This design comes from an exercise in tuning for a short achievable clock period and few clock cycles on the open sky130 flow, not from production work. The RTL was checked by simulation tests, not by an equivalence proof against the original design. Some runs may be left out. An edit can pass the tests and still lose a function that they never use. No activity file was given, so power comes from the tool's default toggle rates.

**flow/run.sh**
```bash
#!/bin/bash
# synth_recipe.tcl (not shown) runs the flow's synth.tcl, then flattens the netlist and writes it again
# the make line also repeats each setting of config.mk as NAME=value (left out here)
make -C /OpenROAD-flow-scripts/flow DESIGN_CONFIG=/design/flow/config.mk WORK_HOME=/design/flow/orfs CLKGATE_MAP_FILE= SYNTH_SCRIPT=/design/flow/synth_recipe.tcl finish
```
**flow/config.mk**
```make
export PLATFORM = sky130hd
export DESIGN_NAME = one_hz_cpu
export DESIGN_NICKNAME = one_hz_cpu
export VERILOG_FILES = /design/flow/design.v
export SDC_FILE = /design/flow/constraint.sdc
export NUM_CORES = 4
export LEC_CHECK = 0
export ABC_CLOCK_PERIOD_IN_PS = 3000
export CAP_MARGIN = 20
export CORE_MARGIN = 2
export CORE_UTILIZATION = 40
export SETUP_SLACK_MARGIN = 5
export SLEW_MARGIN = 20
```
**flow/constraint.sdc**
```tcl
create_clock -name core_clock -period 10.0 [get_ports {clk}]
set_input_delay 2.0000 -clock core_clock [delete_from_list [all_inputs] [get_ports {clk}]]
set_output_delay 2.0000 -clock core_clock [all_outputs]
set_load 0.01 [all_outputs]
```
**flow/design.v**
```verilog
module one_hz_cpu (
    input  logic        clk,
    input  logic        rst,
    output logic [31:0] pc,
    input  logic [31:0] inst_rdata,
    output logic        inst_read,
    input  logic        inst_resp,
    output logic [31:0] data_address,
    input  logic [31:0] data_rdata,
    output logic [31:0] data_wdata,
    output logic        data_read,
    output logic        data_write,
    output logic [3:0]  data_mbe,
    input  logic        data_resp
);
    localparam [29:0] START = 30'h18;  
    localparam [1:0] T_BR  = 2'd0;
    localparam [1:0] T_JMP = 2'd1;
    localparam [1:0] T_RET = 2'd2;
    logic        freeze;         
    logic        ex_redir;       
    logic [29:0] ex_target;
    logic        d_redir;        
    logic [29:0] d_target;
    logic        d_fire;         
    logic [29:0] fpc;
    logic        ireq;
    logic        ibusy, idrop;
    logic [29:0] o_pc, o_pn;
    logic        o_pt, o_hit;
    logic [1:0]  o_ctr;
    logic [31:0] q_inst [4];
    logic [29:0] q_pc   [4];
    logic [29:0] q_pn   [4];
    logic        q_pt   [4];
    logic        q_hit  [4];
    logic [1:0]  q_ctr  [4];
    logic [2:0]  qn;
    logic [29:0] link_d, link_ex;
    logic [63:0] btb_v;
    logic [7:0]  btb_tag [64];
    logic [29:0] btb_tgt [64];
    logic [1:0]  btb_typ [64];
    logic [1:0]  btb_ctr [64];
    logic        ex_valid;
    logic [3:0]  ex_aluop;
    logic [31:0] ex_a, ex_b, ex_s;
    logic        ex_am, ex_aw, ex_bm, ex_bw, ex_sm, ex_sw;
    logic        ex_br, ex_jal, ex_jalr, ex_link, ex_ret, ex_call;
    logic [2:0]  ex_f3;
    logic        ex_pt, ex_tgtmis, ex_hit;
    logic [1:0]  ex_ctr;
    logic [29:0] ex_tgt, ex_pc4, ex_pc;
    logic [31:0] ex_jexp;
    logic        ex_load, ex_store, ex_wen;
    logic [4:0]  ex_rd;
    logic        m_valid, m_wen, m_load;
    logic [4:0]  m_rd;
    logic [31:0] m_res;
    logic [2:0]  m_f3;
    logic [1:0]  m_alo;
    logic        dbusy;
    logic        w_valid, w_wen, w_load;
    logic [4:0]  w_rd;
    logic [31:0] w_res;
    logic [2:0]  w_f3;
    logic [1:0]  w_alo;
    logic [31:0] w_data;
    logic [31:0] rf [32];
    assign pc = {fpc, 2'b00};
    assign inst_read = ireq;
    logic        acc_i;
    assign acc_i = ireq & (~ibusy | inst_resp);
    logic [5:0]  bidx;
    logic        b_hit, b_pt;
    logic [29:0] b_next, fpc4;
    logic [1:0]  b_typ, b_ctr;
    assign bidx  = fpc[5:0];
    assign b_typ = btb_typ[bidx];
    assign b_ctr = btb_ctr[bidx];
    assign b_hit = btb_v[bidx] & (btb_tag[bidx] == fpc[13:6]);
    assign b_pt  = b_hit & ((b_typ != T_BR) | b_ctr[1]);
    assign fpc4  = fpc + 30'd1;
    assign b_next = ~b_pt ? fpc4 : (b_typ == T_RET ? link_d : btb_tgt[bidx]);
    logic push;
    assign push = inst_resp & ibusy & ~idrop;
    logic [2:0] qn_push;
    assign qn_push = qn + {2'b0, push};
    always_ff @(posedge clk) begin
        if (rst) begin
            fpc   <= START;
            ireq  <= 1'b1;
            ibusy <= 1'b0;
            idrop <= 1'b0;
        end else begin
            if (ex_redir)      fpc <= ex_target;
            else if (d_redir)  fpc <= d_target;
            else if (acc_i)    fpc <= b_next;
            if (acc_i) begin
                ibusy <= 1'b1;
                idrop <= ex_redir | d_redir;
            end else if (inst_resp) begin
                ibusy <= 1'b0;
                idrop <= 1'b0;
            end else if (ex_redir | d_redir) begin
                idrop <= 1'b1;
            end
            if (ex_redir | d_redir)
                ireq <= 1'b1;
            else
                ireq <= (qn_push + {2'b0, acc_i | (ibusy & ~inst_resp)}) <= 3'd3;
        end
    end
    always_ff @(posedge clk) begin
        if (acc_i) begin
            o_pc  <= fpc;
            o_pn  <= b_next;
            o_pt  <= b_pt;
            o_hit <= b_hit;
            o_ctr <= b_ctr;
        end
    end
    logic pop;
    assign pop = d_fire;
    always_ff @(posedge clk) begin
        if (rst | ex_redir | d_redir) begin
            qn <= 3'd0;
        end else begin
            qn <= qn + {2'b0, push} - {2'b0, pop};
        end
    end
    always_ff @(posedge clk) begin
        for (int i = 0; i < 4; i++) begin
            if (push && ((pop && qn == i + 1) || (!pop && qn == i))) begin
                q_inst[i] <= inst_rdata;
                q_pc[i]   <= o_pc;
                q_pn[i]   <= o_pn;
                q_pt[i]   <= o_pt;
                q_hit[i]  <= o_hit;
                q_ctr[i]  <= o_ctr;
            end else if (pop && i < 3) begin
                q_inst[i] <= q_inst[i + 1];
                q_pc[i]   <= q_pc[i + 1];
                q_pn[i]   <= q_pn[i + 1];
                q_pt[i]   <= q_pt[i + 1];
                q_hit[i]  <= q_hit[i + 1];
                q_ctr[i]  <= q_ctr[i + 1];
            end
        end
    end
    logic        d_valid;
    logic [31:0] inst;
    logic [29:0] d_pc, d_pn;
    logic        d_pt, d_hit;
    logic [1:0]  d_ctr;
    assign d_valid = qn != 3'd0;
    assign inst  = q_inst[0];
    assign d_pc  = q_pc[0];
    assign d_pn  = q_pn[0];
    assign d_pt  = q_pt[0];
    assign d_hit = q_hit[0];
    assign d_ctr = q_ctr[0];
    logic [6:0] opc;
    logic [2:0] f3;
    logic [4:0] rd, rs1, rs2;
    assign opc = inst[6:0];
    assign f3  = inst[14:12];
    assign rd  = inst[11:7];
    assign rs1 = inst[19:15];
    assign rs2 = inst[24:20];
    logic is_lui, is_auipc, is_jal, is_jalr, is_br, is_load, is_store, is_opi, is_op;
    assign is_lui   = opc[6:2] == 5'b01101;
    assign is_auipc = opc[6:2] == 5'b00101;
    assign is_jal   = opc[6:2] == 5'b11011;
    assign is_jalr  = opc[6:2] == 5'b11001;
    assign is_br    = opc[6:2] == 5'b11000;
    assign is_load  = opc[6:2] == 5'b00000;
    assign is_store = opc[6:2] == 5'b01000;
    assign is_opi   = opc[6:2] == 5'b00100;
    assign is_op    = opc[6:2] == 5'b01100;
    logic use1, use2, wen;
    assign use1 = is_jalr | is_br | is_load | is_store | is_opi | is_op;
    assign use2 = is_br | is_store | is_op;
    assign wen  = (is_lui | is_auipc | is_jal | is_jalr | is_load | is_opi | is_op) & (rd != 5'd0);
    logic [31:0] imm_i, imm_s, imm_b, imm_u, imm_j;
    assign imm_i = {{20{inst[31]}}, inst[31:20]};
    assign imm_s = {{20{inst[31]}}, inst[31:25], inst[11:7]};
    assign imm_b = {{19{inst[31]}}, inst[31], inst[7], inst[30:25], inst[11:8], 1'b0};
    assign imm_u = {inst[31:12], 12'b0};
    assign imm_j = {{11{inst[31]}}, inst[31], inst[19:12], inst[20], inst[30:21], 1'b0};
    logic [31:0] imm;
    always_comb begin
        if (is_store)                imm = imm_s;
        else if (is_lui | is_auipc)  imm = imm_u;
        else                         imm = imm_i;
    end
    logic [3:0] aluop;
    always_comb begin
        aluop = 4'd0;
        if (is_op | is_opi) begin
            case (f3)
                3'd0: aluop = (is_op & inst[30]) ? 4'd1 : 4'd0;
                3'd1: aluop = 4'd2;
                3'd2: aluop = 4'd3;
                3'd3: aluop = 4'd4;
                3'd4: aluop = 4'd5;
                3'd5: aluop = inst[30] ? 4'd7 : 4'd6;
                3'd6: aluop = 4'd8;
                default: aluop = 4'd9;
            endcase
        end
    end
    logic [29:0] d_tgt, d_pc4;
    assign d_tgt = d_pc + (is_jal ? imm_j[31:2] : imm_b[31:2]);
    assign d_pc4 = d_pc + 30'd1;
    logic is_ret, is_call;
    assign is_ret  = is_jalr & (rs1 == 5'd1) & (rd == 5'd0) & (inst[31:20] == 12'd0);
    assign is_call = (is_jal | is_jalr) & (rd == 5'd1);
    logic d_take_jal, d_take_br, d_take_ret, d_unpred;
    assign d_take_jal = is_jal & ~d_pt;
    assign d_take_br  = is_br & ~d_pt & ~d_hit & inst[31];
    assign d_take_ret = is_ret & ~d_pt;
    assign d_unpred   = d_pt & ~(is_jal | is_br | is_jalr);
    logic [29:0] n_pn;
    logic        n_pt;
    always_comb begin
        d_target = d_tgt;
        if (d_take_ret) d_target = link_d;
        else if (d_unpred) d_target = d_pc4;
    end
    assign n_pt = d_pt | d_take_jal | d_take_br | d_take_ret;
    assign n_pn = (d_take_jal | d_take_br | d_take_ret) ? d_target : d_pn;
    logic        w_we;
    assign w_we = w_valid & w_wen;
    logic [31:0] r1, r2;
    assign r1 = (rs1 == 5'd0) ? 32'd0 : (w_we && w_rd == rs1) ? w_data : rf[rs1];
    assign r2 = (rs2 == 5'd0) ? 32'd0 : (w_we && w_rd == rs2) ? w_data : rf[rs2];
    logic ex_fwd_ok, m_fwd_ok;
    assign ex_fwd_ok = ex_valid & ex_wen & ~ex_load;
    assign m_fwd_ok  = m_valid & m_wen & ~m_load;
    logic interlock;
    assign interlock = ((ex_valid & ex_wen & ex_load) &
                        ((use1 & (ex_rd == rs1)) | (use2 & (ex_rd == rs2)))) |
                       ((m_valid & m_wen & m_load) &
                        ((use1 & (m_rd == rs1)) | (use2 & (m_rd == rs2))));
    logic [1:0] sel1, sel2;
    assign sel1 = (ex_fwd_ok && ex_rd == rs1) ? 2'd1 : (m_fwd_ok && m_rd == rs1) ? 2'd2 : 2'd0;
    assign sel2 = (ex_fwd_ok && ex_rd == rs2) ? 2'd1 : (m_fwd_ok && m_rd == rs2) ? 2'd2 : 2'd0;
    assign d_fire  = d_valid & ~interlock & ~freeze;
    assign d_redir = d_fire & (d_take_jal | d_take_br | d_take_ret | d_unpred);
    logic [31:0] jexp;
    assign jexp = d_take_ret ? {link_d, 2'b00} : {d_pn, 2'b00} - imm_i;
    always_ff @(posedge clk) begin
        if (rst | ex_redir) begin
            ex_valid <= 1'b0;
        end else if (~freeze) begin
            ex_valid <= d_fire;
        end
    end
    always_ff @(posedge clk) begin
        if (~freeze) begin
            ex_aluop <= aluop;
            ex_a     <= is_lui ? 32'd0 : is_auipc ? {d_pc, 2'b00} : r1;
            ex_b     <= is_op ? r2 : imm;
            ex_s     <= r2;
            ex_am    <= ~(is_lui | is_auipc) & (sel1 == 2'd1);
            ex_aw    <= ~(is_lui | is_auipc) & (sel1 == 2'd2);
            ex_bm    <= is_op & (sel2 == 2'd1);
            ex_bw    <= is_op & (sel2 == 2'd2);
            ex_sm    <= sel2 == 2'd1;
            ex_sw    <= sel2 == 2'd2;
            ex_br    <= is_br;
            ex_jal   <= is_jal;
            ex_jalr  <= is_jalr;
            ex_link  <= is_jal | is_jalr;
            ex_ret   <= is_ret;
            ex_call  <= is_call;
            ex_f3    <= f3;
            ex_pt    <= n_pt;
            ex_tgtmis <= ~(d_take_jal | d_take_br) & (d_pn != d_tgt);
            ex_hit   <= d_hit;
            ex_ctr   <= d_ctr;
            ex_tgt   <= d_tgt;
            ex_pc4   <= d_pc4;
            ex_pc    <= d_pc;
            ex_jexp  <= jexp;
            ex_load  <= is_load;
            ex_store <= is_store;
            ex_wen   <= wen;
            ex_rd    <= rd;
        end
    end
    logic [31:0] a, b, s;
    assign a = ex_am ? m_res : ex_aw ? w_res : ex_a;
    assign b = ex_bm ? m_res : ex_bw ? w_res : ex_b;
    assign s = ex_sm ? m_res : ex_sw ? w_res : ex_s;
    logic [31:0] sum, diff, alu_out;
    logic        slt, sltu;
    assign sum  = a + b;
    assign diff = a - b;
    assign sltu = a < b;
    assign slt  = $signed(a) < $signed(b);
    always_comb begin
        case (ex_aluop)
            4'd0:    alu_out = sum;
            4'd1:    alu_out = diff;
            4'd2:    alu_out = a << b[4:0];
            4'd3:    alu_out = {31'd0, slt};
            4'd4:    alu_out = {31'd0, sltu};
            4'd5:    alu_out = a ^ b;
            4'd6:    alu_out = a >> b[4:0];
            4'd7:    alu_out = $signed(a) >>> b[4:0];
            4'd8:    alu_out = a | b;
            default: alu_out = a & b;
        endcase
    end
    logic eq, blt, bltu, taken;
    assign eq   = a == s;
    assign blt  = $signed(a) < $signed(s);
    assign bltu = a < s;
    always_comb begin
        case (ex_f3)
            3'd0:    taken = eq;
            3'd1:    taken = ~eq;
            3'd4:    taken = blt;
            3'd5:    taken = ~blt;
            3'd6:    taken = bltu;
            default: taken = ~bltu;
        endcase
    end
    logic mispred;
    always_comb begin
        if (ex_br)        mispred = (taken != ex_pt) | (taken & ex_tgtmis);
        else if (ex_jal)  mispred = ex_tgtmis;
        else if (ex_jalr) mispred = ~ex_pt | (a != ex_jexp);
        else              mispred = 1'b0;
    end
    logic ex_fire;
    assign ex_fire = ex_valid & ~freeze;
    assign ex_redir = ex_fire & mispred;
    assign ex_target = ex_jalr ? sum[31:2] : (ex_br & ~taken) ? ex_pc4 : ex_tgt;
    logic       bw;
    logic [1:0] bw_typ, bw_ctr;
    logic [29:0] bw_tgt;
    always_comb begin
        bw = 1'b0;
        bw_typ = T_JMP;
        bw_ctr = 2'd2;
        bw_tgt = ex_tgt;
        if (ex_br) begin
            bw_typ = T_BR;
            if (ex_hit) begin
                bw = 1'b1;
                bw_ctr = taken ? (ex_ctr == 2'd3 ? 2'd3 : ex_ctr + 2'd1)
                               : (ex_ctr == 2'd0 ? 2'd0 : ex_ctr - 2'd1);
            end else begin
                bw = taken;
            end
        end else if (ex_jal) begin
            bw = 1'b1;
        end else if (ex_jalr) begin
            bw = 1'b1;
            bw_typ = ex_ret ? T_RET : T_JMP;
            bw_tgt = sum[31:2];
        end
    end
    logic        u_we;
    logic [13:0] u_pc;
    logic [29:0] u_tgt;
    logic [1:0]  u_typ, u_ctr;
    always_ff @(posedge clk) begin
        if (rst) u_we <= 1'b0;
        else u_we <= ex_fire & bw;
        u_pc  <= ex_pc[13:0];
        u_tgt <= bw_tgt;
        u_typ <= bw_typ;
        u_ctr <= bw_ctr;
    end
    always_ff @(posedge clk) begin
        if (rst) begin
            btb_v <= 64'd0;
        end else if (u_we) begin
            btb_v[u_pc[5:0]] <= 1'b1;
        end
    end
    always_ff @(posedge clk) begin
        if (u_we) begin
            btb_tag[u_pc[5:0]] <= u_pc[13:6];
            btb_tgt[u_pc[5:0]] <= u_tgt;
            btb_typ[u_pc[5:0]] <= u_typ;
            btb_ctr[u_pc[5:0]] <= u_ctr;
        end
    end
    always_ff @(posedge clk) begin
        if (rst) begin
            link_d  <= 30'd0;
            link_ex <= 30'd0;
        end else begin
            if (ex_fire & ex_call) link_ex <= ex_pc4;
            if (ex_redir)
                link_d <= ex_call ? ex_pc4 : link_ex;
            else if (d_fire & is_call)
                link_d <= d_pc4;
        end
    end
    logic [1:0]  alo;
    logic [3:0]  mbe;
    logic [31:0] wd;
    assign alo = sum[1:0];
    always_comb begin
        case (ex_f3[1:0])
            2'd0:    mbe = 4'b0001 << alo;
            2'd1:    mbe = alo[1] ? 4'b1100 : 4'b0011;
            default: mbe = 4'b1111;
        endcase
        case (alo)
            2'd1:    wd = {s[23:0], 8'b0};
            2'd2:    wd = {s[15:0], 16'b0};
            2'd3:    wd = {s[7:0], 24'b0};
            default: wd = s;
        endcase
    end
    logic m_mem;
    assign m_mem = data_read | data_write;
    always_ff @(posedge clk) begin
        if (rst) begin
            m_valid    <= 1'b0;
            data_read  <= 1'b0;
            data_write <= 1'b0;
        end else if (~freeze) begin
            m_valid    <= ex_valid;
            data_read  <= ex_valid & ex_load;
            data_write <= ex_valid & ex_store;
        end
    end
    always_ff @(posedge clk) begin
        if (~freeze) begin
            m_wen        <= ex_wen;
            m_load       <= ex_load;
            m_rd         <= ex_rd;
            m_res        <= ex_link ? {ex_pc4, 2'b00} : alu_out;
            m_f3         <= ex_f3;
            m_alo        <= alo;
            data_address <= {sum[31:2], 2'b00};
            data_mbe     <= mbe;
            data_wdata   <= wd;
        end
    end
    always_ff @(posedge clk) begin
        if (rst) dbusy <= 1'b0;
        else dbusy <= (m_mem & (~dbusy | data_resp)) | (dbusy & ~data_resp);
    end
    assign freeze = ~data_resp & dbusy & ((w_valid & w_load) | m_mem);
    always_ff @(posedge clk) begin
        if (rst) begin
            w_valid <= 1'b0;
        end else if (~freeze) begin
            w_valid <= m_valid;
        end
    end
    always_ff @(posedge clk) begin
        if (~freeze) begin
            w_wen  <= m_wen;
            w_load <= m_load;
            w_rd   <= m_rd;
            w_res  <= m_res;
            w_f3   <= m_f3;
            w_alo  <= m_alo;
        end
    end
    logic [7:0]  lb;
    logic [15:0] lh;
    logic [31:0] ld;
    assign lb = data_rdata[w_alo * 8 +: 8];
    assign lh = w_alo[1] ? data_rdata[31:16] : data_rdata[15:0];
    always_comb begin
        case (w_f3)
            3'd0:    ld = {{24{lb[7]}}, lb};
            3'd1:    ld = {{16{lh[15]}}, lh};
            3'd4:    ld = {24'd0, lb};
            3'd5:    ld = {16'd0, lh};
            default: ld = data_rdata;
        endcase
    end
    assign w_data = w_load ? ld : w_res;
    always_ff @(posedge clk) begin
        if (w_we & (~w_load | data_resp)) rf[w_rd] <= w_data;
    end
endmodule
```
==> results.tsv, run 1 <==
metric	value	unit
die area	0.529	sq mm
total power	83.3	mW
H-tree depth	6	
deepest clock path buffer count	4	
first-pass GRT wire length	993000	um
grt total ovfl	0	
# DRC	0	
Hold Path Class	reg -> reg	
Place WS	2.16	ns
Comb power frac	0.408	
Hold-fix buffers, CTS	0	
clk slew on worst S/H paths	0.06	ns
Critical Path End Type	flop	
Max-cap violations	0	
outcome	timing/DRC/antenna clean	
Post-Synthesis Cells	11802	
VDD IR max	0.000433	V
cell area after layout	0.242	sq mm
top cells by count, synth	4,540 x edfxtp_1, 1,437 x mux4_2, 671 x nor2_1	
FMAX	0.193	GHz
Synth Cell Area	0.209	sq mm
commonest cells after routing, fill and taps aside	4,540 x edfxtp_1, 1,437 x mux4_2, 591 x nand2_1, 554 x nor2_1, 538 x clkbuf_16	
sequential share of power	0.366	
Synthesis Warnings	7	
Pins Over Slew Limit	0	
Setup Crit Path Kind	reg -> reg	
die width	727	um
clock root cell	clkbuf_16	
Clk network pwr share	0.226	
Post-DRT Antenna Nets	0	
drt first pass iters	6	
critical path's slowest cell	o21ai_2	
post-synthesis sequential area ratio	0.673	
drt initial violations	16940	
setup_tns	0	ns
total clock sinks	4771	
biggest area consumer among synthesized cells	edfxtp_1	
Final period util	0.518	
post-synth top area share	0.651	
I/O pin count	171	
Net Sw Frac	0.392	
pwr dens	345	mW/mm^2
Routed WL	729000	um
#FFs+latches synth	4771	
DIE HEIGHT	727	um
Final nets	12558	
actual slew at the worst max-slew pin	1.28	ns
via count of the first global-routing pass	121717	
Detail Placement HPWL	445000	um
CP Max Fanout	10	
FF-to-FF Start	ex_aw$_DFFE_PN_	
RD Place Congestion	0.964	
count of different cell masters after synthesis	102	
DP Cell Count	18538	
Initial Util	0.402	
Testbench counts for the RTL of run 1, summed over its fixed seeds: cycles 163,016.
==> run 1: final timing paths <==
| path | to | slack [ns] | depth (start not counted) |
|---|---|---|---|
| min reg2reg | u_pc[4]$_DFF_P_ | 0.35 | 0 |
| min | u_pc[4]$_DFF_P_ | 0.35 | 0 |
| max reg2reg | m_res[31]$_DFFE_PN_ | 4.82 | 19 |
| max | m_res[31]$_DFFE_PN_ | 4.82 | 19 |
==> run 1: metrics by stage <==
step,util,hold WS (ns)
floorplan,-,0.323
global placement,0.423,0.332
detailed placement,0.423,0.327
CTS,0.460,0.349
global route,0.463,0.363
finish,0.463,0.347
==> run 1: power groups by stage <==
stage	sequential (mW)	combinational [mW]	clock, mW
2_1_floorplan	29.0	19.0	0
3_3_place_gp	30.8	30.8	0
3_5_place_dp	31.0	31.0	0
4_1_cts	30.5	32.8	19.0
5_1_grt	30.7	35.3	19.8
6_report	30.5	34.0	18.8
==> run 1: layout make-up <==
type                       count  area [sq um]
sequential                  4771        141000
clock inverter               234          2210
inverter                     194           826
fill                       43769        280000
multi-input combinational   6099         67400
tap                         6942          8690
timing repair buffer         700          7020
antenna                       33          82.6
clock buffer                 696         14300
==> run 1: metal layers <==
layer / GRT usage / share of wire / vias up
met5: 0 / 0.00029 / -
met4: 0.141 / 0.062 / 32
met3: 0.0532 / 0.091 / 1560
met2: 0.431 / 0.47 / 6853
met1: 0.347 / 0.37 / 65286
li1: - / - / 49084
==> run 1: sequential cells by signal, summed over array words and instances (netlist names), 32 cells and up, named ones only <==
register and flops:
btb_typ 128, ex_jexp 32, data_wdata 32, btb_v 64
q_pn 120, w_res 32, btb_tgt 1920, ex_s 32
ex_a 32, q_inst 120, ex_b 32, rf 1024
btb_tag 512, btb_ctr 128, q_pc 120, m_res 32
==> run 1: what timing repair did <==
action	CTS	global route
endpoints found under the setup margin	447	472
gates resized for setup	309	168
pin swaps	41	61
gates cloned	21	5
buffers inserted	101	39
==> run 1: cell families after synthesis <==
family          after synthesis  synth area share
fa+ha+maj                   204            0.0123
compound gates             1530            0.0476
buf+inv                     940            0.0189
xor+xnor                    249            0.0106
other cells                   1         0.0000179
mux                        2292             0.199
flops                      4771             0.673
simple gates               1815            0.0387
Run 1, track usage over the die:
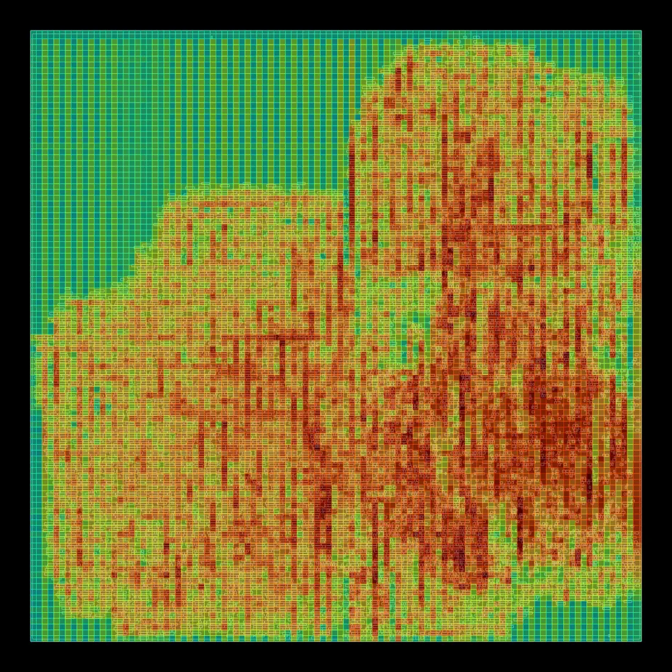
met1 Use GR: 0.347
Global Route Usage Sum: 0.269
met2 global-route usage: 0.431
Global Route met3 Usage: 0.0532
WL/cell: 37.1 um

Run 1, sequential cells coloured by netlist name:
(1 px per um) Other sequential cells in the stronger grey, the rest of the logic in the fainter grey.
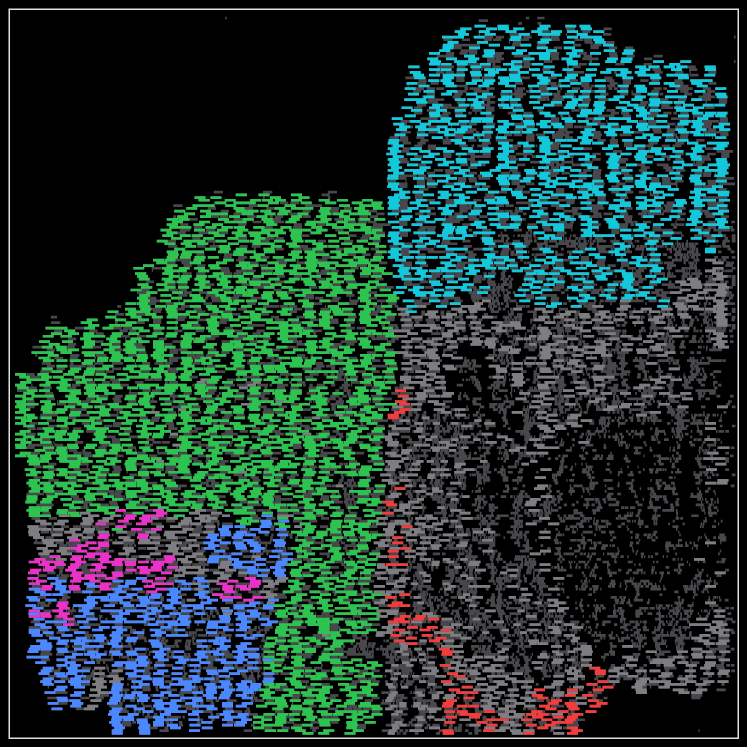
| signal | colour | sequential cells |
|---|---|---|
| `btb_ctr` | magenta | 128 |
| `btb_tgt` | green | 1,920 |
| `btb_tag` | blue | 512 |
| `rf` | cyan | 1,024 |
| `q_pc` | red | 120 |

Run 1, placement view:
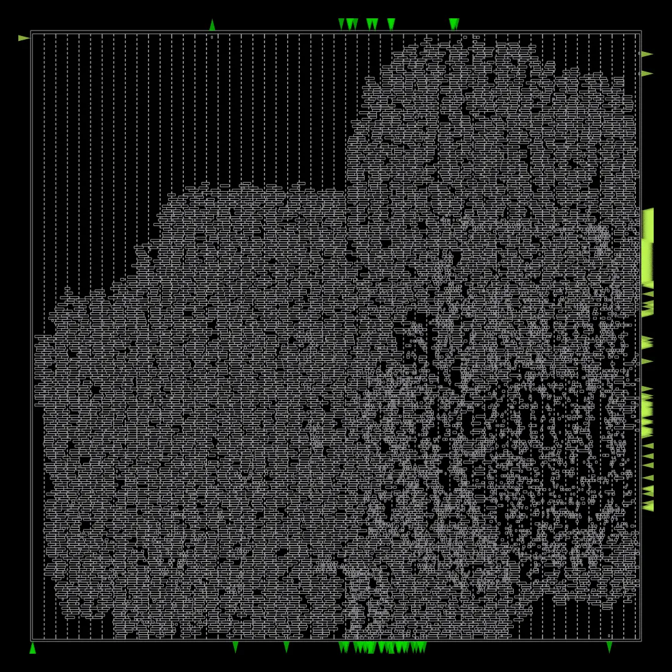
n_taps: 6,942
core area: 0.521 sq mm
std cell rows: 265
fin util: 0.463
Seq/total area: 0.584

Run 1, metal layers overlaid:
(1 px per um) Only two layers are drawn.
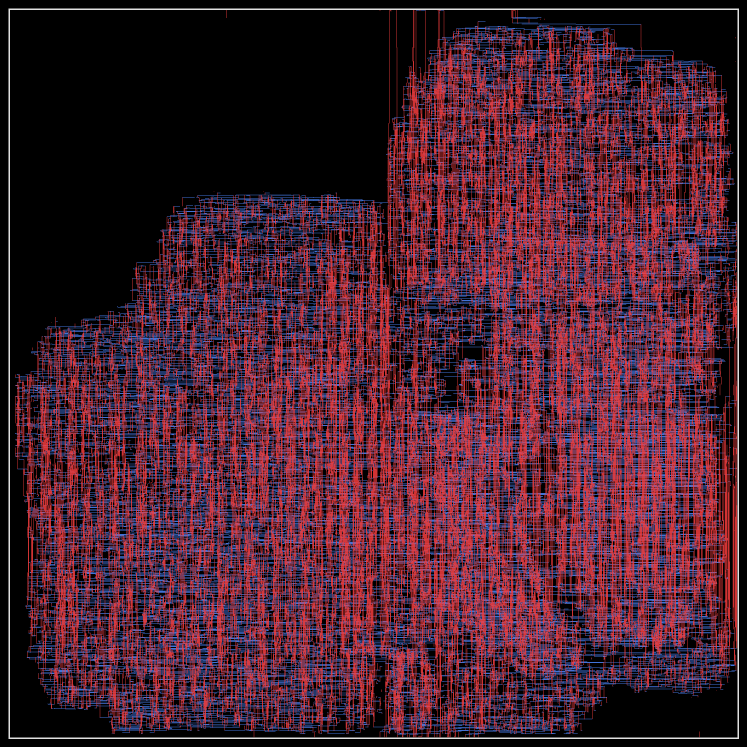
| layer | colour | wire length |
|---|---|---|
| metal 2 | red | 345 mm |
| metal 1 | blue | 272 mm |

## Run 2: what changed since run 1
--- a/flow/design.v
+++ b/flow/design.v
@@ -45,10 +45,11 @@
     logic        ex_valid;
     logic [3:0]  ex_aluop;
     logic [31:0] ex_a, ex_b, ex_s;
-    logic        ex_am, ex_aw, ex_bm, ex_bw, ex_sm, ex_sw;
+    logic        ex_am, ex_bm, ex_sm;
+    logic [29:0] ex_pn;
     logic        ex_br, ex_jal, ex_jalr, ex_link, ex_ret, ex_call;
     logic [2:0]  ex_f3;
-    logic        ex_pt, ex_tgtmis, ex_hit;
+    logic        ex_pt, ex_hit;
     logic [1:0]  ex_ctr;
     logic [29:0] ex_tgt, ex_pc4, ex_pc;
     logic [31:0] ex_jexp;
@@ -232,20 +233,22 @@
     assign n_pn = (d_take_jal | d_take_br | d_take_ret) ? d_target : d_pn;
     logic        w_we;
     assign w_we = w_valid & w_wen;
-    logic [31:0] r1, r2;
-    assign r1 = (rs1 == 5'd0) ? 32'd0 : (w_we && w_rd == rs1) ? w_data : rf[rs1];
-    assign r2 = (rs2 == 5'd0) ? 32'd0 : (w_we && w_rd == rs2) ? w_data : rf[rs2];
     logic ex_fwd_ok, m_fwd_ok;
     assign ex_fwd_ok = ex_valid & ex_wen & ~ex_load;
     assign m_fwd_ok  = m_valid & m_wen & ~m_load;
+    logic [31:0] r1, r2;
+    assign r1 = (rs1 == 5'd0) ? 32'd0 : (m_fwd_ok && m_rd == rs1) ? m_res :
+                (w_we && w_rd == rs1) ? w_data : rf[rs1];
+    assign r2 = (rs2 == 5'd0) ? 32'd0 : (m_fwd_ok && m_rd == rs2) ? m_res :
+                (w_we && w_rd == rs2) ? w_data : rf[rs2];
     logic interlock;
     assign interlock = ((ex_valid & ex_wen & ex_load) &
                         ((use1 & (ex_rd == rs1)) | (use2 & (ex_rd == rs2)))) |
                        ((m_valid & m_wen & m_load) &
                         ((use1 & (m_rd == rs1)) | (use2 & (m_rd == rs2))));
-    logic [1:0] sel1, sel2;
-    assign sel1 = (ex_fwd_ok && ex_rd == rs1) ? 2'd1 : (m_fwd_ok && m_rd == rs1) ? 2'd2 : 2'd0;
-    assign sel2 = (ex_fwd_ok && ex_rd == rs2) ? 2'd1 : (m_fwd_ok && m_rd == rs2) ? 2'd2 : 2'd0;
+    logic sel1, sel2;
+    assign sel1 = ex_fwd_ok && ex_rd == rs1;
+    assign sel2 = ex_fwd_ok && ex_rd == rs2;
     assign d_fire  = d_valid & ~interlock & ~freeze;
     assign d_redir = d_fire & (d_take_jal | d_take_br | d_take_ret | d_unpred);
     logic [31:0] jexp;
@@ -263,12 +266,10 @@
             ex_a     <= is_lui ? 32'd0 : is_auipc ? {d_pc, 2'b00} : r1;
             ex_b     <= is_op ? r2 : imm;
             ex_s     <= r2;
-            ex_am    <= ~(is_lui | is_auipc) & (sel1 == 2'd1);
-            ex_aw    <= ~(is_lui | is_auipc) & (sel1 == 2'd2);
-            ex_bm    <= is_op & (sel2 == 2'd1);
-            ex_bw    <= is_op & (sel2 == 2'd2);
-            ex_sm    <= sel2 == 2'd1;
-            ex_sw    <= sel2 == 2'd2;
+            ex_am    <= ~(is_lui | is_auipc) & sel1;
+            ex_bm    <= is_op & sel2;
+            ex_sm    <= sel2;
+            ex_pn    <= n_pn;
             ex_br    <= is_br;
             ex_jal   <= is_jal;
             ex_jalr  <= is_jalr;
@@ -277,7 +278,6 @@
             ex_call  <= is_call;
             ex_f3    <= f3;
             ex_pt    <= n_pt;
-            ex_tgtmis <= ~(d_take_jal | d_take_br) & (d_pn != d_tgt);
             ex_hit   <= d_hit;
             ex_ctr   <= d_ctr;
             ex_tgt   <= d_tgt;
@@ -291,9 +291,9 @@
         end
     end
     logic [31:0] a, b, s;
-    assign a = ex_am ? m_res : ex_aw ? w_res : ex_a;
-    assign b = ex_bm ? m_res : ex_bw ? w_res : ex_b;
-    assign s = ex_sm ? m_res : ex_sw ? w_res : ex_s;
+    assign a = ex_am ? m_res : ex_a;
+    assign b = ex_bm ? m_res : ex_b;
+    assign s = ex_sm ? m_res : ex_s;
     logic [31:0] sum, diff, alu_out;
     logic        slt, sltu;
     assign sum  = a + b;
@@ -328,6 +328,8 @@
             default: taken = ~bltu;
         endcase
     end
+    logic ex_tgtmis;
+    assign ex_tgtmis = ex_pn != ex_tgt;
     logic mispred;
     always_comb begin
         if (ex_br)        mispred = (taken != ex_pt) | (taken & ex_tgtmis);
Run 2, placement density heat map:
(0.5 px per um) 36 x 36 tiles, from dark purple (low) to yellow (high), 0 to 100% covered.
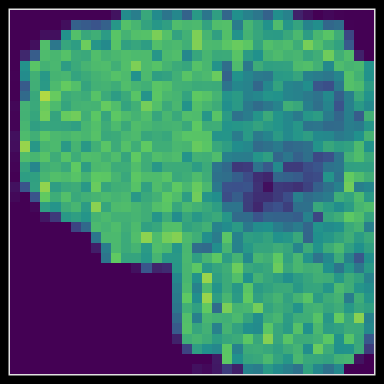
nearly empty tiles: 20%
mean over tiles: 44%
emptiest ninth of the die: bottom left
fullest tile: 88%
tiles over 75% full: 3.5%

Run 2, metal layers overlaid:
(1 px per um) Only two layers are drawn.
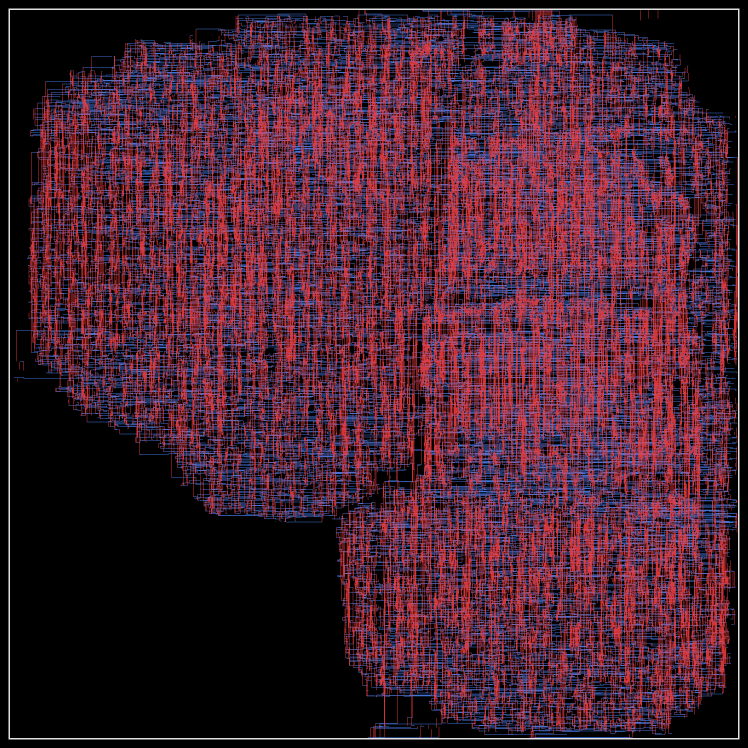
| layer | colour | wire length |
|---|---|---|
| metal 1 | blue | 284 mm |
| metal 2 | red | 331 mm |

==> run 2 against run 1 <==
Still clean. Design area down 0.32%. Clock power about the same. Wire length down 0.75%. Die area up 0.17%. Via count up 0.29%. Clock skew up 0.077 ns. Register-to-register slack better by 0.14 ns. Area after synthesis up 0.17%. Critical path depth down 7. Worst setup slack better by 0.14 ns. Non-clock buffer count down 65. Critical path type unchanged. Largest cell class unchanged.
==> results.tsv, run 2 <==
metric	value	unit	change
max reg flops	1920		unchanged
Initial Util	0.402		+0.000433
post-synth top area share	0.654		+0.00261
Final nets	12429		-1.0%
biggest area consumer among synthesized cells	edfxtp_1		
pwr dens	344	mW/mm^2	-0.31%
CP Max Fanout	46		+36
Routed WL	724000	um	-0.75%
Post-DRT Antenna Nets	0		unchanged
startpoint types	flop		
top cells by count, synth	4,566 x edfxtp_1, 1,436 x mux4_2, 637 x nor2_1		
H-tree depth	5		-1
Max-slew headroom	0.155		
die width	728	um	about the same
Synthesis Warnings	7		unchanged
clk slew on worst S/H paths	0.07	ns	about the same
drt initial violations	18282		+7.9%
post-synthesis sequential area ratio	0.676		+0.00257
outcome	timing/DRC/antenna clean		
Post-Synthesis Cells	11750		-0.44%
Final period util	0.504		-0.0141
DIE HEIGHT	728	um	about the same
grt total ovfl	0		unchanged
Skew-Pair Late Insertion Delay	1.08	ns	
Comb power frac	0.400		-0.008
FMAX	0.199	GHz	+2.8%
Max-cap violations	0		unchanged
Net Sw Frac	0.391		-0.000520
RD Place Congestion	0.974		+1.0%
via count of the first global-routing pass	120346		-1.1%
worst hold slack	0.349	ns	+0.00173 ns
Place WS	2.83	ns	+0.674 ns
die area	0.530	sq mm	+0.17%
#FFs+latches synth	4797		+0.54%
Critical Path End Type	flop		
VDD IR max	0.000225	V	-48%
setup_tns	0	ns	unchanged
core area	0.522	sq mm	about the same
count of different cell masters after synthesis	91		-11%
Clock Skew	0.169	ns	
Detail Placement HPWL	442000	um	-0.74%
sequential share of power	0.375		+0.009
I/O pin count	171		unchanged
deepest clock path buffer count	4		unchanged
drt first pass iters	6		unchanged
commonest cells after routing, fill and taps aside	4,566 x edfxtp_1, 1,436 x mux4_2, 571 x nand2_1, 533 x nor2_1, 491 x clkbuf_16		
Pins Over Slew Limit	0		unchanged
Synth Cell Area	0.210	sq mm	+0.17%
Hold Path Class	reg -> reg		
std cell rows	265		unchanged
Clk network pwr share	0.225		about the same
DP Cell Count	18525		-0.070%
actual slew at the worst max-slew pin	1.26	ns	-0.0254 ns
Testbench counts for the RTL of run 2, summed over its fixed seeds: cycles 163,016.
Run 2, track usage over the die:
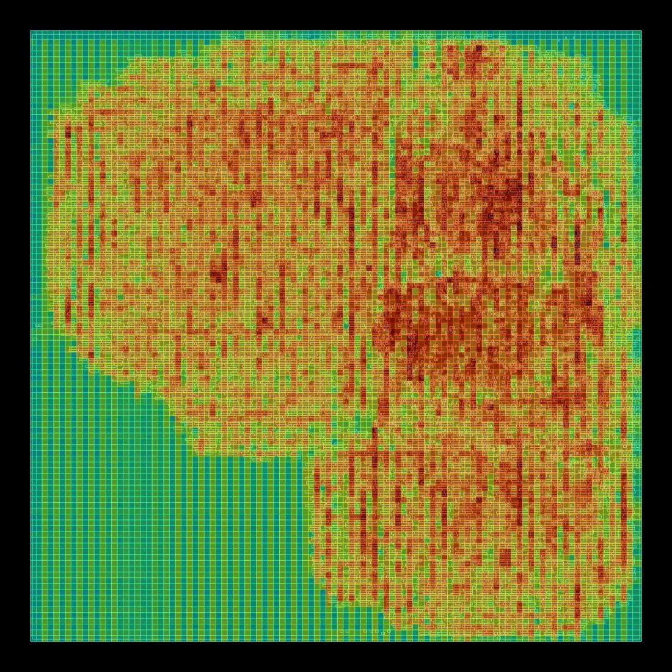
Global Route Usage Sum: 0.266
fin util: 0.462
WL/cell: 37.0 um

[run 2: what timing repair did]
action / in CTS / in global routing
pin swaps: 10 / 25
setup buffers: 41 / 27
gates resized for setup: 151 / 101
cloned: 14 / 4
endpoints found under the setup margin: 784 / 261
[run 2: cell families (layout without fill, tap and decap cells)]
group	count (synthesis)	in the layout	share of synthesized area
adder cells (fa/ha/maj)	204	204	0.0123
AND/OR/NAND/NOR	1744	1748	0.0371
AO/OA/AOI/OAI	1525	1525	0.0462
XOR/XNOR	256	256	0.0107
other	1	42	0.0000179
multiplexers	2298	2298	0.199
flip-flops	4797	4797	0.676
buffers and inverters	925	1750	0.0185
[run 2: power by group through the flow]
stage	Combinational [mW]	Clock, mW	Sequential, mW
2_1_floorplan	19.1	0	29.3
3_3_place_gp	30.8	0	31.2
3_5_place_dp	31.1	0	31.4
4_1_cts	32.1	18.8	30.9
5_1_grt	34.3	19.5	31.2
6_report	33.1	18.6	31.0
[run 2: critical path, stage by stage, from the launching register on]
cell,delay (ns)
dfxtp_4,0.42
buf_16,0.23
inv_2,0.59
nor3_1,0.15
a2111oi_1,0.66
a21oi_2,0.19
o21ai_0,0.44
and3_2,0.29
buf_6,0.40
mux2i_1,0.54
nor2_1,0.11
a211o_1,0.33
a221o_1,0.31
[run 2: area by class of cell]
cell class | count | area [sq um]
timing repair inverter | 2 | 10.0
antenna | 38 | 95.1
multi-input combinational | 6035 | 66900
timing repair buffer | 635 | 6170
tap | 6942 | 8690
inverter | 203 | 792
clock inverter | 273 | 3050
sequential | 4797 | 142000
fill | 43765 | 281000
clock buffer | 637 | 13200
[run 2: path summary, 6_finish.rpt]
| kind | endpoint | start | cells past startpoint | slack [ns] |
|---|---|---|---|---|
| worst max-delay path | flop | flop | 12 | 4.96 |
| worst min-delay path | u_pc[4]$_DFF_P_ | ex_pc[4]$_DFFE_PN_ | 0 | 0.35 |
| worst max register to register | flop | flop | 12 | 4.96 |
| worst min register to register | u_pc[4]$_DFF_P_ | ex_pc[4]$_DFFE_PN_ | 0 | 0.35 |
[run 2: layer usage]
layer,vias up,share of wire,global-route usage
met5,-,0.00029,0
met4,30,0.049,0.113
met3,1320,0.10,0.0552
met2,7169,0.46,0.412
met1,65868,0.39,0.367
li1,48783,-,-
## Run 3: what changed since run 2
==> flow/flow/run.sh (new file) <==
#!/bin/bash
set -euo pipefail
bash standard.sh SETUP_SLACK_MARGIN=8 finish > flow_make.log 2>&1
==> flow/standard.sh (new file) <==
#!/bin/bash
# synth_recipe.tcl (not shown) runs the flow's synth.tcl, then flattens the netlist and writes it again
# the make line also repeats each setting of config.mk as NAME=value (left out here)
make -C /OpenROAD-flow-scripts/flow DESIGN_CONFIG=/design/flow/config.mk WORK_HOME=/design/flow/orfs CLKGATE_MAP_FILE= SYNTH_SCRIPT=/design/flow/synth_recipe.tcl "${@:-finish}"
--- a/flow/config.mk
+++ b/flow/config.mk
@@ -9,5 +9,4 @@
 export CAP_MARGIN = 20
 export CORE_MARGIN = 2
 export CORE_UTILIZATION = 40
-export SETUP_SLACK_MARGIN = 5
 export SLEW_MARGIN = 20
removed: flow/run.sh
Run 3, track usage over the die:
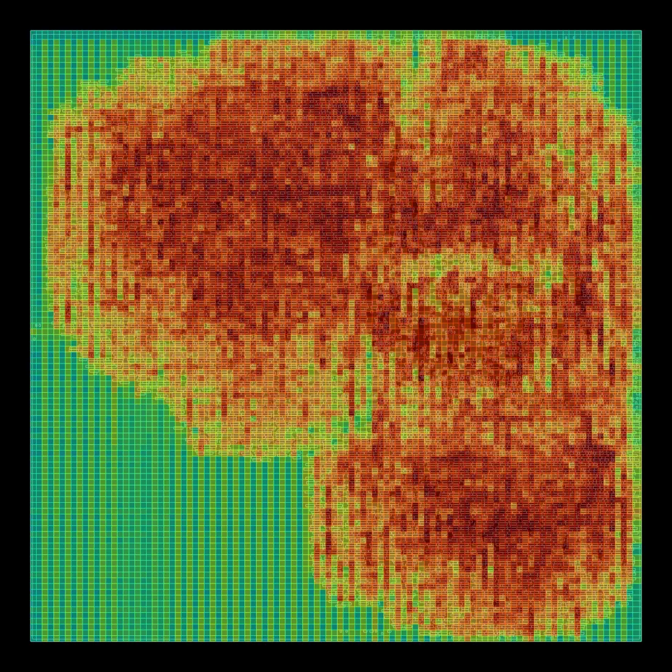
met1 Use GR: 0.428
Global Route met3 Usage: 0.148
Global Route Usage Sum: 0.354

Run 3, sequential cells coloured by netlist name:
(1 px per um) Other sequential cells in the stronger grey, the rest of the logic in the fainter grey.
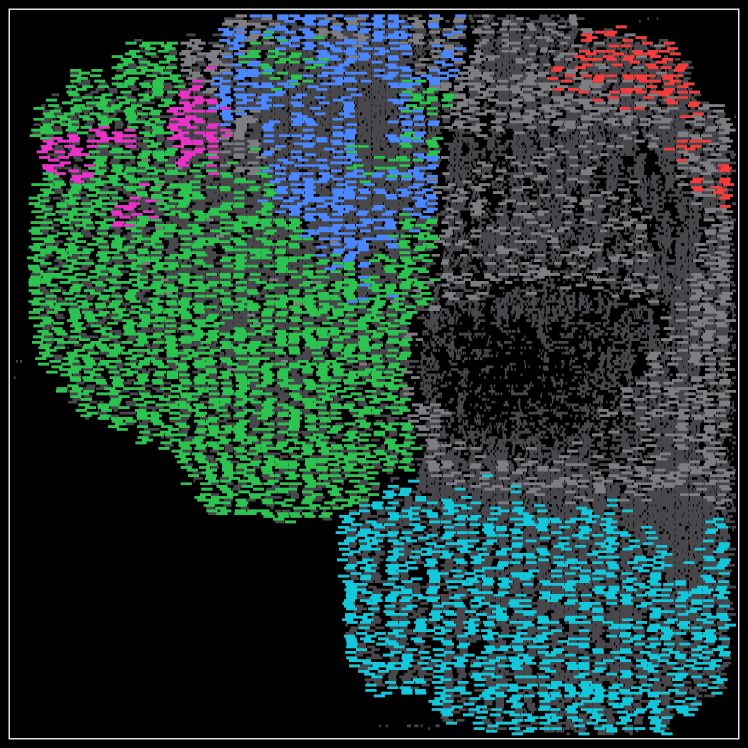
| signal | colour | sequential cells |
|---|---|---|
| `btb_ctr` | magenta | 128 |
| `btb_tgt` | green | 1,920 |
| `q_pc` | red | 120 |
| `rf` | cyan | 1,024 |
| `btb_tag` | blue | 512 |
not coloured: 1,093
fin util: 0.577
FF+latch area: 0.142 sq mm
Seq/total area: 0.472
sequential group power: 31.1 mW

==> run 3 against run 2 <==
Worst hold slack got worse by 0.0052 ns. Highest routed layer unchanged. Count of clock-buffer cells in the layout did not move. Maximum frequency down 0.71%. Combinational power is 61% higher. Sequential power barely moved. First-iteration DRC count grew 54%. Area after synthesis did not move. Largest power group unchanged. Still clean. Register-to-register slack lost 0.04 ns.
==> results.tsv, run 3 <==
metric	value	unit	change
top cells by count, synth	4,566 x edfxtp_1, 1,436 x mux4_2, 637 x nor2_1		
Max-cap violations	0		unchanged
I/O pin count	171		unchanged
biggest area consumer among synthesized cells	edfxtp_1		
Skew-Pair Late Insertion Delay	1.19	ns	+0.11 ns
Routed WL	1040000	um	+43%
Max-slew headroom	0.131		-0.0249
H-tree depth	5		unchanged
critical path's slowest cell	o211ai_1		
worst hold slack	0.344	ns	-0.00522 ns
crit-path max cell delay	0.68	ns	+0.02 ns
Final nets	15164		+22%
Critical Path End Type	flop		
Final period util	0.507		+0.00361
Synthesis Warnings	7		unchanged
Comb power frac	0.514		+0.114
Buffers, non-clock	3290		+420%
top cell category	flip-flops and latches		
WL/cell	46.3	um	+25%
count of different cell masters after synthesis	91		unchanged
max reg flops	1920		unchanged
CP Max Fanout	11		-76%
reg2reg path depth	14		+2
post-synth top area share	0.654		unchanged
cell count of the worst hold path	0		unchanged
die area	0.530	sq mm	unchanged
comb_multi_in	6108		+1.2%
outcome	timing/DRC/antenna clean		
Initial Util	0.402		unchanged
cell mode on critical path	buf_6		
Clk network pwr share	0.185		-0.040
inverter count	212		+3.4%
Post-Synthesis Cells	11750		unchanged
Detail Placement HPWL	442000	um	unchanged
startpoint types	flop		
Post-DRT Antenna Nets	0		unchanged
Hold Path Class	reg -> reg		
std cell rows	265		unchanged
VDD IR max	0.000248	V	+10%
commonest cells after routing, fill and taps aside	4,566 x edfxtp_1, 1,441 x mux4_2, 817 x buf_6, 714 x buf_16, 679 x buf_12		
crit path cell chain	buf_6 -> buf_4 -> mux4_2 -> a22oi_1 -> o211ai_1 -> xnor2_1 -> o21ai_2 -> nand3_4 -> and3_4 -> buf_6 -> buf_16 -> o21ai_0 -> a211o_1 -> a221o_1		
post-synthesis sequential area ratio	0.676		unchanged
DIE HEIGHT	728	um	unchanged
Pins Over Slew Limit	0		unchanged
sequential share of power	0.300		-0.075
grt total ovfl	0		unchanged
Place WS	2.83	ns	unchanged
deepest clock path buffer count	4		unchanged
area of the multi-input gates	0.0773	sq mm	+16%
n_diodes	103		+170%
drt initial violations	28235		+54%
multi-input gate share of the layout cell area	0.257		-0.0211
Synth Cell Area	0.210	sq mm	unchanged
Non-clock buffering overhead	0.185		+0.159
Run 3, placement view:
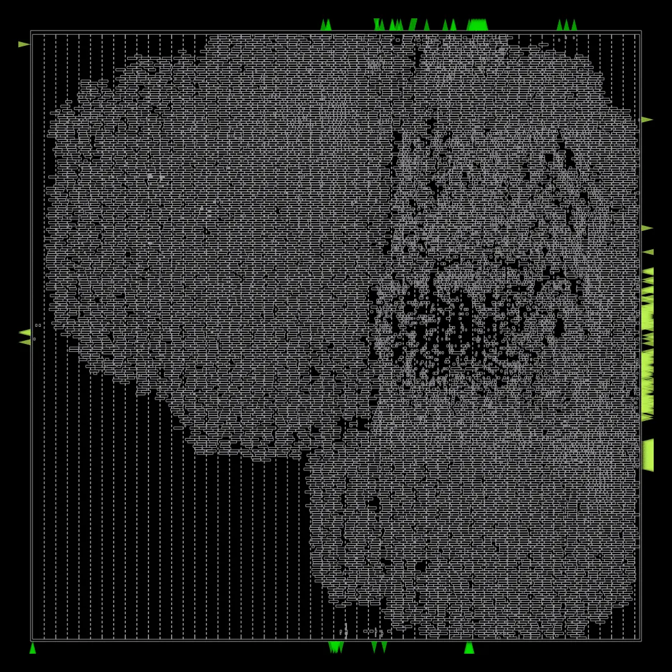
Seq cells: 4,797
non-filler cells, final: 22.4k
core area: 0.522 sq mm
filler cell count: 36.2k

[run 3: path summary, 6_finish.rpt]
kind,start,end,slack (ns)
setup / recovery,flop,flop,4.93
hold / removal,ex_pc[1]$_DFFE_PN_,u_pc[1]$_DFF_P_,0.34
setup reg to reg,flop,flop,4.93
hold reg to reg,ex_pc[1]$_DFFE_PN_,u_pc[1]$_DFF_P_,0.34
[run 3: routing by layer]
| layer | GRT usage | share of wire | vias up |
|---|---|---|---|
| li1 | - | - | 54856 |
| met1 | 0.428 | 0.31 | 78148 |
| met2 | 0.510 | 0.42 | 15460 |
| met3 | 0.148 | 0.16 | 4614 |
| met4 | 0.256 | 0.11 | 70 |
| met5 | 0.00553 | 0.0016 | - |
[run 3: worst reg2reg max path: stages, from the launching register on]
cell and delay [ns]:
dfxtp_4 0.56, buf_6 0.34, buf_4 0.39, mux4_2 0.36, a22oi_1 0.51, o211ai_1 0.68, xnor2_1 0.45, o21ai_2 0.16
nand3_4 0.16, and3_4 0.30, buf_6 0.14, buf_16 0.13, o21ai_0 0.10, a211o_1 0.30, a221o_1 0.31
[run 3: logic make-up after synthesis]
group / count (synthesis) / synth area share
other: 1 / 0.0000179
XOR/XNOR: 256 / 0.0107
buffers and inverters: 925 / 0.0185
adder cells (fa/ha/maj): 204 / 0.0123
AO/OA/AOI/OAI: 1525 / 0.0462
flip-flops: 4797 / 0.676
multiplexers: 2298 / 0.199
AND/OR/NAND/NOR: 1744 / 0.0371
[run 3: timing repair]
action	in CTS	in global routing
pin swaps	584	568
cloned	655	147
setup endpoints to repair	6533	6383
buffers inserted	1470	551
hold buffers	0	0
resized for setup	4608	1348
[run 3: metrics by stage]
stage | cells | TNS, ns | utilization
CTS | 21560 | 0 | 0.549
global route | 22299 | 0 | 0.577
finish | 22362 | 0 | 0.577
global placement | 18520 | 0 | 0.425
floorplan | 11753 | -968.16 | -
detailed placement | 18525 | 0 | 0.426
[run 3: power by group through the flow]
stage | Combinational (mW) | Clock (mW) | Sequential (mW)
after floorplan | 19.1 | 0 | 29.3
after global placement | 30.8 | 0 | 31.2
after detailed placement | 31.1 | 0 | 31.4
after CTS | 46.0 | 18.8 | 30.7
after global routing | 53.5 | 19.8 | 31.1
final | 53.2 | 19.2 | 31.1
## Run 4: what changed since run 3
--- a/flow/design.v
+++ b/flow/design.v
@@ -32,16 +32,19 @@
     logic [31:0] q_inst [4];
     logic [29:0] q_pc   [4];
     logic [29:0] q_pn   [4];
+    logic [29:0] q_tgtj [4];     
+    logic [29:0] q_tgtb [4];
+    logic [29:0] q_pc4  [4];
     logic        q_pt   [4];
     logic        q_hit  [4];
     logic [1:0]  q_ctr  [4];
     logic [2:0]  qn;
     logic [29:0] link_d, link_ex;
-    logic [63:0] btb_v;
-    logic [7:0]  btb_tag [64];
-    logic [29:0] btb_tgt [64];
-    logic [1:0]  btb_typ [64];
-    logic [1:0]  btb_ctr [64];
+    logic [127:0] btb_v;
+    logic [7:0]  btb_tag [128];
+    logic [29:0] btb_tgt [128];
+    logic [1:0]  btb_typ [128];
+    logic [1:0]  btb_ctr [128];
     logic        ex_valid;
     logic [3:0]  ex_aluop;
     logic [31:0] ex_a, ex_b, ex_s;
@@ -72,14 +75,14 @@
     assign inst_read = ireq;
     logic        acc_i;
     assign acc_i = ireq & (~ibusy | inst_resp);
-    logic [5:0]  bidx;
+    logic [6:0]  bidx;
     logic        b_hit, b_pt;
     logic [29:0] b_next, fpc4;
     logic [1:0]  b_typ, b_ctr;
-    assign bidx  = fpc[5:0];
+    assign bidx  = fpc[6:0];
     assign b_typ = btb_typ[bidx];
     assign b_ctr = btb_ctr[bidx];
-    assign b_hit = btb_v[bidx] & (btb_tag[bidx] == fpc[13:6]);
+    assign b_hit = btb_v[bidx] & (btb_tag[bidx] == fpc[14:7]);
     assign b_pt  = b_hit & ((b_typ != T_BR) | b_ctr[1]);
     assign fpc4  = fpc + 30'd1;
     assign b_next = ~b_pt ? fpc4 : (b_typ == T_RET ? link_d : btb_tgt[bidx]);
@@ -130,10 +133,17 @@
             qn <= qn + {2'b0, push} - {2'b0, pop};
         end
     end
+    logic [29:0] n_tgt_j, n_tgt_b, o_pc4;
+    assign n_tgt_j = o_pc + {{12{inst_rdata[31]}}, inst_rdata[19:12], inst_rdata[20], inst_rdata[30:22]};
+    assign n_tgt_b = o_pc + {{20{inst_rdata[31]}}, inst_rdata[7], inst_rdata[30:25], inst_rdata[11:9]};
+    assign o_pc4 = o_pc + 30'd1;
     always_ff @(posedge clk) begin
         for (int i = 0; i < 4; i++) begin
             if (push && ((pop && qn == i + 1) || (!pop && qn == i))) begin
                 q_inst[i] <= inst_rdata;
+                q_tgtj[i] <= n_tgt_j;
+                q_tgtb[i] <= n_tgt_b;
+                q_pc4[i]  <= o_pc4;
                 q_pc[i]   <= o_pc;
                 q_pn[i]   <= o_pn;
                 q_pt[i]   <= o_pt;
@@ -141,6 +151,9 @@
                 q_ctr[i]  <= o_ctr;
             end else if (pop && i < 3) begin
                 q_inst[i] <= q_inst[i + 1];
+                q_tgtj[i] <= q_tgtj[i + 1];
+                q_tgtb[i] <= q_tgtb[i + 1];
+                q_pc4[i]  <= q_pc4[i + 1];
                 q_pc[i]   <= q_pc[i + 1];
                 q_pn[i]   <= q_pn[i + 1];
                 q_pt[i]   <= q_pt[i + 1];
@@ -212,8 +225,8 @@
         end
     end
     logic [29:0] d_tgt, d_pc4;
-    assign d_tgt = d_pc + (is_jal ? imm_j[31:2] : imm_b[31:2]);
-    assign d_pc4 = d_pc + 30'd1;
+    assign d_tgt = is_jal ? q_tgtj[0] : q_tgtb[0];
+    assign d_pc4 = q_pc4[0];
     logic is_ret, is_call;
     assign is_ret  = is_jalr & (rs1 == 5'd1) & (rd == 5'd0) & (inst[31:20] == 12'd0);
     assign is_call = (is_jal | is_jalr) & (rd == 5'd1);
@@ -296,10 +309,21 @@
     assign s = ex_sm ? m_res : ex_s;
     logic [31:0] sum, diff, alu_out;
     logic        slt, sltu;
-    assign sum  = a + b;
-    assign diff = a - b;
-    assign sltu = a < b;
-    assign slt  = $signed(a) < $signed(b);
+    logic [31:0] sum_rr, sum_mr, sum_rm, sum_mm;
+    logic [32:0] dif_rr, dif_mr, dif_rm;
+    assign sum_rr = ex_a + ex_b;
+    assign sum_mr = m_res + ex_b;
+    assign sum_rm = ex_a + m_res;
+    assign sum_mm = {m_res[30:0], 1'b0};
+    assign dif_rr = {1'b0, ex_a} - {1'b0, ex_b};
+    assign dif_mr = {1'b0, m_res} - {1'b0, ex_b};
+    assign dif_rm = {1'b0, ex_a} - {1'b0, m_res};
+    assign sum = ex_am ? (ex_bm ? sum_mm : sum_mr) : (ex_bm ? sum_rm : sum_rr);
+    logic [32:0] dif;
+    assign dif = ex_am ? (ex_bm ? 33'd0 : dif_mr) : (ex_bm ? dif_rm : dif_rr);
+    assign diff = dif[31:0];
+    assign sltu = dif[32];
+    assign slt  = (a[31] ^ b[31]) ? a[31] : dif[31];
     always_comb begin
         case (ex_aluop)
             4'd0:    alu_out = sum;
@@ -315,9 +339,18 @@
         endcase
     end
     logic eq, blt, bltu, taken;
-    assign eq   = a == s;
-    assign blt  = $signed(a) < $signed(s);
-    assign bltu = a < s;
+    logic [32:0] cd_rr, cd_mr, cd_rm, cd;
+    logic        eq_rr, eq_mr, eq_rm;
+    assign cd_rr = {1'b0, ex_a} - {1'b0, ex_s};
+    assign cd_mr = {1'b0, m_res} - {1'b0, ex_s};
+    assign cd_rm = {1'b0, ex_a} - {1'b0, m_res};
+    assign eq_rr = ex_a == ex_s;
+    assign eq_mr = m_res == ex_s;
+    assign eq_rm = ex_a == m_res;
+    assign cd = ex_am ? (ex_sm ? 33'd0 : cd_mr) : (ex_sm ? cd_rm : cd_rr);
+    assign eq = ex_am ? (ex_sm ? 1'b1 : eq_mr) : (ex_sm ? eq_rm : eq_rr);
+    assign bltu = cd[32];
+    assign blt  = (a[31] ^ s[31]) ? a[31] : cd[31];
     always_comb begin
         case (ex_f3)
             3'd0:    taken = eq;
@@ -330,11 +363,14 @@
     end
     logic ex_tgtmis;
     assign ex_tgtmis = ex_pn != ex_tgt;
+    logic jeq_r, jeq_m;
+    assign jeq_r = ex_a == ex_jexp;
+    assign jeq_m = m_res == ex_jexp;
     logic mispred;
     always_comb begin
         if (ex_br)        mispred = (taken != ex_pt) | (taken & ex_tgtmis);
         else if (ex_jal)  mispred = ex_tgtmis;
-        else if (ex_jalr) mispred = ~ex_pt | (a != ex_jexp);
+        else if (ex_jalr) mispred = ~ex_pt | ~(ex_am ? jeq_m : jeq_r);
         else              mispred = 1'b0;
     end
     logic ex_fire;
@@ -367,30 +403,30 @@
         end
     end
     logic        u_we;
-    logic [13:0] u_pc;
+    logic [14:0] u_pc;
     logic [29:0] u_tgt;
     logic [1:0]  u_typ, u_ctr;
     always_ff @(posedge clk) begin
         if (rst) u_we <= 1'b0;
         else u_we <= ex_fire & bw;
-        u_pc  <= ex_pc[13:0];
+        u_pc  <= ex_pc[14:0];
         u_tgt <= bw_tgt;
         u_typ <= bw_typ;
         u_ctr <= bw_ctr;
     end
     always_ff @(posedge clk) begin
         if (rst) begin
-            btb_v <= 64'd0;
+            btb_v <= 128'd0;
         end else if (u_we) begin
-            btb_v[u_pc[5:0]] <= 1'b1;
+            btb_v[u_pc[6:0]] <= 1'b1;
         end
     end
     always_ff @(posedge clk) begin
         if (u_we) begin
-            btb_tag[u_pc[5:0]] <= u_pc[13:6];
-            btb_tgt[u_pc[5:0]] <= u_tgt;
-            btb_typ[u_pc[5:0]] <= u_typ;
-            btb_ctr[u_pc[5:0]] <= u_ctr;
+            btb_tag[u_pc[6:0]] <= u_pc[14:7];
+            btb_tgt[u_pc[6:0]] <= u_tgt;
+            btb_typ[u_pc[6:0]] <= u_typ;
+            btb_ctr[u_pc[6:0]] <= u_ctr;
         end
     end
     always_ff @(posedge clk) begin
==> flow/flow/run.sh (replaced) <==
#!/bin/bash
set -euo pipefail
bash standard.sh SETUP_SLACK_MARGIN=8 TNS_END_PERCENT=5 finish > flow_make.log 2>&1
Run 4, placement view:
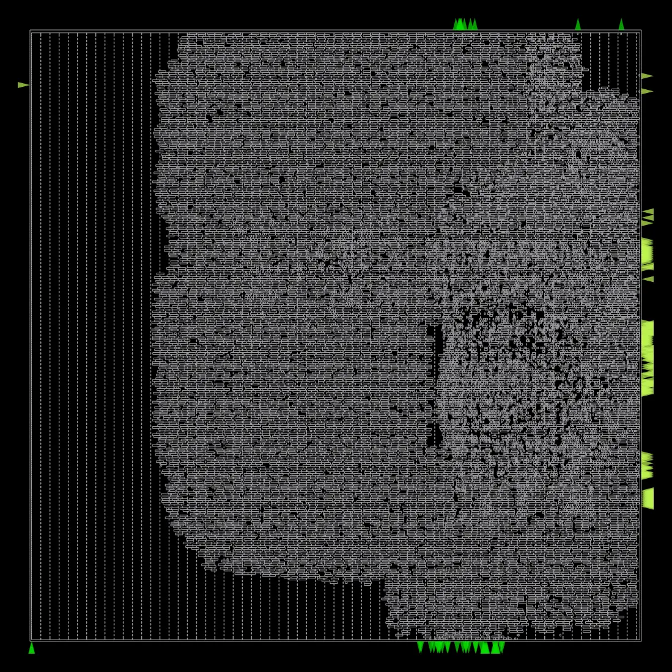
Seq/total area: 0.584
non-filler cells, final: 32.0k
core area: 0.837 sq mm
fin util: 0.480

Run 4, sequential cells coloured by netlist name:
Other sequential cells in the stronger grey, the rest of the logic in the fainter grey.
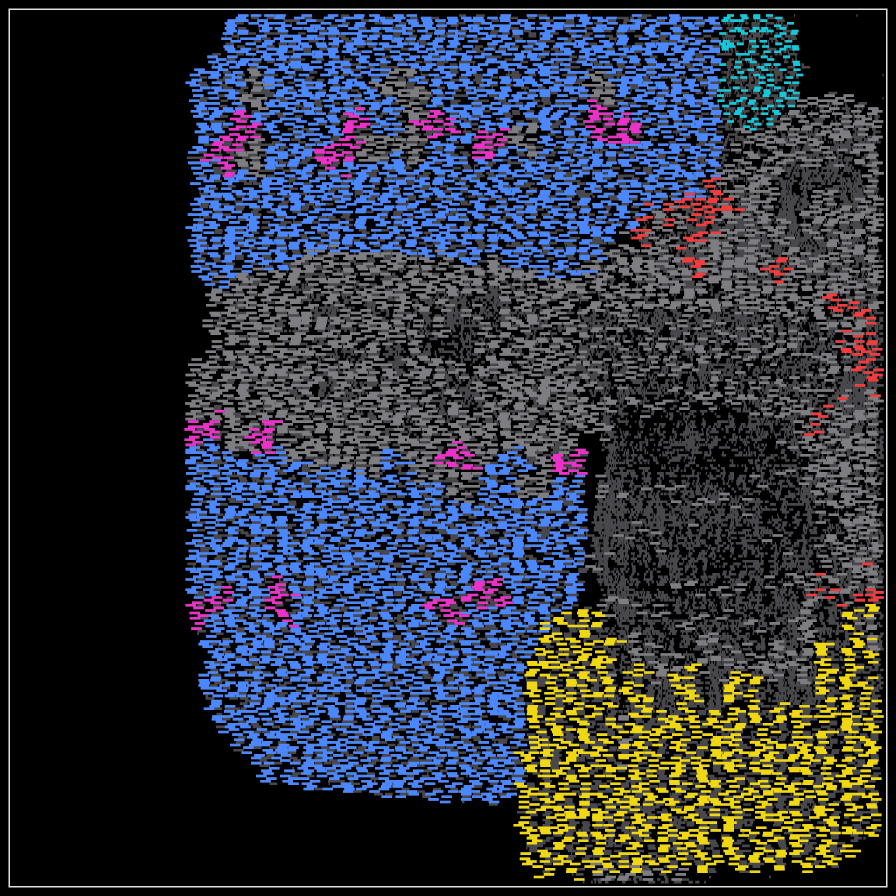
| signal | colour | sequential cells |
|---|---|---|
| `rf` | yellow | 1,024 |
| `q_pc` | red | 120 |
| `btb_tgt` | blue | 3,840 |
| `btb_v` | cyan | 128 |
| `btb_ctr` | magenta | 256 |

==> run 4 against run 3 <==
The layout now fails its checks (antenna rules). Power is 32% higher. Clock power is 51% higher. Non-clock buffer count is 1528 lower. Combinational power is about 10% higher. Via count is 29% higher. Global-route usage is 9.8 points lower. Sequential power is 57% higher. Design area is 34% higher. Maximum frequency is 0.68% higher. Synthesized cell count is 59% higher. Register-to-register slack better by 0.03 ns. Count of clock-buffer cells in the layout is 320 higher.
==> results.tsv, run 4 <==
metric	value	unit	change
CP Max Fanout	9		-2
Clk network pwr share	0.212		+0.027
Clk. pwr	28.9	mW	+51%
die area	0.848	sq mm	+60%
Initial Util	0.402		-0.000418
Place WS	3.01	ns	+0.177 ns
std cell rows	336		+27%
Final period util	0.504		-0.00345
Global Route Usage Sum	0.256		-0.0982
Skew-Pair Late Insertion Delay	1.19	ns	about the same
Post-DRT Antenna Nets	1		+1
Hold-fix buffers, CTS	0		unchanged
DP Cell Count	29477		+59%
cell count of the worst hold path	0		unchanged
P_comb	58.5	mW	+10%
Comb power frac	0.430		-0.084
filler cell count	68824		+90%
max reg flops	3840		+100%
post-synth top area share	0.680		+0.0260
VDD IR max	0.000289	V	+17%
outcome	complete, but fails checks		
first-pass GRT wire length	1530000	um	
postcts setup bufs	465		-68%
count of different cell masters after synthesis	95		+4.4%
Hold Path Class	reg -> reg		
sequential share of power	0.359		+0.059
post-synthesis sequential area ratio	0.698		+0.0216
grt total ovfl	0		unchanged
Final nets	20600		+36%
Synthesis Warnings	10		+3
Detail Placement HPWL	634000	um	+43%
Pins Over Slew Limit	0		unchanged
Max-cap violations	0		unchanged
Net Sw Frac	0.384		
I/O pin count	171		unchanged
deepest clock path buffer count	4		unchanged
startpoint types	flop		
biggest area consumer among synthesized cells	edfxtp_1		
actual slew at the worst max-slew pin	1.26	ns	
setup_tns	0	ns	unchanged
layout check failures	antenna rules		
fin worst setup slack	4.96	ns	
top cells by count, synth	7,615 x edfxtp_1, 2,340 x mux4_2, 1,689 x nand2_1		
Max-slew headroom	0.151		+0.0202
Routed WL	1150000	um	+11%
H-tree depth	6		+1
commonest cells after routing, fill and taps aside	7,615 x edfxtp_1, 2,340 x mux4_2, 1,620 x nand2_1, 873 x buf_4, 867 x clkbuf_16		
drt initial violations	29264		+3.6%
Post-Synthesis Cells	18682		+59%
Critical Path End Type	flop		
reg2reg path depth	20		+6
ys async rst share	0		
post-CTS resize count	1632		-65%
Synth Cell Area	0.336	sq mm	+60%
DIE HEIGHT	921	um	+27%
Top pwr grp	combinational logic		
sequential group power	48.9	mW	+57%
RSZ-0062 raised after global routing	yes		
Testbench counts for the RTL of run 4, summed over its fixed seeds: cycles 161,501.
Run 4, track usage over the die:
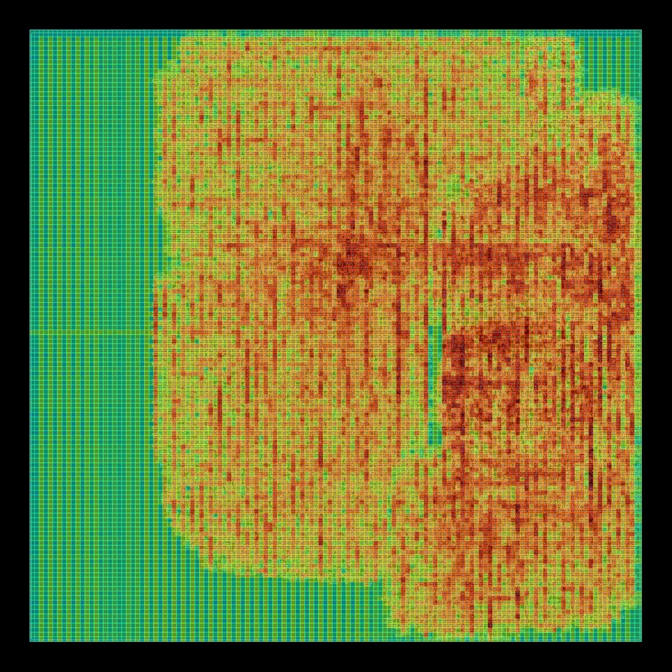
met2 global-route usage: 0.396
met1 Use GR: 0.344
WL/cell: 36.0 um

run 4: cell type report:
class                   instances  area, sq um  area share
diodes                         46          115    0.000286
clock buffers                 957        20200      0.0503
clock inverters               451         4330      0.0108
inverters                     373         1510     0.00376
multi-input cells            9336       103000       0.257
flip-flops and latches       7912       235000       0.584
well taps                   11154        14000      0.0347
repair buffers               1762        23600      0.0587
repair inverters                1         8.76   0.0000218
run 4: logic make-up after synthesis:
logic type / after synthesis / synth area share
AOI/OAI and AO/OA: 2283 / 0.0426
DFF: 7912 / 0.698
adders and majority gates: 378 / 0.0142
other: 1 / 0.0000111
xor gates and xnor gates: 374 / 0.00974
buffers and inverters: 1472 / 0.0183
muxes: 2942 / 0.175
and+or+nand+nor: 3320 / 0.0423
run 4: path summary, 6_finish.rpt:
| kind | end | from | slack (ns) |
|---|---|---|---|
| hold reg to reg | u_pc[5]$_DFF_P_ | ex_pc[5]$_DFFE_PN_ | 0.34 |
| setup reg to reg | fpc[8]$_SDFFE_PP0P_ | m_res[0]$_SDFFCE_PP0N_ | 4.96 |
| hold / removal | u_pc[5]$_DFF_P_ | ex_pc[5]$_DFFE_PN_ | 0.34 |
| setup / recovery | fpc[8]$_SDFFE_PP0P_ | m_res[0]$_SDFFCE_PP0N_ | 4.96 |
run 4: per-layer routing:
layer	global-route usage	wire length (um)	up-vias	share of wire
li1	-	-	78613	-
met5	0	128	-	0.00011
met3	0.0616	128000	2314	0.11
met2	0.396	521000	12159	0.45
met4	0.119	69200	20	0.060
met1	0.344	432000	105174	0.38
run 4: critical path, stage by stage, from the launching register on:
cell       delay (ns)
edfxtp_1         0.38
buf_12           0.14
ha_4             0.12
inv_2            0.04
fa_2             0.37
a21oi_2          0.19
o2bb2ai_2        0.08
o41a_1           0.43
a221o_1          0.39
o41ai_4          0.36
o31ai_4          0.09
o2111a_1         0.29
a221oi_4         0.22
and4_4           0.36
mux2i_4          0.32
nand4bb_4        0.19
buf_12           0.17
buf_12           0.17
nor2_4           0.09
clkbuf_16        0.23
a32o_1           0.21
run 4: stage by stage:
step	util	hold WS [ns]	power, mW
2_1_floorplan	-	0.323	74.4
3_3_place_gp	0.423	0.324	93.8
3_5_place_dp	0.423	0.326	94.4
4_1_cts	0.470	0.340	131
5_1_grt	0.480	0.351	140
6_report	0.480	0.342	136
## Run 5: what changed since run 4
--- a/flow/design.v
+++ b/flow/design.v
@@ -1,3 +1,66 @@
+module gp_node (
+    input  logic gh,
+    input  logic ph,
+    input  logic gl,
+    input  logic pl,
+    output logic g,
+    output logic p
+);
+    assign g = gh | (ph & gl);
+    assign p = ph & pl;
+endmodule
+module ks_add32 (
+    input  logic [31:0] a,
+    input  logic [31:0] b,
+    input  logic        cin,
+    output logic [31:0] s,
+    output logic        cout
+);
+    logic [31:0] g0, p0, x;
+    logic [31:0] g [6];
+    logic [31:0] p [6];
+    assign x  = a ^ b;
+    assign g0 = (a & b) | {31'd0, x[0] & cin};
+    assign p0 = x;
+    assign g[0] = g0;
+    assign p[0] = p0;
+    for (genvar k = 1; k <= 5; k++) begin : lvl
+        for (genvar i = 0; i < 32; i++) begin : bit_
+            if (i >= (1 << (k - 1))) begin : n
+                gp_node u (.gh(g[k-1][i]), .ph(p[k-1][i]),
+                           .gl(g[k-1][i - (1 << (k - 1))]), .pl(p[k-1][i - (1 << (k - 1))]),
+                           .g(g[k][i]), .p(p[k][i]));
+            end else begin : w
+                assign g[k][i] = g[k-1][i];
+                assign p[k][i] = p[k-1][i];
+            end
+        end
+    end
+    assign s = x ^ {g[5][30:0], cin};
+    assign cout = g[5][31];
+endmodule
+module cmp32 (
+    input  logic [31:0] a,
+    input  logic [31:0] b,
+    output logic        ltu,
+    output logic        lts,
+    output logic        eq
+);
+    logic [31:0] l [6];
+    logic [31:0] e [6];
+    assign l[0] = ~a & b;
+    assign e[0] = ~(a ^ b);
+    for (genvar k = 1; k <= 5; k++) begin : lvl
+        for (genvar i = 0; i < (32 >> k); i++) begin : n
+            gp_node u (.gh(l[k-1][2*i+1]), .ph(e[k-1][2*i+1]),
+                       .gl(l[k-1][2*i]), .pl(e[k-1][2*i]),
+                       .g(l[k][i]), .p(e[k][i]));
+        end
+    end
+    assign ltu = l[5][0];
+    assign eq  = e[5][0];
+    assign lts = (a[31] ^ b[31]) ? a[31] : ltu;
+endmodule
 module one_hz_cpu (
     input  logic        clk,
     input  logic        rst,
@@ -40,11 +103,11 @@
     logic [1:0]  q_ctr  [4];
     logic [2:0]  qn;
     logic [29:0] link_d, link_ex;
-    logic [127:0] btb_v;
-    logic [7:0]  btb_tag [128];
-    logic [29:0] btb_tgt [128];
-    logic [1:0]  btb_typ [128];
-    logic [1:0]  btb_ctr [128];
+    logic [63:0] btb_v;
+    logic [7:0]  btb_tag [64];
+    logic [29:0] btb_tgt [64];
+    logic [1:0]  btb_typ [64];
+    logic [1:0]  btb_ctr [64];
     logic        ex_valid;
     logic [3:0]  ex_aluop;
     logic [31:0] ex_a, ex_b, ex_s;
@@ -75,14 +138,14 @@
     assign inst_read = ireq;
     logic        acc_i;
     assign acc_i = ireq & (~ibusy | inst_resp);
-    logic [6:0]  bidx;
+    logic [5:0]  bidx;
     logic        b_hit, b_pt;
     logic [29:0] b_next, fpc4;
     logic [1:0]  b_typ, b_ctr;
-    assign bidx  = fpc[6:0];
+    assign bidx  = fpc[5:0];
     assign b_typ = btb_typ[bidx];
     assign b_ctr = btb_ctr[bidx];
-    assign b_hit = btb_v[bidx] & (btb_tag[bidx] == fpc[14:7]);
+    assign b_hit = btb_v[bidx] & (btb_tag[bidx] == fpc[13:6]);
     assign b_pt  = b_hit & ((b_typ != T_BR) | b_ctr[1]);
     assign fpc4  = fpc + 30'd1;
     assign b_next = ~b_pt ? fpc4 : (b_typ == T_RET ? link_d : btb_tgt[bidx]);
@@ -311,13 +374,17 @@
     logic        slt, sltu;
     logic [31:0] sum_rr, sum_mr, sum_rm, sum_mm;
     logic [32:0] dif_rr, dif_mr, dif_rm;
-    assign sum_rr = ex_a + ex_b;
-    assign sum_mr = m_res + ex_b;
-    assign sum_rm = ex_a + m_res;
+    logic c_rr, c_mr, c_rm;
+    ks_add32 add_rr (.a(ex_a), .b(ex_b), .cin(1'b0), .s(sum_rr), .cout());
+    ks_add32 add_mr (.a(m_res), .b(ex_b), .cin(1'b0), .s(sum_mr), .cout());
+    ks_add32 add_rm (.a(ex_a), .b(m_res), .cin(1'b0), .s(sum_rm), .cout());
     assign sum_mm = {m_res[30:0], 1'b0};
-    assign dif_rr = {1'b0, ex_a} - {1'b0, ex_b};
-    assign dif_mr = {1'b0, m_res} - {1'b0, ex_b};
-    assign dif_rm = {1'b0, ex_a} - {1'b0, m_res};
+    ks_add32 sub_rr (.a(ex_a), .b(~ex_b), .cin(1'b1), .s(dif_rr[31:0]), .cout(c_rr));
+    ks_add32 sub_mr (.a(m_res), .b(~ex_b), .cin(1'b1), .s(dif_mr[31:0]), .cout(c_mr));
+    ks_add32 sub_rm (.a(ex_a), .b(~m_res), .cin(1'b1), .s(dif_rm[31:0]), .cout(c_rm));
+    assign dif_rr[32] = ~c_rr;
+    assign dif_mr[32] = ~c_mr;
+    assign dif_rm[32] = ~c_rm;
     assign sum = ex_am ? (ex_bm ? sum_mm : sum_mr) : (ex_bm ? sum_rm : sum_rr);
     logic [32:0] dif;
     assign dif = ex_am ? (ex_bm ? 33'd0 : dif_mr) : (ex_bm ? dif_rm : dif_rr);
@@ -339,18 +406,13 @@
         endcase
     end
     logic eq, blt, bltu, taken;
-    logic [32:0] cd_rr, cd_mr, cd_rm, cd;
-    logic        eq_rr, eq_mr, eq_rm;
-    assign cd_rr = {1'b0, ex_a} - {1'b0, ex_s};
-    assign cd_mr = {1'b0, m_res} - {1'b0, ex_s};
-    assign cd_rm = {1'b0, ex_a} - {1'b0, m_res};
-    assign eq_rr = ex_a == ex_s;
-    assign eq_mr = m_res == ex_s;
-    assign eq_rm = ex_a == m_res;
-    assign cd = ex_am ? (ex_sm ? 33'd0 : cd_mr) : (ex_sm ? cd_rm : cd_rr);
-    assign eq = ex_am ? (ex_sm ? 1'b1 : eq_mr) : (ex_sm ? eq_rm : eq_rr);
-    assign bltu = cd[32];
-    assign blt  = (a[31] ^ s[31]) ? a[31] : cd[31];
+    logic        eq_rr, eq_mr, eq_rm, lu_rr, lu_mr, lu_rm, ls_rr, ls_mr, ls_rm;
+    cmp32 cmp_rr (.a(ex_a), .b(ex_s), .ltu(lu_rr), .lts(ls_rr), .eq(eq_rr));
+    cmp32 cmp_mr (.a(m_res), .b(ex_s), .ltu(lu_mr), .lts(ls_mr), .eq(eq_mr));
+    cmp32 cmp_rm (.a(ex_a), .b(m_res), .ltu(lu_rm), .lts(ls_rm), .eq(eq_rm));
+    assign eq   = ex_am ? (ex_sm ? 1'b1 : eq_mr) : (ex_sm ? eq_rm : eq_rr);
+    assign bltu = ex_am ? (ex_sm ? 1'b0 : lu_mr) : (ex_sm ? lu_rm : lu_rr);
+    assign blt  = ex_am ? (ex_sm ? 1'b0 : ls_mr) : (ex_sm ? ls_rm : ls_rr);
     always_comb begin
         case (ex_f3)
             3'd0:    taken = eq;
@@ -403,30 +465,30 @@
         end
     end
     logic        u_we;
-    logic [14:0] u_pc;
+    logic [13:0] u_pc;
     logic [29:0] u_tgt;
     logic [1:0]  u_typ, u_ctr;
     always_ff @(posedge clk) begin
         if (rst) u_we <= 1'b0;
         else u_we <= ex_fire & bw;
-        u_pc  <= ex_pc[14:0];
+        u_pc  <= ex_pc[13:0];
         u_tgt <= bw_tgt;
         u_typ <= bw_typ;
         u_ctr <= bw_ctr;
     end
     always_ff @(posedge clk) begin
         if (rst) begin
-            btb_v <= 128'd0;
+            btb_v <= 64'd0;
         end else if (u_we) begin
-            btb_v[u_pc[6:0]] <= 1'b1;
+            btb_v[u_pc[5:0]] <= 1'b1;
         end
     end
     always_ff @(posedge clk) begin
         if (u_we) begin
-            btb_tag[u_pc[6:0]] <= u_pc[14:7];
-            btb_tgt[u_pc[6:0]] <= u_tgt;
-            btb_typ[u_pc[6:0]] <= u_typ;
-            btb_ctr[u_pc[6:0]] <= u_ctr;
+            btb_tag[u_pc[5:0]] <= u_pc[13:6];
+            btb_tgt[u_pc[5:0]] <= u_tgt;
+            btb_typ[u_pc[5:0]] <= u_typ;
+            btb_ctr[u_pc[5:0]] <= u_ctr;
         end
     end
     always_ff @(posedge clk) begin
--- a/flow/config.mk
+++ b/flow/config.mk
@@ -10,3 +10,4 @@
 export CORE_MARGIN = 2
 export CORE_UTILIZATION = 40
 export SLEW_MARGIN = 20
+export SYNTH_HIERARCHICAL = 1
Run 5, metal layers overlaid:
(1 px per um) Only two layers are drawn.
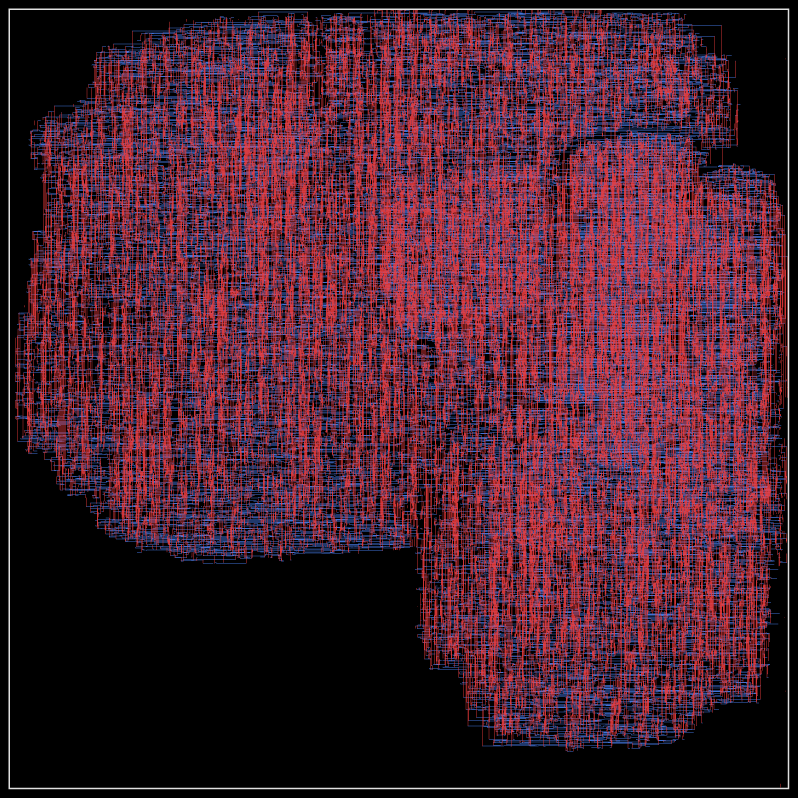
| layer | colour | wire length |
|---|---|---|
| metal 2 | red | 402 mm |
| metal 1 | blue | 334 mm |

Run 5, placement density heat map:
(0.5 px per um) 39 x 39 tiles, from dark purple (low) to yellow (high), 0 to 100% covered.
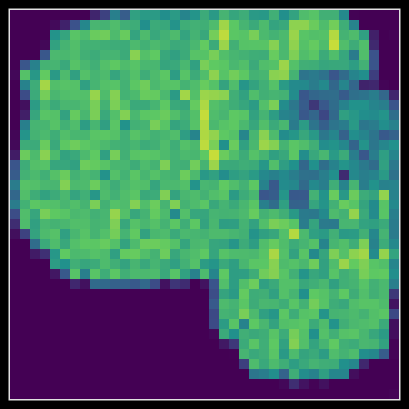
nearly empty tiles: 23%
fullest tile: 92%
mean over tiles: 47%
emptiest ninth of the die: bottom left

==> run 5 against run 4 <==
The run now finishes clean. Flip-flop and latch count decreased by 2755. Sequential power is about 30% lower. Via count down 23%. Sequential share of layout area fell by 6.0 points. Critical path type unchanged. Critical endpoint is now m_res[27]$_DFFE_PN_. Largest cell class unchanged.
==> results.tsv, run 5 <==
metric	value	unit	change
outcome	timing/DRC/antenna clean		
reg2reg setup slack	5.43	ns	+0.47 ns
Max-slew headroom	0.147		-0.00347
actual slew at the worst max-slew pin	1.27	ns	+0.0129 ns
crit-path max cell delay	0.64	ns	+0.21 ns
startpoint types	flop		
DP Cell Count	22696		-23%
Detail Placement HPWL	515000	um	-19%
DIE HEIGHT	778	um	-16%
Skew-Pair Late Insertion Delay	1.11	ns	-0.08 ns
setup_tns	0	ns	unchanged
Initial Util	0.401		-0.000745
CP Max Fanout	11		+2
I/O pin count	171		unchanged
deepest clock path buffer count	4		unchanged
Routed WL	889000	um	-23%
Final period util	0.457		-0.0466
reg2reg path depth	15		-25%
Pins Over Slew Limit	0		unchanged
Max-cap violations	0		unchanged
WL/cell	35.8	um	-0.51%
max reg flops	1920		-50%
VDD IR max	0.000375	V	+30%
WP buf/inv	1		-4
Final nets	16856		-18%
Testbench counts for the RTL of run 5, summed over its fixed seeds: cycles 163,016.
Run 5, placement view:
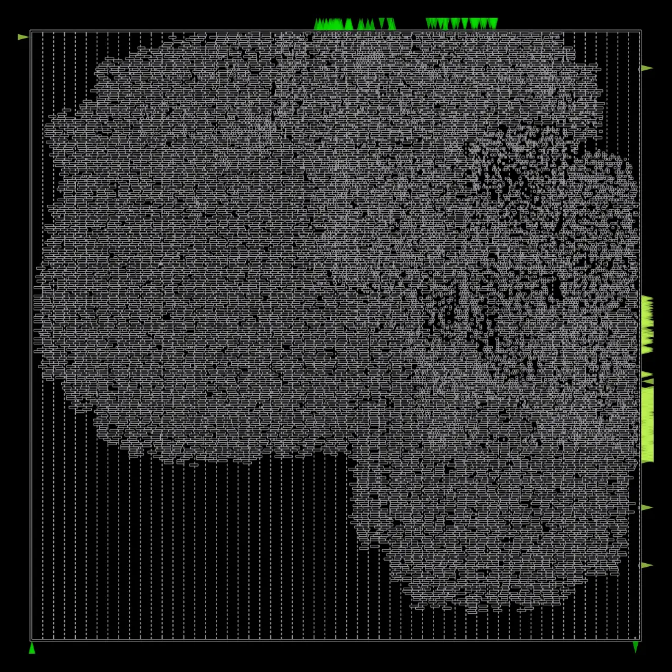
non-filler cells, final: 24.9k
filler cell count: 49.6k
Seq cells: 5,157

[run 5: cell count changes in the layout (fill, tap and decap cells not counted), sizes merged, moves of 134 or more]
cell    previous run  this run
a21o              85       902
a21oi            684       418
and2              35       694
clkbuf          1054       840
clkinv           336       202
edfxtp          7615      4926
mux4            2340      1508
nand2           1707      1099
nor2             855       581
xor2             154       302
[run 5: worst min-delay path by stage]
stage | cells past startpoint | end | start | slack [ns]
5_1_grt | 0 | u_pc[12]$_DFF_P_ | ex_pc[12]$_DFFE_PN_ | 0.37
3_5_place_dp | 0 | u_pc[2]$_DFF_P_ | ex_pc[2]$_DFFE_PN_ | 0.33
4_1_cts | 0 | u_pc[12]$_DFF_P_ | ex_pc[12]$_DFFE_PN_ | 0.35
6_report | 0 | u_pc[12]$_DFF_P_ | ex_pc[12]$_DFFE_PN_ | 0.35
3_3_place_gp | 0 | u_pc[6]$_DFF_P_ | ex_pc[6]$_DFFE_PN_ | 0.33
2_1_floorplan | 0 | u_pc[0]$_DFF_P_ | ex_pc[0]$_DFFE_PN_ | 0.32
[run 5: timing repair]
item,4_1_cts,5_1_grt
endpoints found under the hold margin,0,0
resized for setup,1305,1185
cloned,132,62
setup buffers,521,386
endpoints found under the setup margin,7222,7225
pin swaps,309,209
[run 5: routing by layer]
layer,routed length (um),vias up,GRT usage
met1,334000,80190,0.372
met2,402000,9367,0.431
met5,172,-,0
met3,93300,2018,0.0584
li1,-,61912,-
met4,60500,28,0.155
[run 5: stage by stage]
stage,hold slack (ns),area [sq um]
6_report,0.355,292000
5_1_grt,0.372,292000
3_3_place_gp,0.328,252000
3_5_place_dp,0.329,252000
4_1_cts,0.350,283000
2_1_floorplan,0.323,240000
[run 5: layout make-up]
| type | count | area [sq um] | share of cell area |
|---|---|---|---|
| clock inverter | 272 | 3090 | 0.0106 |
| timing repair buffer | 1663 | 20400 | 0.0698 |
| inverter | 382 | 1630 | 0.00558 |
| sequential | 5157 | 153000 | 0.524 |
| timing repair inverter | 10 | 53.8 | 0.000184 |
| multi-input combinational | 8580 | 88800 | 0.304 |
| tap | 8008 | 10000 | 0.0343 |
| antenna | 51 | 128 | 0.000437 |
| clock buffer | 727 | 14900 | 0.0511 |
[run 5: power by group]
group	total (mW)	internal [mW]	switching (mW)
clock	20.5	11.6	8.91
combinational	53.5	21.9	31.5
sequential	34.2	30.0	4.21
total	108	63.5	44.6
## Run 6: what changed since run 5
--- a/flow/design.v
+++ b/flow/design.v
@@ -83,6 +83,9 @@
     logic        freeze;         
     logic        ex_redir;       
     logic [29:0] ex_target;
+    logic        mr_redir;       
+    logic [29:0] mr_target;
+    logic        d_done;         
     logic        d_redir;        
     logic [29:0] d_target;
     logic        d_fire;         
@@ -109,7 +112,7 @@
     logic [1:0]  btb_typ [64];
     logic [1:0]  btb_ctr [64];
     logic        ex_valid;
-    logic [3:0]  ex_aluop;
+    logic [10:0] ex_op;          
     logic [31:0] ex_a, ex_b, ex_s;
     logic        ex_am, ex_bm, ex_sm;
     logic [29:0] ex_pn;
@@ -160,19 +163,19 @@
             ibusy <= 1'b0;
             idrop <= 1'b0;
         end else begin
-            if (ex_redir)      fpc <= ex_target;
+            if (mr_redir)      fpc <= mr_target;
             else if (d_redir)  fpc <= d_target;
             else if (acc_i)    fpc <= b_next;
             if (acc_i) begin
                 ibusy <= 1'b1;
-                idrop <= ex_redir | d_redir;
+                idrop <= mr_redir | d_redir;
             end else if (inst_resp) begin
                 ibusy <= 1'b0;
                 idrop <= 1'b0;
-            end else if (ex_redir | d_redir) begin
+            end else if (mr_redir | d_redir) begin
                 idrop <= 1'b1;
             end
-            if (ex_redir | d_redir)
+            if (mr_redir | d_redir)
                 ireq <= 1'b1;
             else
                 ireq <= (qn_push + {2'b0, acc_i | (ibusy & ~inst_resp)}) <= 3'd3;
@@ -190,8 +193,10 @@
     logic pop;
     assign pop = d_fire;
     always_ff @(posedge clk) begin
-        if (rst | ex_redir | d_redir) begin
+        if (rst | mr_redir) begin
             qn <= 3'd0;
+        end else if (d_redir) begin
+            qn <= d_fire ? 3'd0 : 3'd1;
         end else begin
             qn <= qn + {2'b0, push} - {2'b0, pop};
         end
@@ -326,11 +331,15 @@
     assign sel1 = ex_fwd_ok && ex_rd == rs1;
     assign sel2 = ex_fwd_ok && ex_rd == rs2;
     assign d_fire  = d_valid & ~interlock & ~freeze;
-    assign d_redir = d_fire & (d_take_jal | d_take_br | d_take_ret | d_unpred);
+    assign d_redir = d_valid & ~d_done & (d_take_jal | d_take_br | d_take_ret | d_unpred);
+    always_ff @(posedge clk) begin
+        if (rst | mr_redir | d_fire) d_done <= 1'b0;
+        else if (d_redir) d_done <= 1'b1;
+    end
     logic [31:0] jexp;
     assign jexp = d_take_ret ? {link_d, 2'b00} : {d_pn, 2'b00} - imm_i;
     always_ff @(posedge clk) begin
-        if (rst | ex_redir) begin
+        if (rst | mr_redir) begin
             ex_valid <= 1'b0;
         end else if (~freeze) begin
             ex_valid <= d_fire;
@@ -338,7 +347,7 @@
     end
     always_ff @(posedge clk) begin
         if (~freeze) begin
-            ex_aluop <= aluop;
+            ex_op    <= (is_jal | is_jalr) ? 11'b1 << 10 : 11'b1 << aluop;
             ex_a     <= is_lui ? 32'd0 : is_auipc ? {d_pc, 2'b00} : r1;
             ex_b     <= is_op ? r2 : imm;
             ex_s     <= r2;
@@ -391,20 +400,19 @@
     assign diff = dif[31:0];
     assign sltu = dif[32];
     assign slt  = (a[31] ^ b[31]) ? a[31] : dif[31];
-    always_comb begin
-        case (ex_aluop)
-            4'd0:    alu_out = sum;
-            4'd1:    alu_out = diff;
-            4'd2:    alu_out = a << b[4:0];
-            4'd3:    alu_out = {31'd0, slt};
-            4'd4:    alu_out = {31'd0, sltu};
-            4'd5:    alu_out = a ^ b;
-            4'd6:    alu_out = a >> b[4:0];
-            4'd7:    alu_out = $signed(a) >>> b[4:0];
-            4'd8:    alu_out = a | b;
-            default: alu_out = a & b;
-        endcase
-    end
+    logic [31:0] sra;
+    assign sra = $signed(a) >>> b[4:0];
+    assign alu_out = ({32{ex_op[0]}} & sum) |
+                     ({32{ex_op[1]}} & diff) |
+                     ({32{ex_op[2]}} & (a << b[4:0])) |
+                     ({32{ex_op[3]}} & {31'd0, slt}) |
+                     ({32{ex_op[4]}} & {31'd0, sltu}) |
+                     ({32{ex_op[5]}} & (a ^ b)) |
+                     ({32{ex_op[6]}} & (a >> b[4:0])) |
+                     ({32{ex_op[7]}} & sra) |
+                     ({32{ex_op[8]}} & (a | b)) |
+                     ({32{ex_op[9]}} & (a & b)) |
+                     ({32{ex_op[10]}} & {ex_pc4, 2'b00});
     logic eq, blt, bltu, taken;
     logic        eq_rr, eq_mr, eq_rm, lu_rr, lu_mr, lu_rm, ls_rr, ls_mr, ls_rm;
     cmp32 cmp_rr (.a(ex_a), .b(ex_s), .ltu(lu_rr), .lts(ls_rr), .eq(eq_rr));
@@ -437,7 +445,19 @@
     end
     logic ex_fire;
     assign ex_fire = ex_valid & ~freeze;
-    assign ex_redir = ex_fire & mispred;
+    assign ex_redir = ex_fire & mispred & ~mr_redir;
+    logic [29:0] mr_sum, mr_tgt, mr_pc4;
+    logic        mr_jalr, mr_taken;
+    always_ff @(posedge clk) begin
+        if (rst) mr_redir <= 1'b0;
+        else mr_redir <= ex_redir;
+        mr_sum   <= sum[31:2];
+        mr_tgt   <= ex_tgt;
+        mr_pc4   <= ex_pc4;
+        mr_jalr  <= ex_jalr;
+        mr_taken <= taken | ~ex_br;
+    end
+    assign mr_target = mr_jalr ? mr_sum : mr_taken ? mr_tgt : mr_pc4;
     assign ex_target = ex_jalr ? sum[31:2] : (ex_br & ~taken) ? ex_pc4 : ex_tgt;
     logic       bw;
     logic [1:0] bw_typ, bw_ctr;
@@ -470,7 +490,7 @@
     logic [1:0]  u_typ, u_ctr;
     always_ff @(posedge clk) begin
         if (rst) u_we <= 1'b0;
-        else u_we <= ex_fire & bw;
+        else u_we <= ex_fire & bw & ~mr_redir;
         u_pc  <= ex_pc[13:0];
         u_tgt <= bw_tgt;
         u_typ <= bw_typ;
@@ -496,9 +516,9 @@
             link_d  <= 30'd0;
             link_ex <= 30'd0;
         end else begin
-            if (ex_fire & ex_call) link_ex <= ex_pc4;
-            if (ex_redir)
-                link_d <= ex_call ? ex_pc4 : link_ex;
+            if (ex_fire & ex_call & ~mr_redir) link_ex <= ex_pc4;
+            if (mr_redir)
+                link_d <= link_ex;
             else if (d_fire & is_call)
                 link_d <= d_pc4;
         end
@@ -528,9 +548,9 @@
             data_read  <= 1'b0;
             data_write <= 1'b0;
         end else if (~freeze) begin
-            m_valid    <= ex_valid;
-            data_read  <= ex_valid & ex_load;
-            data_write <= ex_valid & ex_store;
+            m_valid    <= ex_valid & ~mr_redir;
+            data_read  <= ex_valid & ~mr_redir & ex_load;
+            data_write <= ex_valid & ~mr_redir & ex_store;
         end
     end
     always_ff @(posedge clk) begin
@@ -538,7 +558,7 @@
             m_wen        <= ex_wen;
             m_load       <= ex_load;
             m_rd         <= ex_rd;
-            m_res        <= ex_link ? {ex_pc4, 2'b00} : alu_out;
+            m_res        <= alu_out;
             m_f3         <= ex_f3;
             m_alo        <= alo;
             data_address <= {sum[31:2], 2'b00};
Run 6, track usage over the die:
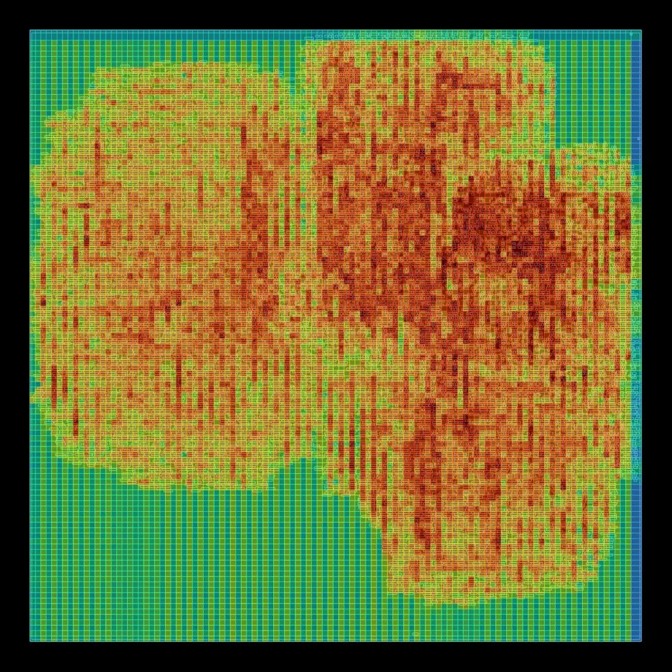
Global Route Usage Sum: 0.276
Global Route met3 Usage: 0.0598
fin util: 0.490

Run 6, placement view:
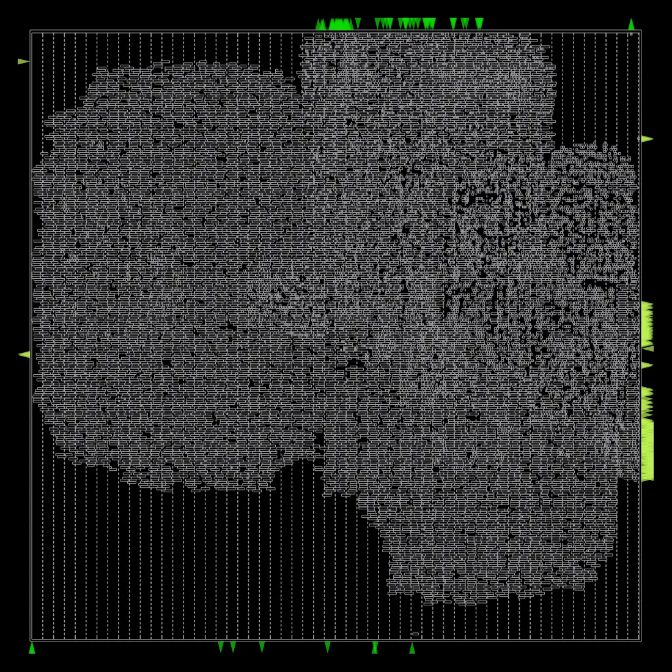
std cell rows: 284
filler cell count: 49.8k
Seq/total area: 0.528

==> run 6 against run 5 <==
First-iteration DRC count up 3.3%. Maximum frequency up 4.6%. Synthesized cell count down 1.4%. Via count down 0.78%. Critical path type unchanged. Critical endpoint is now fpc[0]$_SDFFE_PP0N_. Largest cell class unchanged.
==> results.tsv, run 6 <==
metric	value	unit	change
Port Buffer Count	164		
RSZ-0062 raised after global routing	yes		
Skew-Pair Late Insertion Delay	1.12	ns	about the same
clk slew on worst S/H paths	0.06	ns	
Pins Over Slew Limit	0		unchanged
actual slew at the worst max-slew pin	1.19	ns	-0.0854 ns
via count of the first global-routing pass	142929		
Max-slew headroom	0.185		+0.0380
Setup Crit Path Kind	reg -> reg		
area of the multi-input gates	0.0876	sq mm	-1.4%
Final nets	16703		-0.91%
initial antenna violation count	56		
Hold-fix buffers, CTS	0		
Hold Path Class	reg -> reg		
Syn-to-layout area delta	22.1	%	
die width	779	um	
endpoints failing hold	0		
FF+latch area	0.155	sq mm	+1.3%
commonest non-fill, non-tap cell in the layout	edfxtp_1		
DIE HEIGHT	779	um	+0.16%
total clock sinks	5257		
commonest cells after routing, fill and taps aside	4,932 x edfxtp_1, 1,485 x mux4_2, 1,050 x nand2_1, 906 x buf_4, 880 x a21o_1		
RD Place Congestion	1.00		
pin count of the biggest net entering global routing	173		
Final period util	0.437		-0.0202
# DRC	0		
CTS tree	built		
CP Max Fanout	7		-4
setup_tns	0	ns	unchanged
via-per-instance ratio	6.17		
clock root cell	clkbuf_16		
Synth Cell Area	0.240	sq mm	
Initial Util	0.401		+0.000584
VDD IR max	0.000315	V	-16%
die area	0.607	sq mm	
drt first pass iters	8		
final setup violation count	0		
outcome	timing/DRC/antenna clean		
worst hold slack	0.418	ns	+0.0632 ns
Leakage	105	nW	
non-filler cells, final	24679		-0.69%
layout cells sized above 1	0.314		
Detail Placement HPWL	508000	um	-1.4%
max reg flops	1920		unchanged
startpoint types	flop		
Max-cap violations	0		unchanged
DP Cell Count	22509		-0.82%
grt total ovfl	0		
drt initial violations	22749		
I/O pin count	171		unchanged
fin worst setup slack	5.63	ns	
deepest clock path buffer count	4		unchanged
Post-Synthesis Cells	14722		
Critical Path End Type	flop		
Synthesis Warnings	26		
Clock Skew	0.0759	ns	
Testbench counts for the RTL of run 6, summed over its fixed seeds: cycles 165,802.
Run 6, metal layers overlaid:
(1 px per um) Only two layers are drawn.
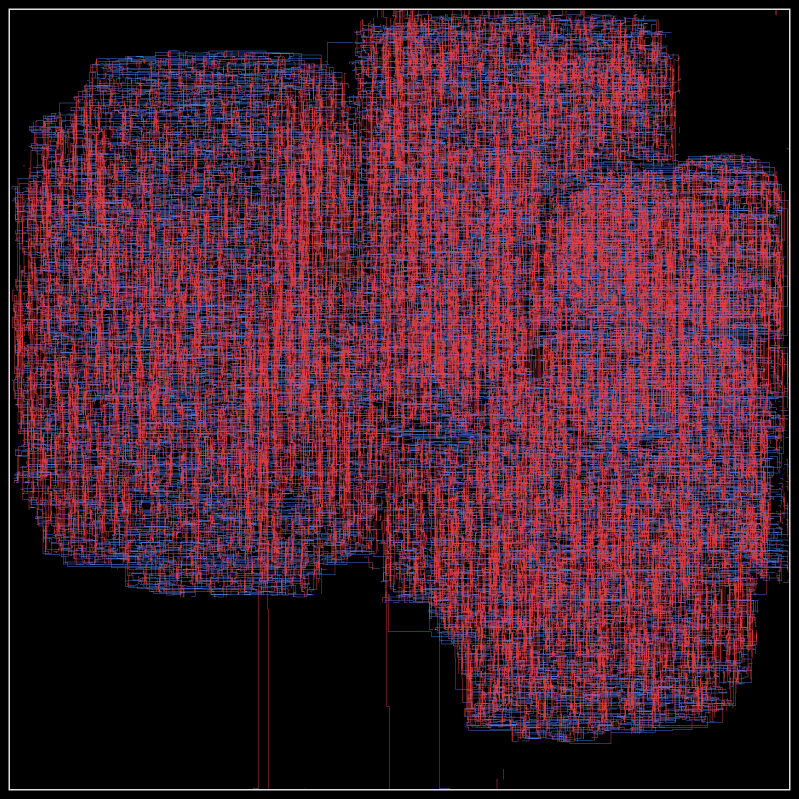
| layer | colour | wire length |
|---|---|---|
| metal 2 | red | 394 mm |
| metal 1 | blue | 336 mm |
Routed WL: 885,000 um
DR vias: 152k
WL/cell: 35.9 um

run 6: path summary, 6_finish.rpt:
path                                            from                   to  slack (ns)  cells past startpoint
worst max register to register                  flop  fpc[0]$_SDFFE_PP0N_        5.63                     15
worst min register to register  ex_tgt[22]$_DFFE_PN_   mr_tgt[22]$_DFF_P_        0.42                      0
worst min-delay path            ex_tgt[22]$_DFFE_PN_   mr_tgt[22]$_DFF_P_        0.42                      0
worst max-delay path                            flop  fpc[0]$_SDFFE_PP0N_        5.63                     15
run 6: layout make-up:
class	count	area share
well taps	8008	0.0342
repair buffers	1685	0.0714
diodes	29	0.000247
inverters	399	0.00559
repair inverters	1	0.0000256
flip-flops and latches	5257	0.528
multi-input cells	8292	0.299
clock buffers	728	0.0520
clock inverters	280	0.00989
run 6: what timing repair did:
action	CTS	global route
cloned	113	77
gates resized for setup	1025	1234
endpoints found under the setup margin	7271	7272
pin swaps	176	242
buffers inserted	439	502
endpoints found under the hold margin	0	0
run 6: metal layers:
| metal | vias up | wire length [um] | GRT usage |
|---|---|---|---|
| met3 | 1867 | 99100 | 0.0598 |
| li1 | 61322 | - | - |
| met1 | 79623 | 336000 | 0.376 |
| met5 | - | 181 | 0 |
| met4 | 28 | 56400 | 0.142 |
| met2 | 9475 | 394000 | 0.419 |
run 6: power breakdown:
part           switching, mW  internal, mW
Sequential              4.12          30.6
Combinational           30.6          22.3
Clock                   8.95          11.9
Total                   43.6          64.8
run 6: stage by stage:
stage	util	total power, mW	instance area [sq um]
finish	0.490	108	293000
global route	0.490	111	293000
detailed placement	0.423	76.2	253000
floorplan	-	58.8	240000
CTS	0.471	101	282000
global placement	0.423	75.9	253000
run 6: critical path, cell delays in order (launching register included):
cell	delay (ns)
dfxtp_4	0.40
buf_16	0.18
buf_16	0.17
buf_12	0.12
mux4_2	0.49
mux2_4	0.28
a222oi_1	0.33
nand3_1	0.21
a31oi_4	0.26
o2111ai_4	0.17
nor4b_4	0.36
buf_6	0.23
buf_12	0.20
mux2i_4	0.34
nor2_2	0.08
o32ai_4	0.32
## Run 7: what changed since run 6
--- a/flow/design.v
+++ b/flow/design.v
@@ -90,7 +90,12 @@
     logic [29:0] d_target;
     logic        d_fire;         
     logic [29:0] fpc;
-    logic        ireq;
+    logic [29:0] fpc_n;          
+    logic [29:0] pc_r;           
+    logic        ireq;           
+    logic        ireq_n;         
+    logic        ireq_o;         
+    logic [63:0] fidx;           
     logic        ibusy, idrop;
     logic [29:0] o_pc, o_pn;
     logic        o_pt, o_hit;
@@ -137,8 +142,10 @@
     logic [1:0]  w_alo;
     logic [31:0] w_data;
     logic [31:0] rf [32];
-    assign pc = {fpc, 2'b00};
-    assign inst_read = ireq;
+    assign pc = {pc_r, 2'b00};
+    assign fpc = ~fpc_n;
+    assign inst_read = ireq_o;
+    assign ireq = ~ireq_n;
     logic        acc_i;
     assign acc_i = ireq & (~ibusy | inst_resp);
     logic [5:0]  bidx;
@@ -146,26 +153,54 @@
     logic [29:0] b_next, fpc4;
     logic [1:0]  b_typ, b_ctr;
     assign bidx  = fpc[5:0];
-    assign b_typ = btb_typ[bidx];
-    assign b_ctr = btb_ctr[bidx];
-    assign b_hit = btb_v[bidx] & (btb_tag[bidx] == fpc[13:6]);
+    logic [7:0]  b_tag;
+    logic [29:0] b_tgt;
+    logic        b_v;
+    always_comb begin
+        b_typ = 2'd0;
+        b_ctr = 2'd0;
+        b_tag = 8'd0;
+        b_tgt = 30'd0;
+        b_v   = 1'b0;
+        for (int i = 0; i < 64; i++) begin
+            b_typ = b_typ | ({2{fidx[i]}} & btb_typ[i]);
+            b_ctr = b_ctr | ({2{fidx[i]}} & btb_ctr[i]);
+            b_tag = b_tag | ({8{fidx[i]}} & btb_tag[i]);
+            b_tgt = b_tgt | ({30{fidx[i]}} & btb_tgt[i]);
+            b_v   = b_v | (fidx[i] & btb_v[i]);
+        end
+    end
+    assign b_hit = b_v & (b_tag == fpc[13:6]);
     assign b_pt  = b_hit & ((b_typ != T_BR) | b_ctr[1]);
     assign fpc4  = fpc + 30'd1;
-    assign b_next = ~b_pt ? fpc4 : (b_typ == T_RET ? link_d : btb_tgt[bidx]);
+    assign b_next = ~b_pt ? fpc4 : (b_typ == T_RET ? link_d : b_tgt);
+    logic [29:0] fpc_nx;
+    always_comb begin
+        if (mr_redir)      fpc_nx = mr_target;
+        else if (d_redir)  fpc_nx = d_target;
+        else if (acc_i)    fpc_nx = b_next;
+        else               fpc_nx = fpc;
+    end
+    logic ireq_nx;
     logic push;
     assign push = inst_resp & ibusy & ~idrop;
     logic [2:0] qn_push;
     assign qn_push = qn + {2'b0, push};
     always_ff @(posedge clk) begin
         if (rst) begin
-            fpc   <= START;
-            ireq  <= 1'b1;
+            fpc_n <= ~START;
+            pc_r  <= START;
+            fidx  <= 64'd1 << START[5:0];
+            ireq_n <= 1'b0;
+            ireq_o <= 1'b1;
             ibusy <= 1'b0;
             idrop <= 1'b0;
         end else begin
-            if (mr_redir)      fpc <= mr_target;
-            else if (d_redir)  fpc <= d_target;
-            else if (acc_i)    fpc <= b_next;
+            fpc_n <= ~fpc_nx;
+            pc_r  <= fpc_nx;
+            fidx  <= 64'd1 << fpc_nx[5:0];
+            ireq_n <= ~ireq_nx;
+            ireq_o <= ireq_nx;
             if (acc_i) begin
                 ibusy <= 1'b1;
                 idrop <= mr_redir | d_redir;
@@ -175,12 +210,10 @@
             end else if (mr_redir | d_redir) begin
                 idrop <= 1'b1;
             end
-            if (mr_redir | d_redir)
-                ireq <= 1'b1;
-            else
-                ireq <= (qn_push + {2'b0, acc_i | (ibusy & ~inst_resp)}) <= 3'd3;
         end
     end
+    assign ireq_nx = (mr_redir | d_redir) |
+                     ((qn_push + {2'b0, acc_i | (ibusy & ~inst_resp)}) <= 3'd3);
     always_ff @(posedge clk) begin
         if (acc_i) begin
             o_pc  <= fpc;
Run 7, sequential cells coloured by netlist name:
(1 px per um) Other sequential cells in the stronger grey, the rest of the logic in the fainter grey.
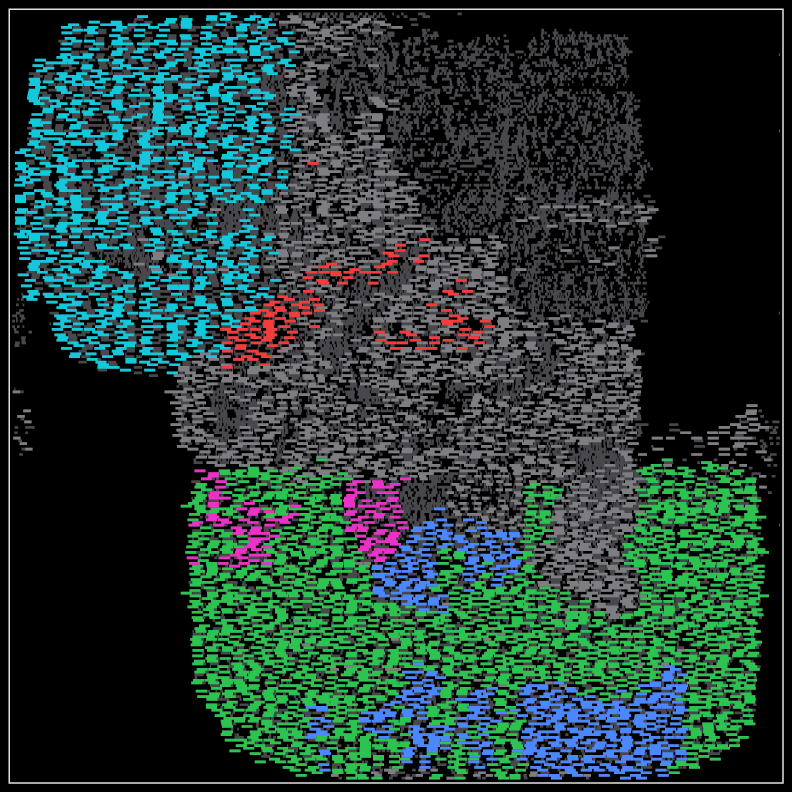
| signal | colour | sequential cells |
|---|---|---|
| `q_pc` | red | 120 |
| `btb_ctr` | magenta | 128 |
| `rf` | cyan | 1,024 |
| `btb_tag` | blue | 512 |
| `btb_tgt` | green | 1,920 |
not coloured: 1,642

Run 7, placement density heat map:
(0.5 px per um) 39 x 39 tiles, from dark purple (low) to yellow (high), 0 to 100% covered.
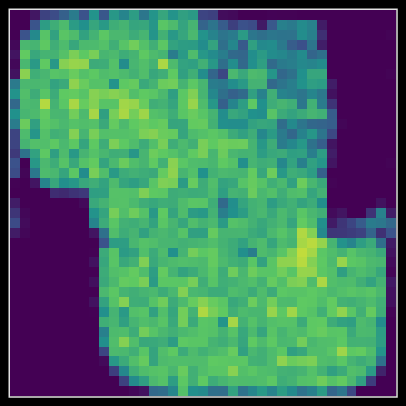
mean over tiles: 47%
emptiest ninth of the die: bottom left
tiles over 75% full: 10%
nearly empty tiles: 22%

==> run 7 against run 6 <==
Maximum frequency grew 0.48%. Register-to-register slack better by 0.02 ns. Wire length increased by 19%. Via count rose by 13%. Cell count up 5.0%. Critical endpoint is now pc_r[26]$_SDFF_PP0_. Flip-flop and latch count rose by 89. First-iteration DRC count grew 53%. Sequential power grew 1%.
==> results.tsv, run 7 <==
metric	value	unit	change
Clock Skew	0.163	ns	+0.0868 ns
initial antenna violation count	125		+120%
outcome	timing/DRC/antenna clean		
clock root cell	clkbuf_16		
WP buf/inv	3		-2
pin count of the biggest net entering global routing	163		-5.8%
crit path cell chain	buf_4 -> a22o_1 -> a221oi_1 -> nand4_1 -> nor4_4 -> xnor2_2 -> nor4_4 -> nand3_4 -> buf_4 -> inv_12 -> mux2_2 -> o211ai_1 -> o21ai_0 -> o21a_2		
VDD IR max	0.000326	V	+3.6%
clk slew on worst S/H paths	0.06	ns	about the same
area of the multi-input gates	0.0813	sq mm	-7.2%
Final period util	0.435		-0.00211
die width	772	um	-0.87%
CP Max Fanout	7		unchanged
Detail Placement HPWL	597000	um	+18%
DP Cell Count	23595		+4.8%
commonest non-fill, non-tap cell in the layout	edfxtp_1		
grt total ovfl	0		unchanged
Pins Over Slew Limit	0		unchanged
via-per-instance ratio	6.65		+7.8%
filler cell count	49312		-0.99%
drt first pass iters	9		+1
startpoint types	flop		
final setup violation count	0		unchanged
total clock sinks	5346		+1.7%
P_int	62.8	mW	-3.1%
die area	0.596	sq mm	-1.7%
Initial Util	0.401		-0.000585
Comb power frac	0.480		-0.007
RD Place Congestion	0.960		-4.2%
deepest clock path buffer count	4		unchanged
endpoints failing hold	0		unchanged
CTS tree	built		
setup_tns	0	ns	unchanged
std cell rows	282		-0.70%
sequential share of power	0.326		+0.006
critical path's slowest cell	dfxtp_4		
Setup Crit Path Kind	reg -> reg		
Clk network pwr share	0.194		+0.002
FF+latch area	0.157	sq mm	+1.2%
Testbench counts for the RTL of run 7, summed over its fixed seeds: cycles 165,802.
Run 7, track usage over the die:
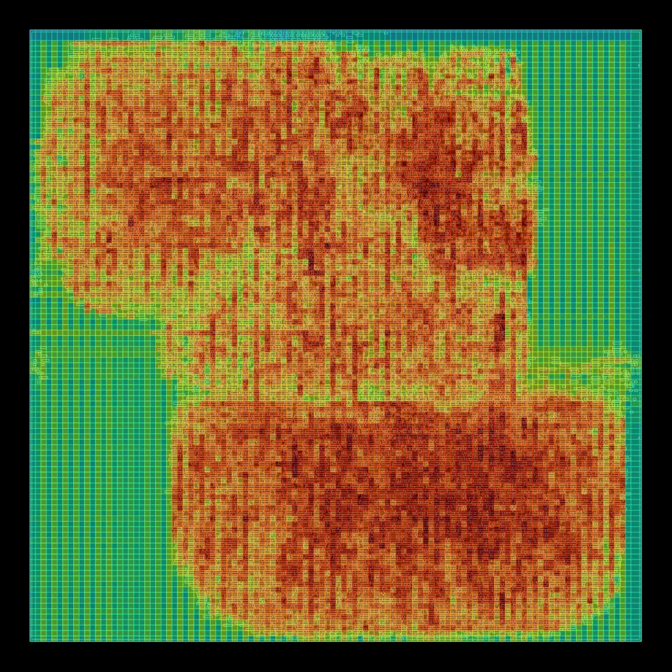
WL/cell: 40.7 um
met2 global-route usage: 0.469

==> run 7: power by group through the flow <==
stage               Combinational, mW  Clock, mW  Sequential [mW]
finish                           51.7       20.9             35.1
global route                     52.9       21.7             35.3
CTS                              44.7       20.8             35.0
detailed placement               39.5          0             36.0
global placement                 39.3          0             35.9
floorplan                        22.8          0             33.7
==> run 7: repair_timing <==
item,CTS,global route
resized for setup,1107,1143
cloned,83,66
buffers inserted,556,397
setup endpoints to repair,7379,7357
pin swaps,179,195
==> run 7: worst register-to-register path, cell delays in order (launching register included) <==
cell and delay [ns]:
dfxtp_4 0.49, buf_4 0.29, a22o_1 0.28, a221oi_1 0.29, nand4_1 0.32, nor4_4 0.42, xnor2_2 0.18, nor4_4 0.32
nand3_4 0.13, buf_4 0.23, inv_12 0.15, mux2_2 0.40, o211ai_1 0.15, o21ai_0 0.13, o21a_2 0.34
==> run 7: cell type report <==
cell class | instances | share of cell area
Sequential cell | 5346 | 0.544
Multi-Input combinational cell | 9381 | 0.282
Timing Repair Buffer | 1747 | 0.0705
Clock buffer | 739 | 0.0529
Tap cell | 7810 | 0.0339
Clock inverter | 283 | 0.00952
Inverter | 410 | 0.00584
Antenna cell | 196 | 0.00170
Timing Repair inverter | 5 | 0.000217
==> run 7: through the flow <==
step | utilization | instance area [sq um]
floorplan | - | 236000
global placement | 0.423 | 249000
detailed placement | 0.424 | 249000
CTS | 0.473 | 278000
global route | 0.489 | 288000
finish | 0.490 | 288000
==> run 7: final timing paths <==
| path | startpoint | to | slack [ns] | cells after the start |
|---|---|---|---|---|
| max | fidx[9]$_SDFF_PP0_ | pc_r[26]$_SDFF_PP0_ | 5.65 | 14 |
| min | ex_pc[8]$_DFFE_PN_ | u_pc[8]$_DFF_P_ | 0.34 | 0 |
| max reg2reg | fidx[9]$_SDFF_PP0_ | pc_r[26]$_SDFF_PP0_ | 5.65 | 14 |
| min reg2reg | ex_pc[8]$_DFFE_PN_ | u_pc[8]$_DFF_P_ | 0.34 | 0 |
==> run 7: routing by layer <==
layer / routed length, um / up-vias / track usage
met5: 564 / - / 0.000805
met1: 371000 / 87493 / 0.445
li1: - / 66002 / -
met4: 80900 / 64 / 0.207
met2: 436000 / 15655 / 0.469
met3: 167000 / 3230 / 0.117
## Run 8: what changed since run 7
--- a/flow/design.v
+++ b/flow/design.v
@@ -118,6 +118,7 @@
     logic [1:0]  btb_ctr [64];
     logic        ex_valid;
     logic [10:0] ex_op;          
+    logic [6:0]  ex_as;          
     logic [31:0] ex_a, ex_b, ex_s;
     logic        ex_am, ex_bm, ex_sm;
     logic [29:0] ex_pn;
@@ -363,6 +364,9 @@
     logic sel1, sel2;
     assign sel1 = ex_fwd_ok && ex_rd == rs1;
     assign sel2 = ex_fwd_ok && ex_rd == rs2;
+    logic n_am, n_bm;
+    assign n_am = ~(is_lui | is_auipc) & sel1;
+    assign n_bm = is_op & sel2;
     assign d_fire  = d_valid & ~interlock & ~freeze;
     assign d_redir = d_valid & ~d_done & (d_take_jal | d_take_br | d_take_ret | d_unpred);
     always_ff @(posedge clk) begin
@@ -381,11 +385,18 @@
     always_ff @(posedge clk) begin
         if (~freeze) begin
             ex_op    <= (is_jal | is_jalr) ? 11'b1 << 10 : 11'b1 << aluop;
+            ex_as    <= {aluop == 4'd1 & ~n_am &  n_bm,
+                         aluop == 4'd1 &  n_am & ~n_bm,
+                         aluop == 4'd1 & ~n_am & ~n_bm,
+                         aluop == 4'd0 & ~(is_jal | is_jalr) &  n_am &  n_bm,
+                         aluop == 4'd0 & ~(is_jal | is_jalr) & ~n_am &  n_bm,
+                         aluop == 4'd0 & ~(is_jal | is_jalr) &  n_am & ~n_bm,
+                         aluop == 4'd0 & ~(is_jal | is_jalr) & ~n_am & ~n_bm};
             ex_a     <= is_lui ? 32'd0 : is_auipc ? {d_pc, 2'b00} : r1;
             ex_b     <= is_op ? r2 : imm;
             ex_s     <= r2;
-            ex_am    <= ~(is_lui | is_auipc) & sel1;
-            ex_bm    <= is_op & sel2;
+            ex_am    <= n_am;
+            ex_bm    <= n_bm;
             ex_sm    <= sel2;
             ex_pn    <= n_pn;
             ex_br    <= is_br;
@@ -435,8 +446,13 @@
     assign slt  = (a[31] ^ b[31]) ? a[31] : dif[31];
     logic [31:0] sra;
     assign sra = $signed(a) >>> b[4:0];
-    assign alu_out = ({32{ex_op[0]}} & sum) |
-                     ({32{ex_op[1]}} & diff) |
+    assign alu_out = ({32{ex_as[0]}} & sum_rr) |
+                     ({32{ex_as[1]}} & sum_mr) |
+                     ({32{ex_as[2]}} & sum_rm) |
+                     ({32{ex_as[3]}} & sum_mm) |
+                     ({32{ex_as[4]}} & dif_rr[31:0]) |
+                     ({32{ex_as[5]}} & dif_mr[31:0]) |
+                     ({32{ex_as[6]}} & dif_rm[31:0]) |
                      ({32{ex_op[2]}} & (a << b[4:0])) |
                      ({32{ex_op[3]}} & {31'd0, slt}) |
                      ({32{ex_op[4]}} & {31'd0, sltu}) |
Run 8, track usage over the die:
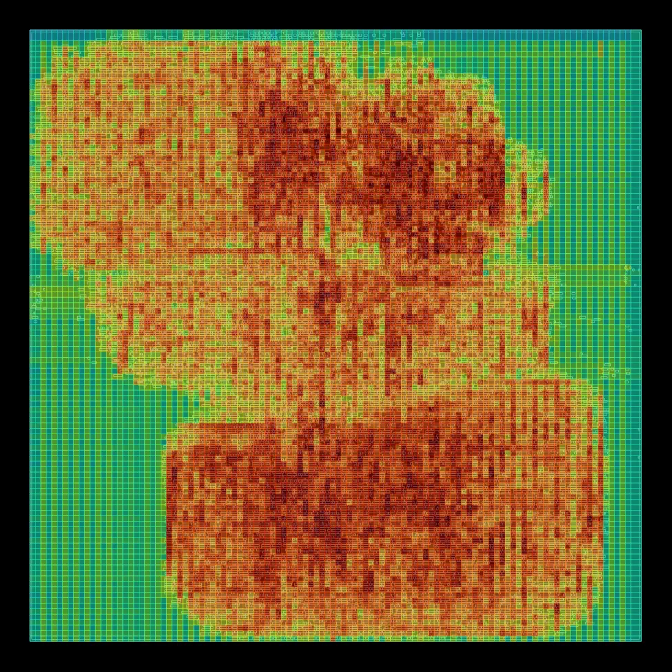
Top Usage Layer GRT: met2
Global Route met3 Usage: 0.115

Run 8, placement density heat map:
(0.5 px per um) 39 x 39 tiles, from dark purple (low) to yellow (high), 0 to 100% covered.
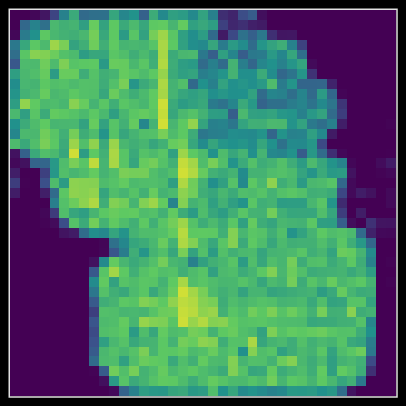
nearly empty tiles: 22%
fullest tile: 93%
mean over tiles: 47%
tiles over 75% full: 12%
emptiest ninth of the die: top right

==> run 8 against run 7 <==
Still clean. Via count up 0.69%. Non-clock buffer count up 150. First-iteration DRC count down 4.6%. Highest routed layer unchanged.
==> results.tsv, run 8 <==
metric	value	unit	change
Comb power frac	0.497		+0.017
die width	772	um	about the same
Final period util	0.445		+0.00979
pin count of the biggest net entering global routing	171		+4.9%
clk slew on worst S/H paths	0.06	ns	about the same
clock root cell	clkbuf_16		
Clock Skew	0.139	ns	-0.0239 ns
commonest non-fill, non-tap cell in the layout	edfxtp_1		
CP Max Fanout	7		unchanged
CTS tree	built		
crit path cell chain	buf_12 -> a22o_1 -> a221oi_4 -> nand4_1 -> nor4_4 -> xnor2_2 -> nand4_4 -> buf_6 -> or3_4 -> buf_6 -> o211ai_4 -> buf_12 -> or2b_4 -> or2_4 -> nor2_4		
std cell rows	282		unchanged
drt first pass iters	9		unchanged
sequential share of power	0.314		-0.012
Initial Util	0.401		about the same
P_int	64.1	mW	+2.1%
Setup Crit Path Kind	reg -> reg		
initial antenna violation count	129		+3.2%
WP buf/inv	4		+1
fin util	0.498		+0.00773
outcome	timing/DRC/antenna clean		
Clk network pwr share	0.189		-0.005
total clock sinks	5351		+0.094%
grt total ovfl	0		unchanged
Detail Placement HPWL	594000	um	-0.57%
WL/cell	40.6	um	-0.39%
setup_tns	0	ns	unchanged
die area	0.596	sq mm	about the same
final setup violation count	0		unchanged
startpoint types	flop		
Testbench counts for the RTL of run 8, summed over its fixed seeds: cycles 165,802.
Run 8, placement view:
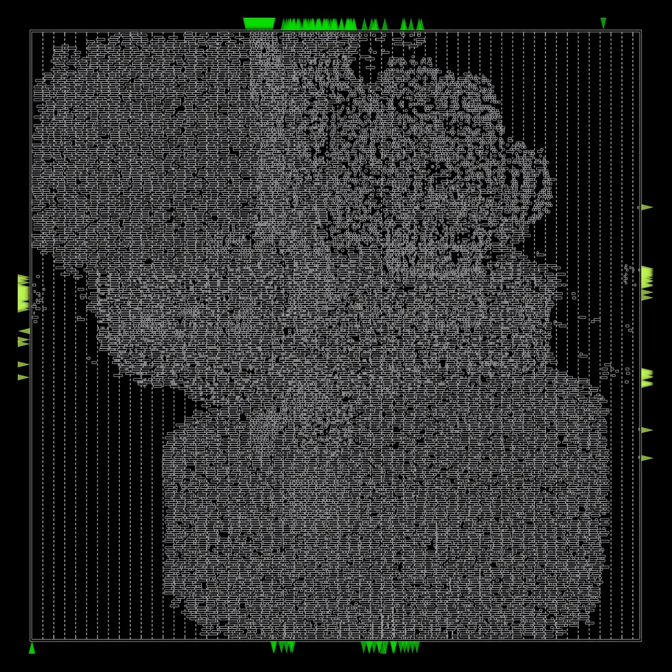
Seq/total area: 0.536
filler cell count: 48.9k

run 8: timing repair:
| action | in CTS | in global routing |
|---|---|---|
| endpoints found under the hold margin | 0 | 0 |
| gates cloned | 83 | 103 |
| resized for setup | 784 | 1961 |
| pin swaps | 107 | 510 |
| buffers inserted | 360 | 668 |
| endpoints found under the setup margin | 7348 | 7354 |
run 8: final timing paths:
check	start	to	cells past startpoint
min reg2reg	ex_pc[2]$_DFFE_PN_	u_pc[2]$_DFF_P_	0
min	ex_pc[2]$_DFFE_PN_	u_pc[2]$_DFF_P_	0
max	fidx[14]$_SDFF_PP0_	fidx[56]$_SDFF_PP0_	15
max reg2reg	fidx[14]$_SDFF_PP0_	fidx[56]$_SDFF_PP0_	15
run 8: power groups by stage:
| stage | logic (mW) | clock network [mW] | registers, mW |
|---|---|---|---|
| after CTS | 43.7 | 20.9 | 35.1 |
| after detailed placement | 39.5 | 0 | 35.9 |
| after global routing | 55.9 | 21.7 | 35.1 |
| after floorplan | 22.6 | 0 | 33.8 |
| final | 55.2 | 21.0 | 34.9 |
| after global placement | 39.4 | 0 | 35.8 |
run 8: final cells by class:
class / count / area share
flip-flops and latches: 5351 / 0.536
multi-input cells: 9381 / 0.284
repair buffers: 1897 / 0.0781
clock buffers: 750 / 0.0520
well taps: 7810 / 0.0334
clock inverters: 283 / 0.00963
inverters: 396 / 0.00550
diodes: 166 / 0.00142
repair inverters: 1 / 0.0000171
run 8: per-layer routing:
metal | vias up | wire (um) | track usage
met1 | 88060 | 373000 | 0.445
met2 | 15669 | 429000 | 0.457
met3 | 3413 | 174000 | 0.115
li1 | 66402 | - | -
met5 | - | 701 | 0.00241
met4 | 86 | 79800 | 0.198

==> gallery <==
Placement density heat map.
panel A
(0.5 px per um) 39 x 39 tiles, from dark purple (low) to yellow (high), 0 to 100% covered.
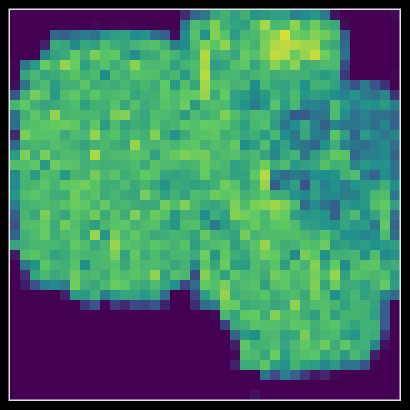
panel B
(0.5 px per um) 36 x 36 tiles, from dark purple (low) to yellow (high), 0 to 100% covered.
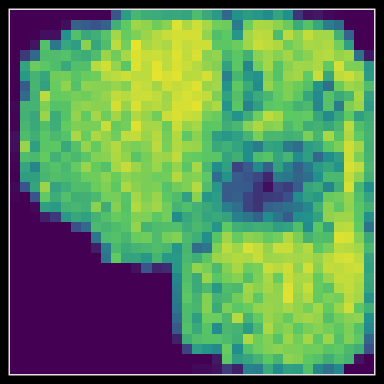
panel C
(0.5 px per um) 36 x 36 tiles, from dark purple (low) to yellow (high), 0 to 100% covered.
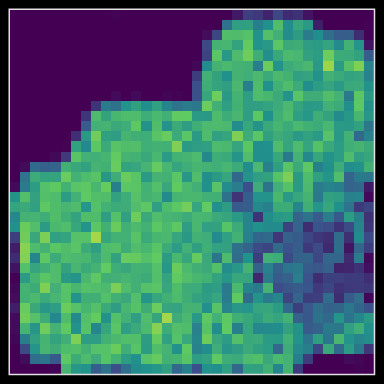
panel D
23 x 23 tiles, from dark purple (low) to yellow (high), 0 to 100% covered.
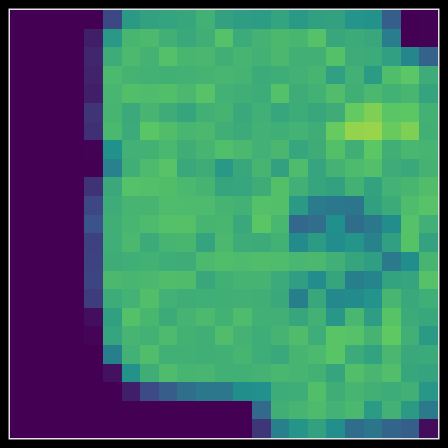
Of these, largest die: panel D
Of these, highest utilization: panel B
Panel D comes from run 4.
Panel B comes from run 3.
Panel C comes from run 1.
Panel A comes from run 6.


## Gallery

Sequential cells coloured by netlist name.
(1 px per um) Other sequential cells in the stronger grey, the rest of the logic in the fainter grey.
Plate I
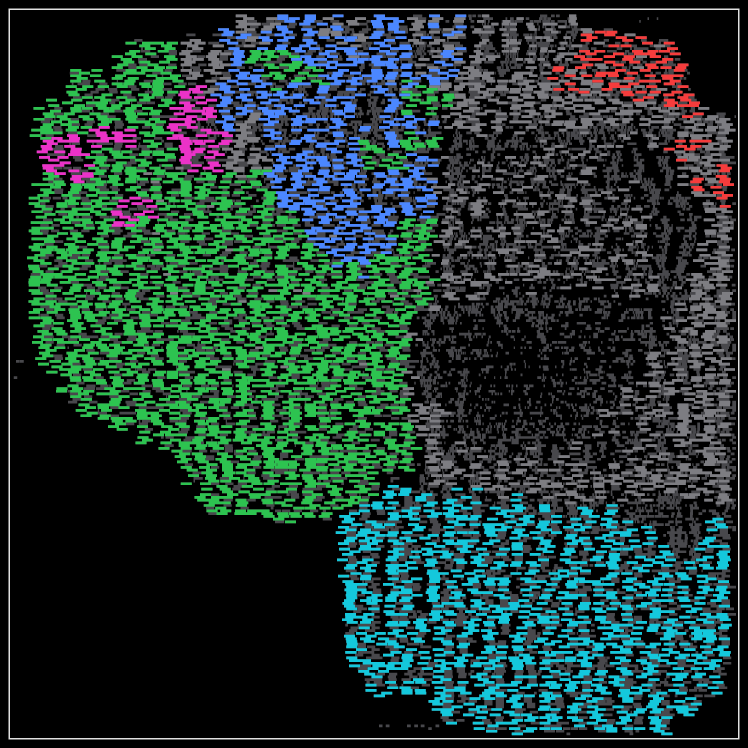
Plate II
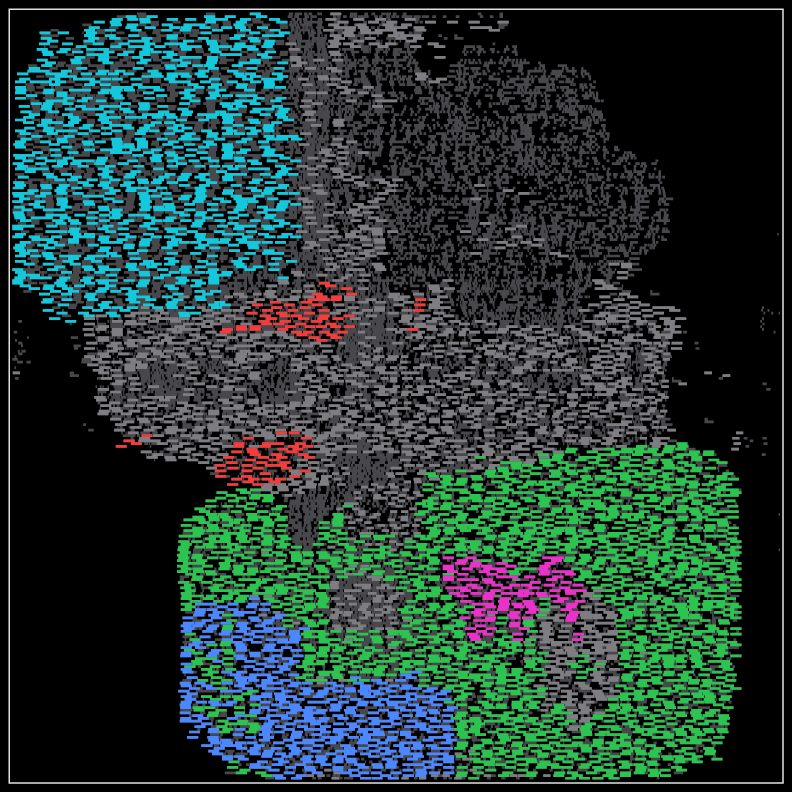
Plate III
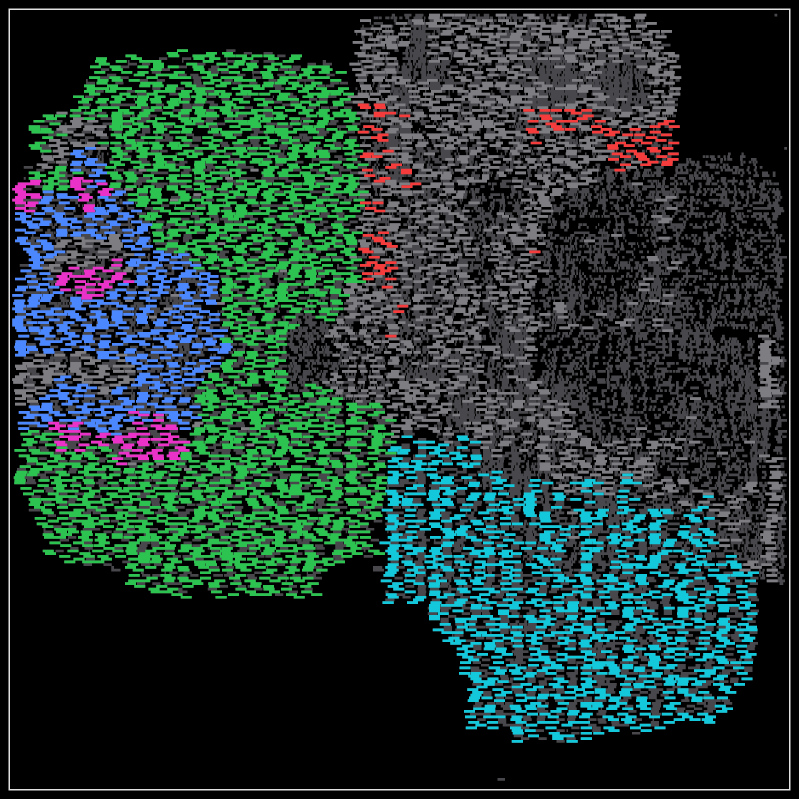
run 8 -> Plate II
run 2 -> Plate I
run 6 -> Plate III

Key to Plate III:
| signal | colour | sequential cells |
|---|---|---|
| `btb_ctr` | magenta | 128 |
| `btb_tag` | blue | 512 |
| `rf` | cyan | 1,024 |
| `q_pc` | red | 120 |
| `btb_tgt` | green | 1,920 |

==> afterwards: timing with drivers on the ports <==
Ports are ideal in the flow. The routed layouts listed here were re-timed in OpenROAD. Step 1, drivers: a clkbuf_16 drives clk and a buf_2 each remaining input, both assumed. Step 2 times the ports against the registers' clock, not the clock port: input delays grow and output delays shrink by t, the midpoint of the rising clock arrivals with the driver on. Slacks: ideal ports / drivers / drivers and shift; pairs: ideal ports / drivers.
run | t (ns) | slack for setup (ns) | worst hold slack (ns) | worst slew at a driven data input, ns
run 1 | 1.133 | 4.822 / 4.822 / 3.978 | 0.347 / 0.347 / 0.347 | 0.37
run 2 | 1.116 | 4.963 / 4.963 / 3.937 | 0.349 / 0.349 / 0.349 | 0.22
run 3 | 1.189 | 4.927 / 4.927 / 4.822 | 0.344 / 0.344 / 0.344 | 0.28
run 4 | 1.289 | 4.961 / 4.961 / 4.582 | 0.342 / 0.342 / 0.342 | 0.19
run 5 | 1.183 | 5.428 / 5.428 / 4.864 | 0.355 / 0.355 / 0.355 | 0.36
run 6 | 1.204 | 5.629 / 5.629 / 4.689 | 0.418 / 0.418 / 0.418 | 0.23
run 7 | 1.240 | 5.651 / 5.651 / 4.653 | 0.338 / 0.338 / 0.338 | 0.30
run 8 | 1.249 | 5.553 / 5.553 / 4.682 | 0.321 / 0.321 / 0.321 | 0.35
For run 2, which loses most, drivers alone change the setup slack by 0.000 ns; drivers and shift together by -1.026 ns.
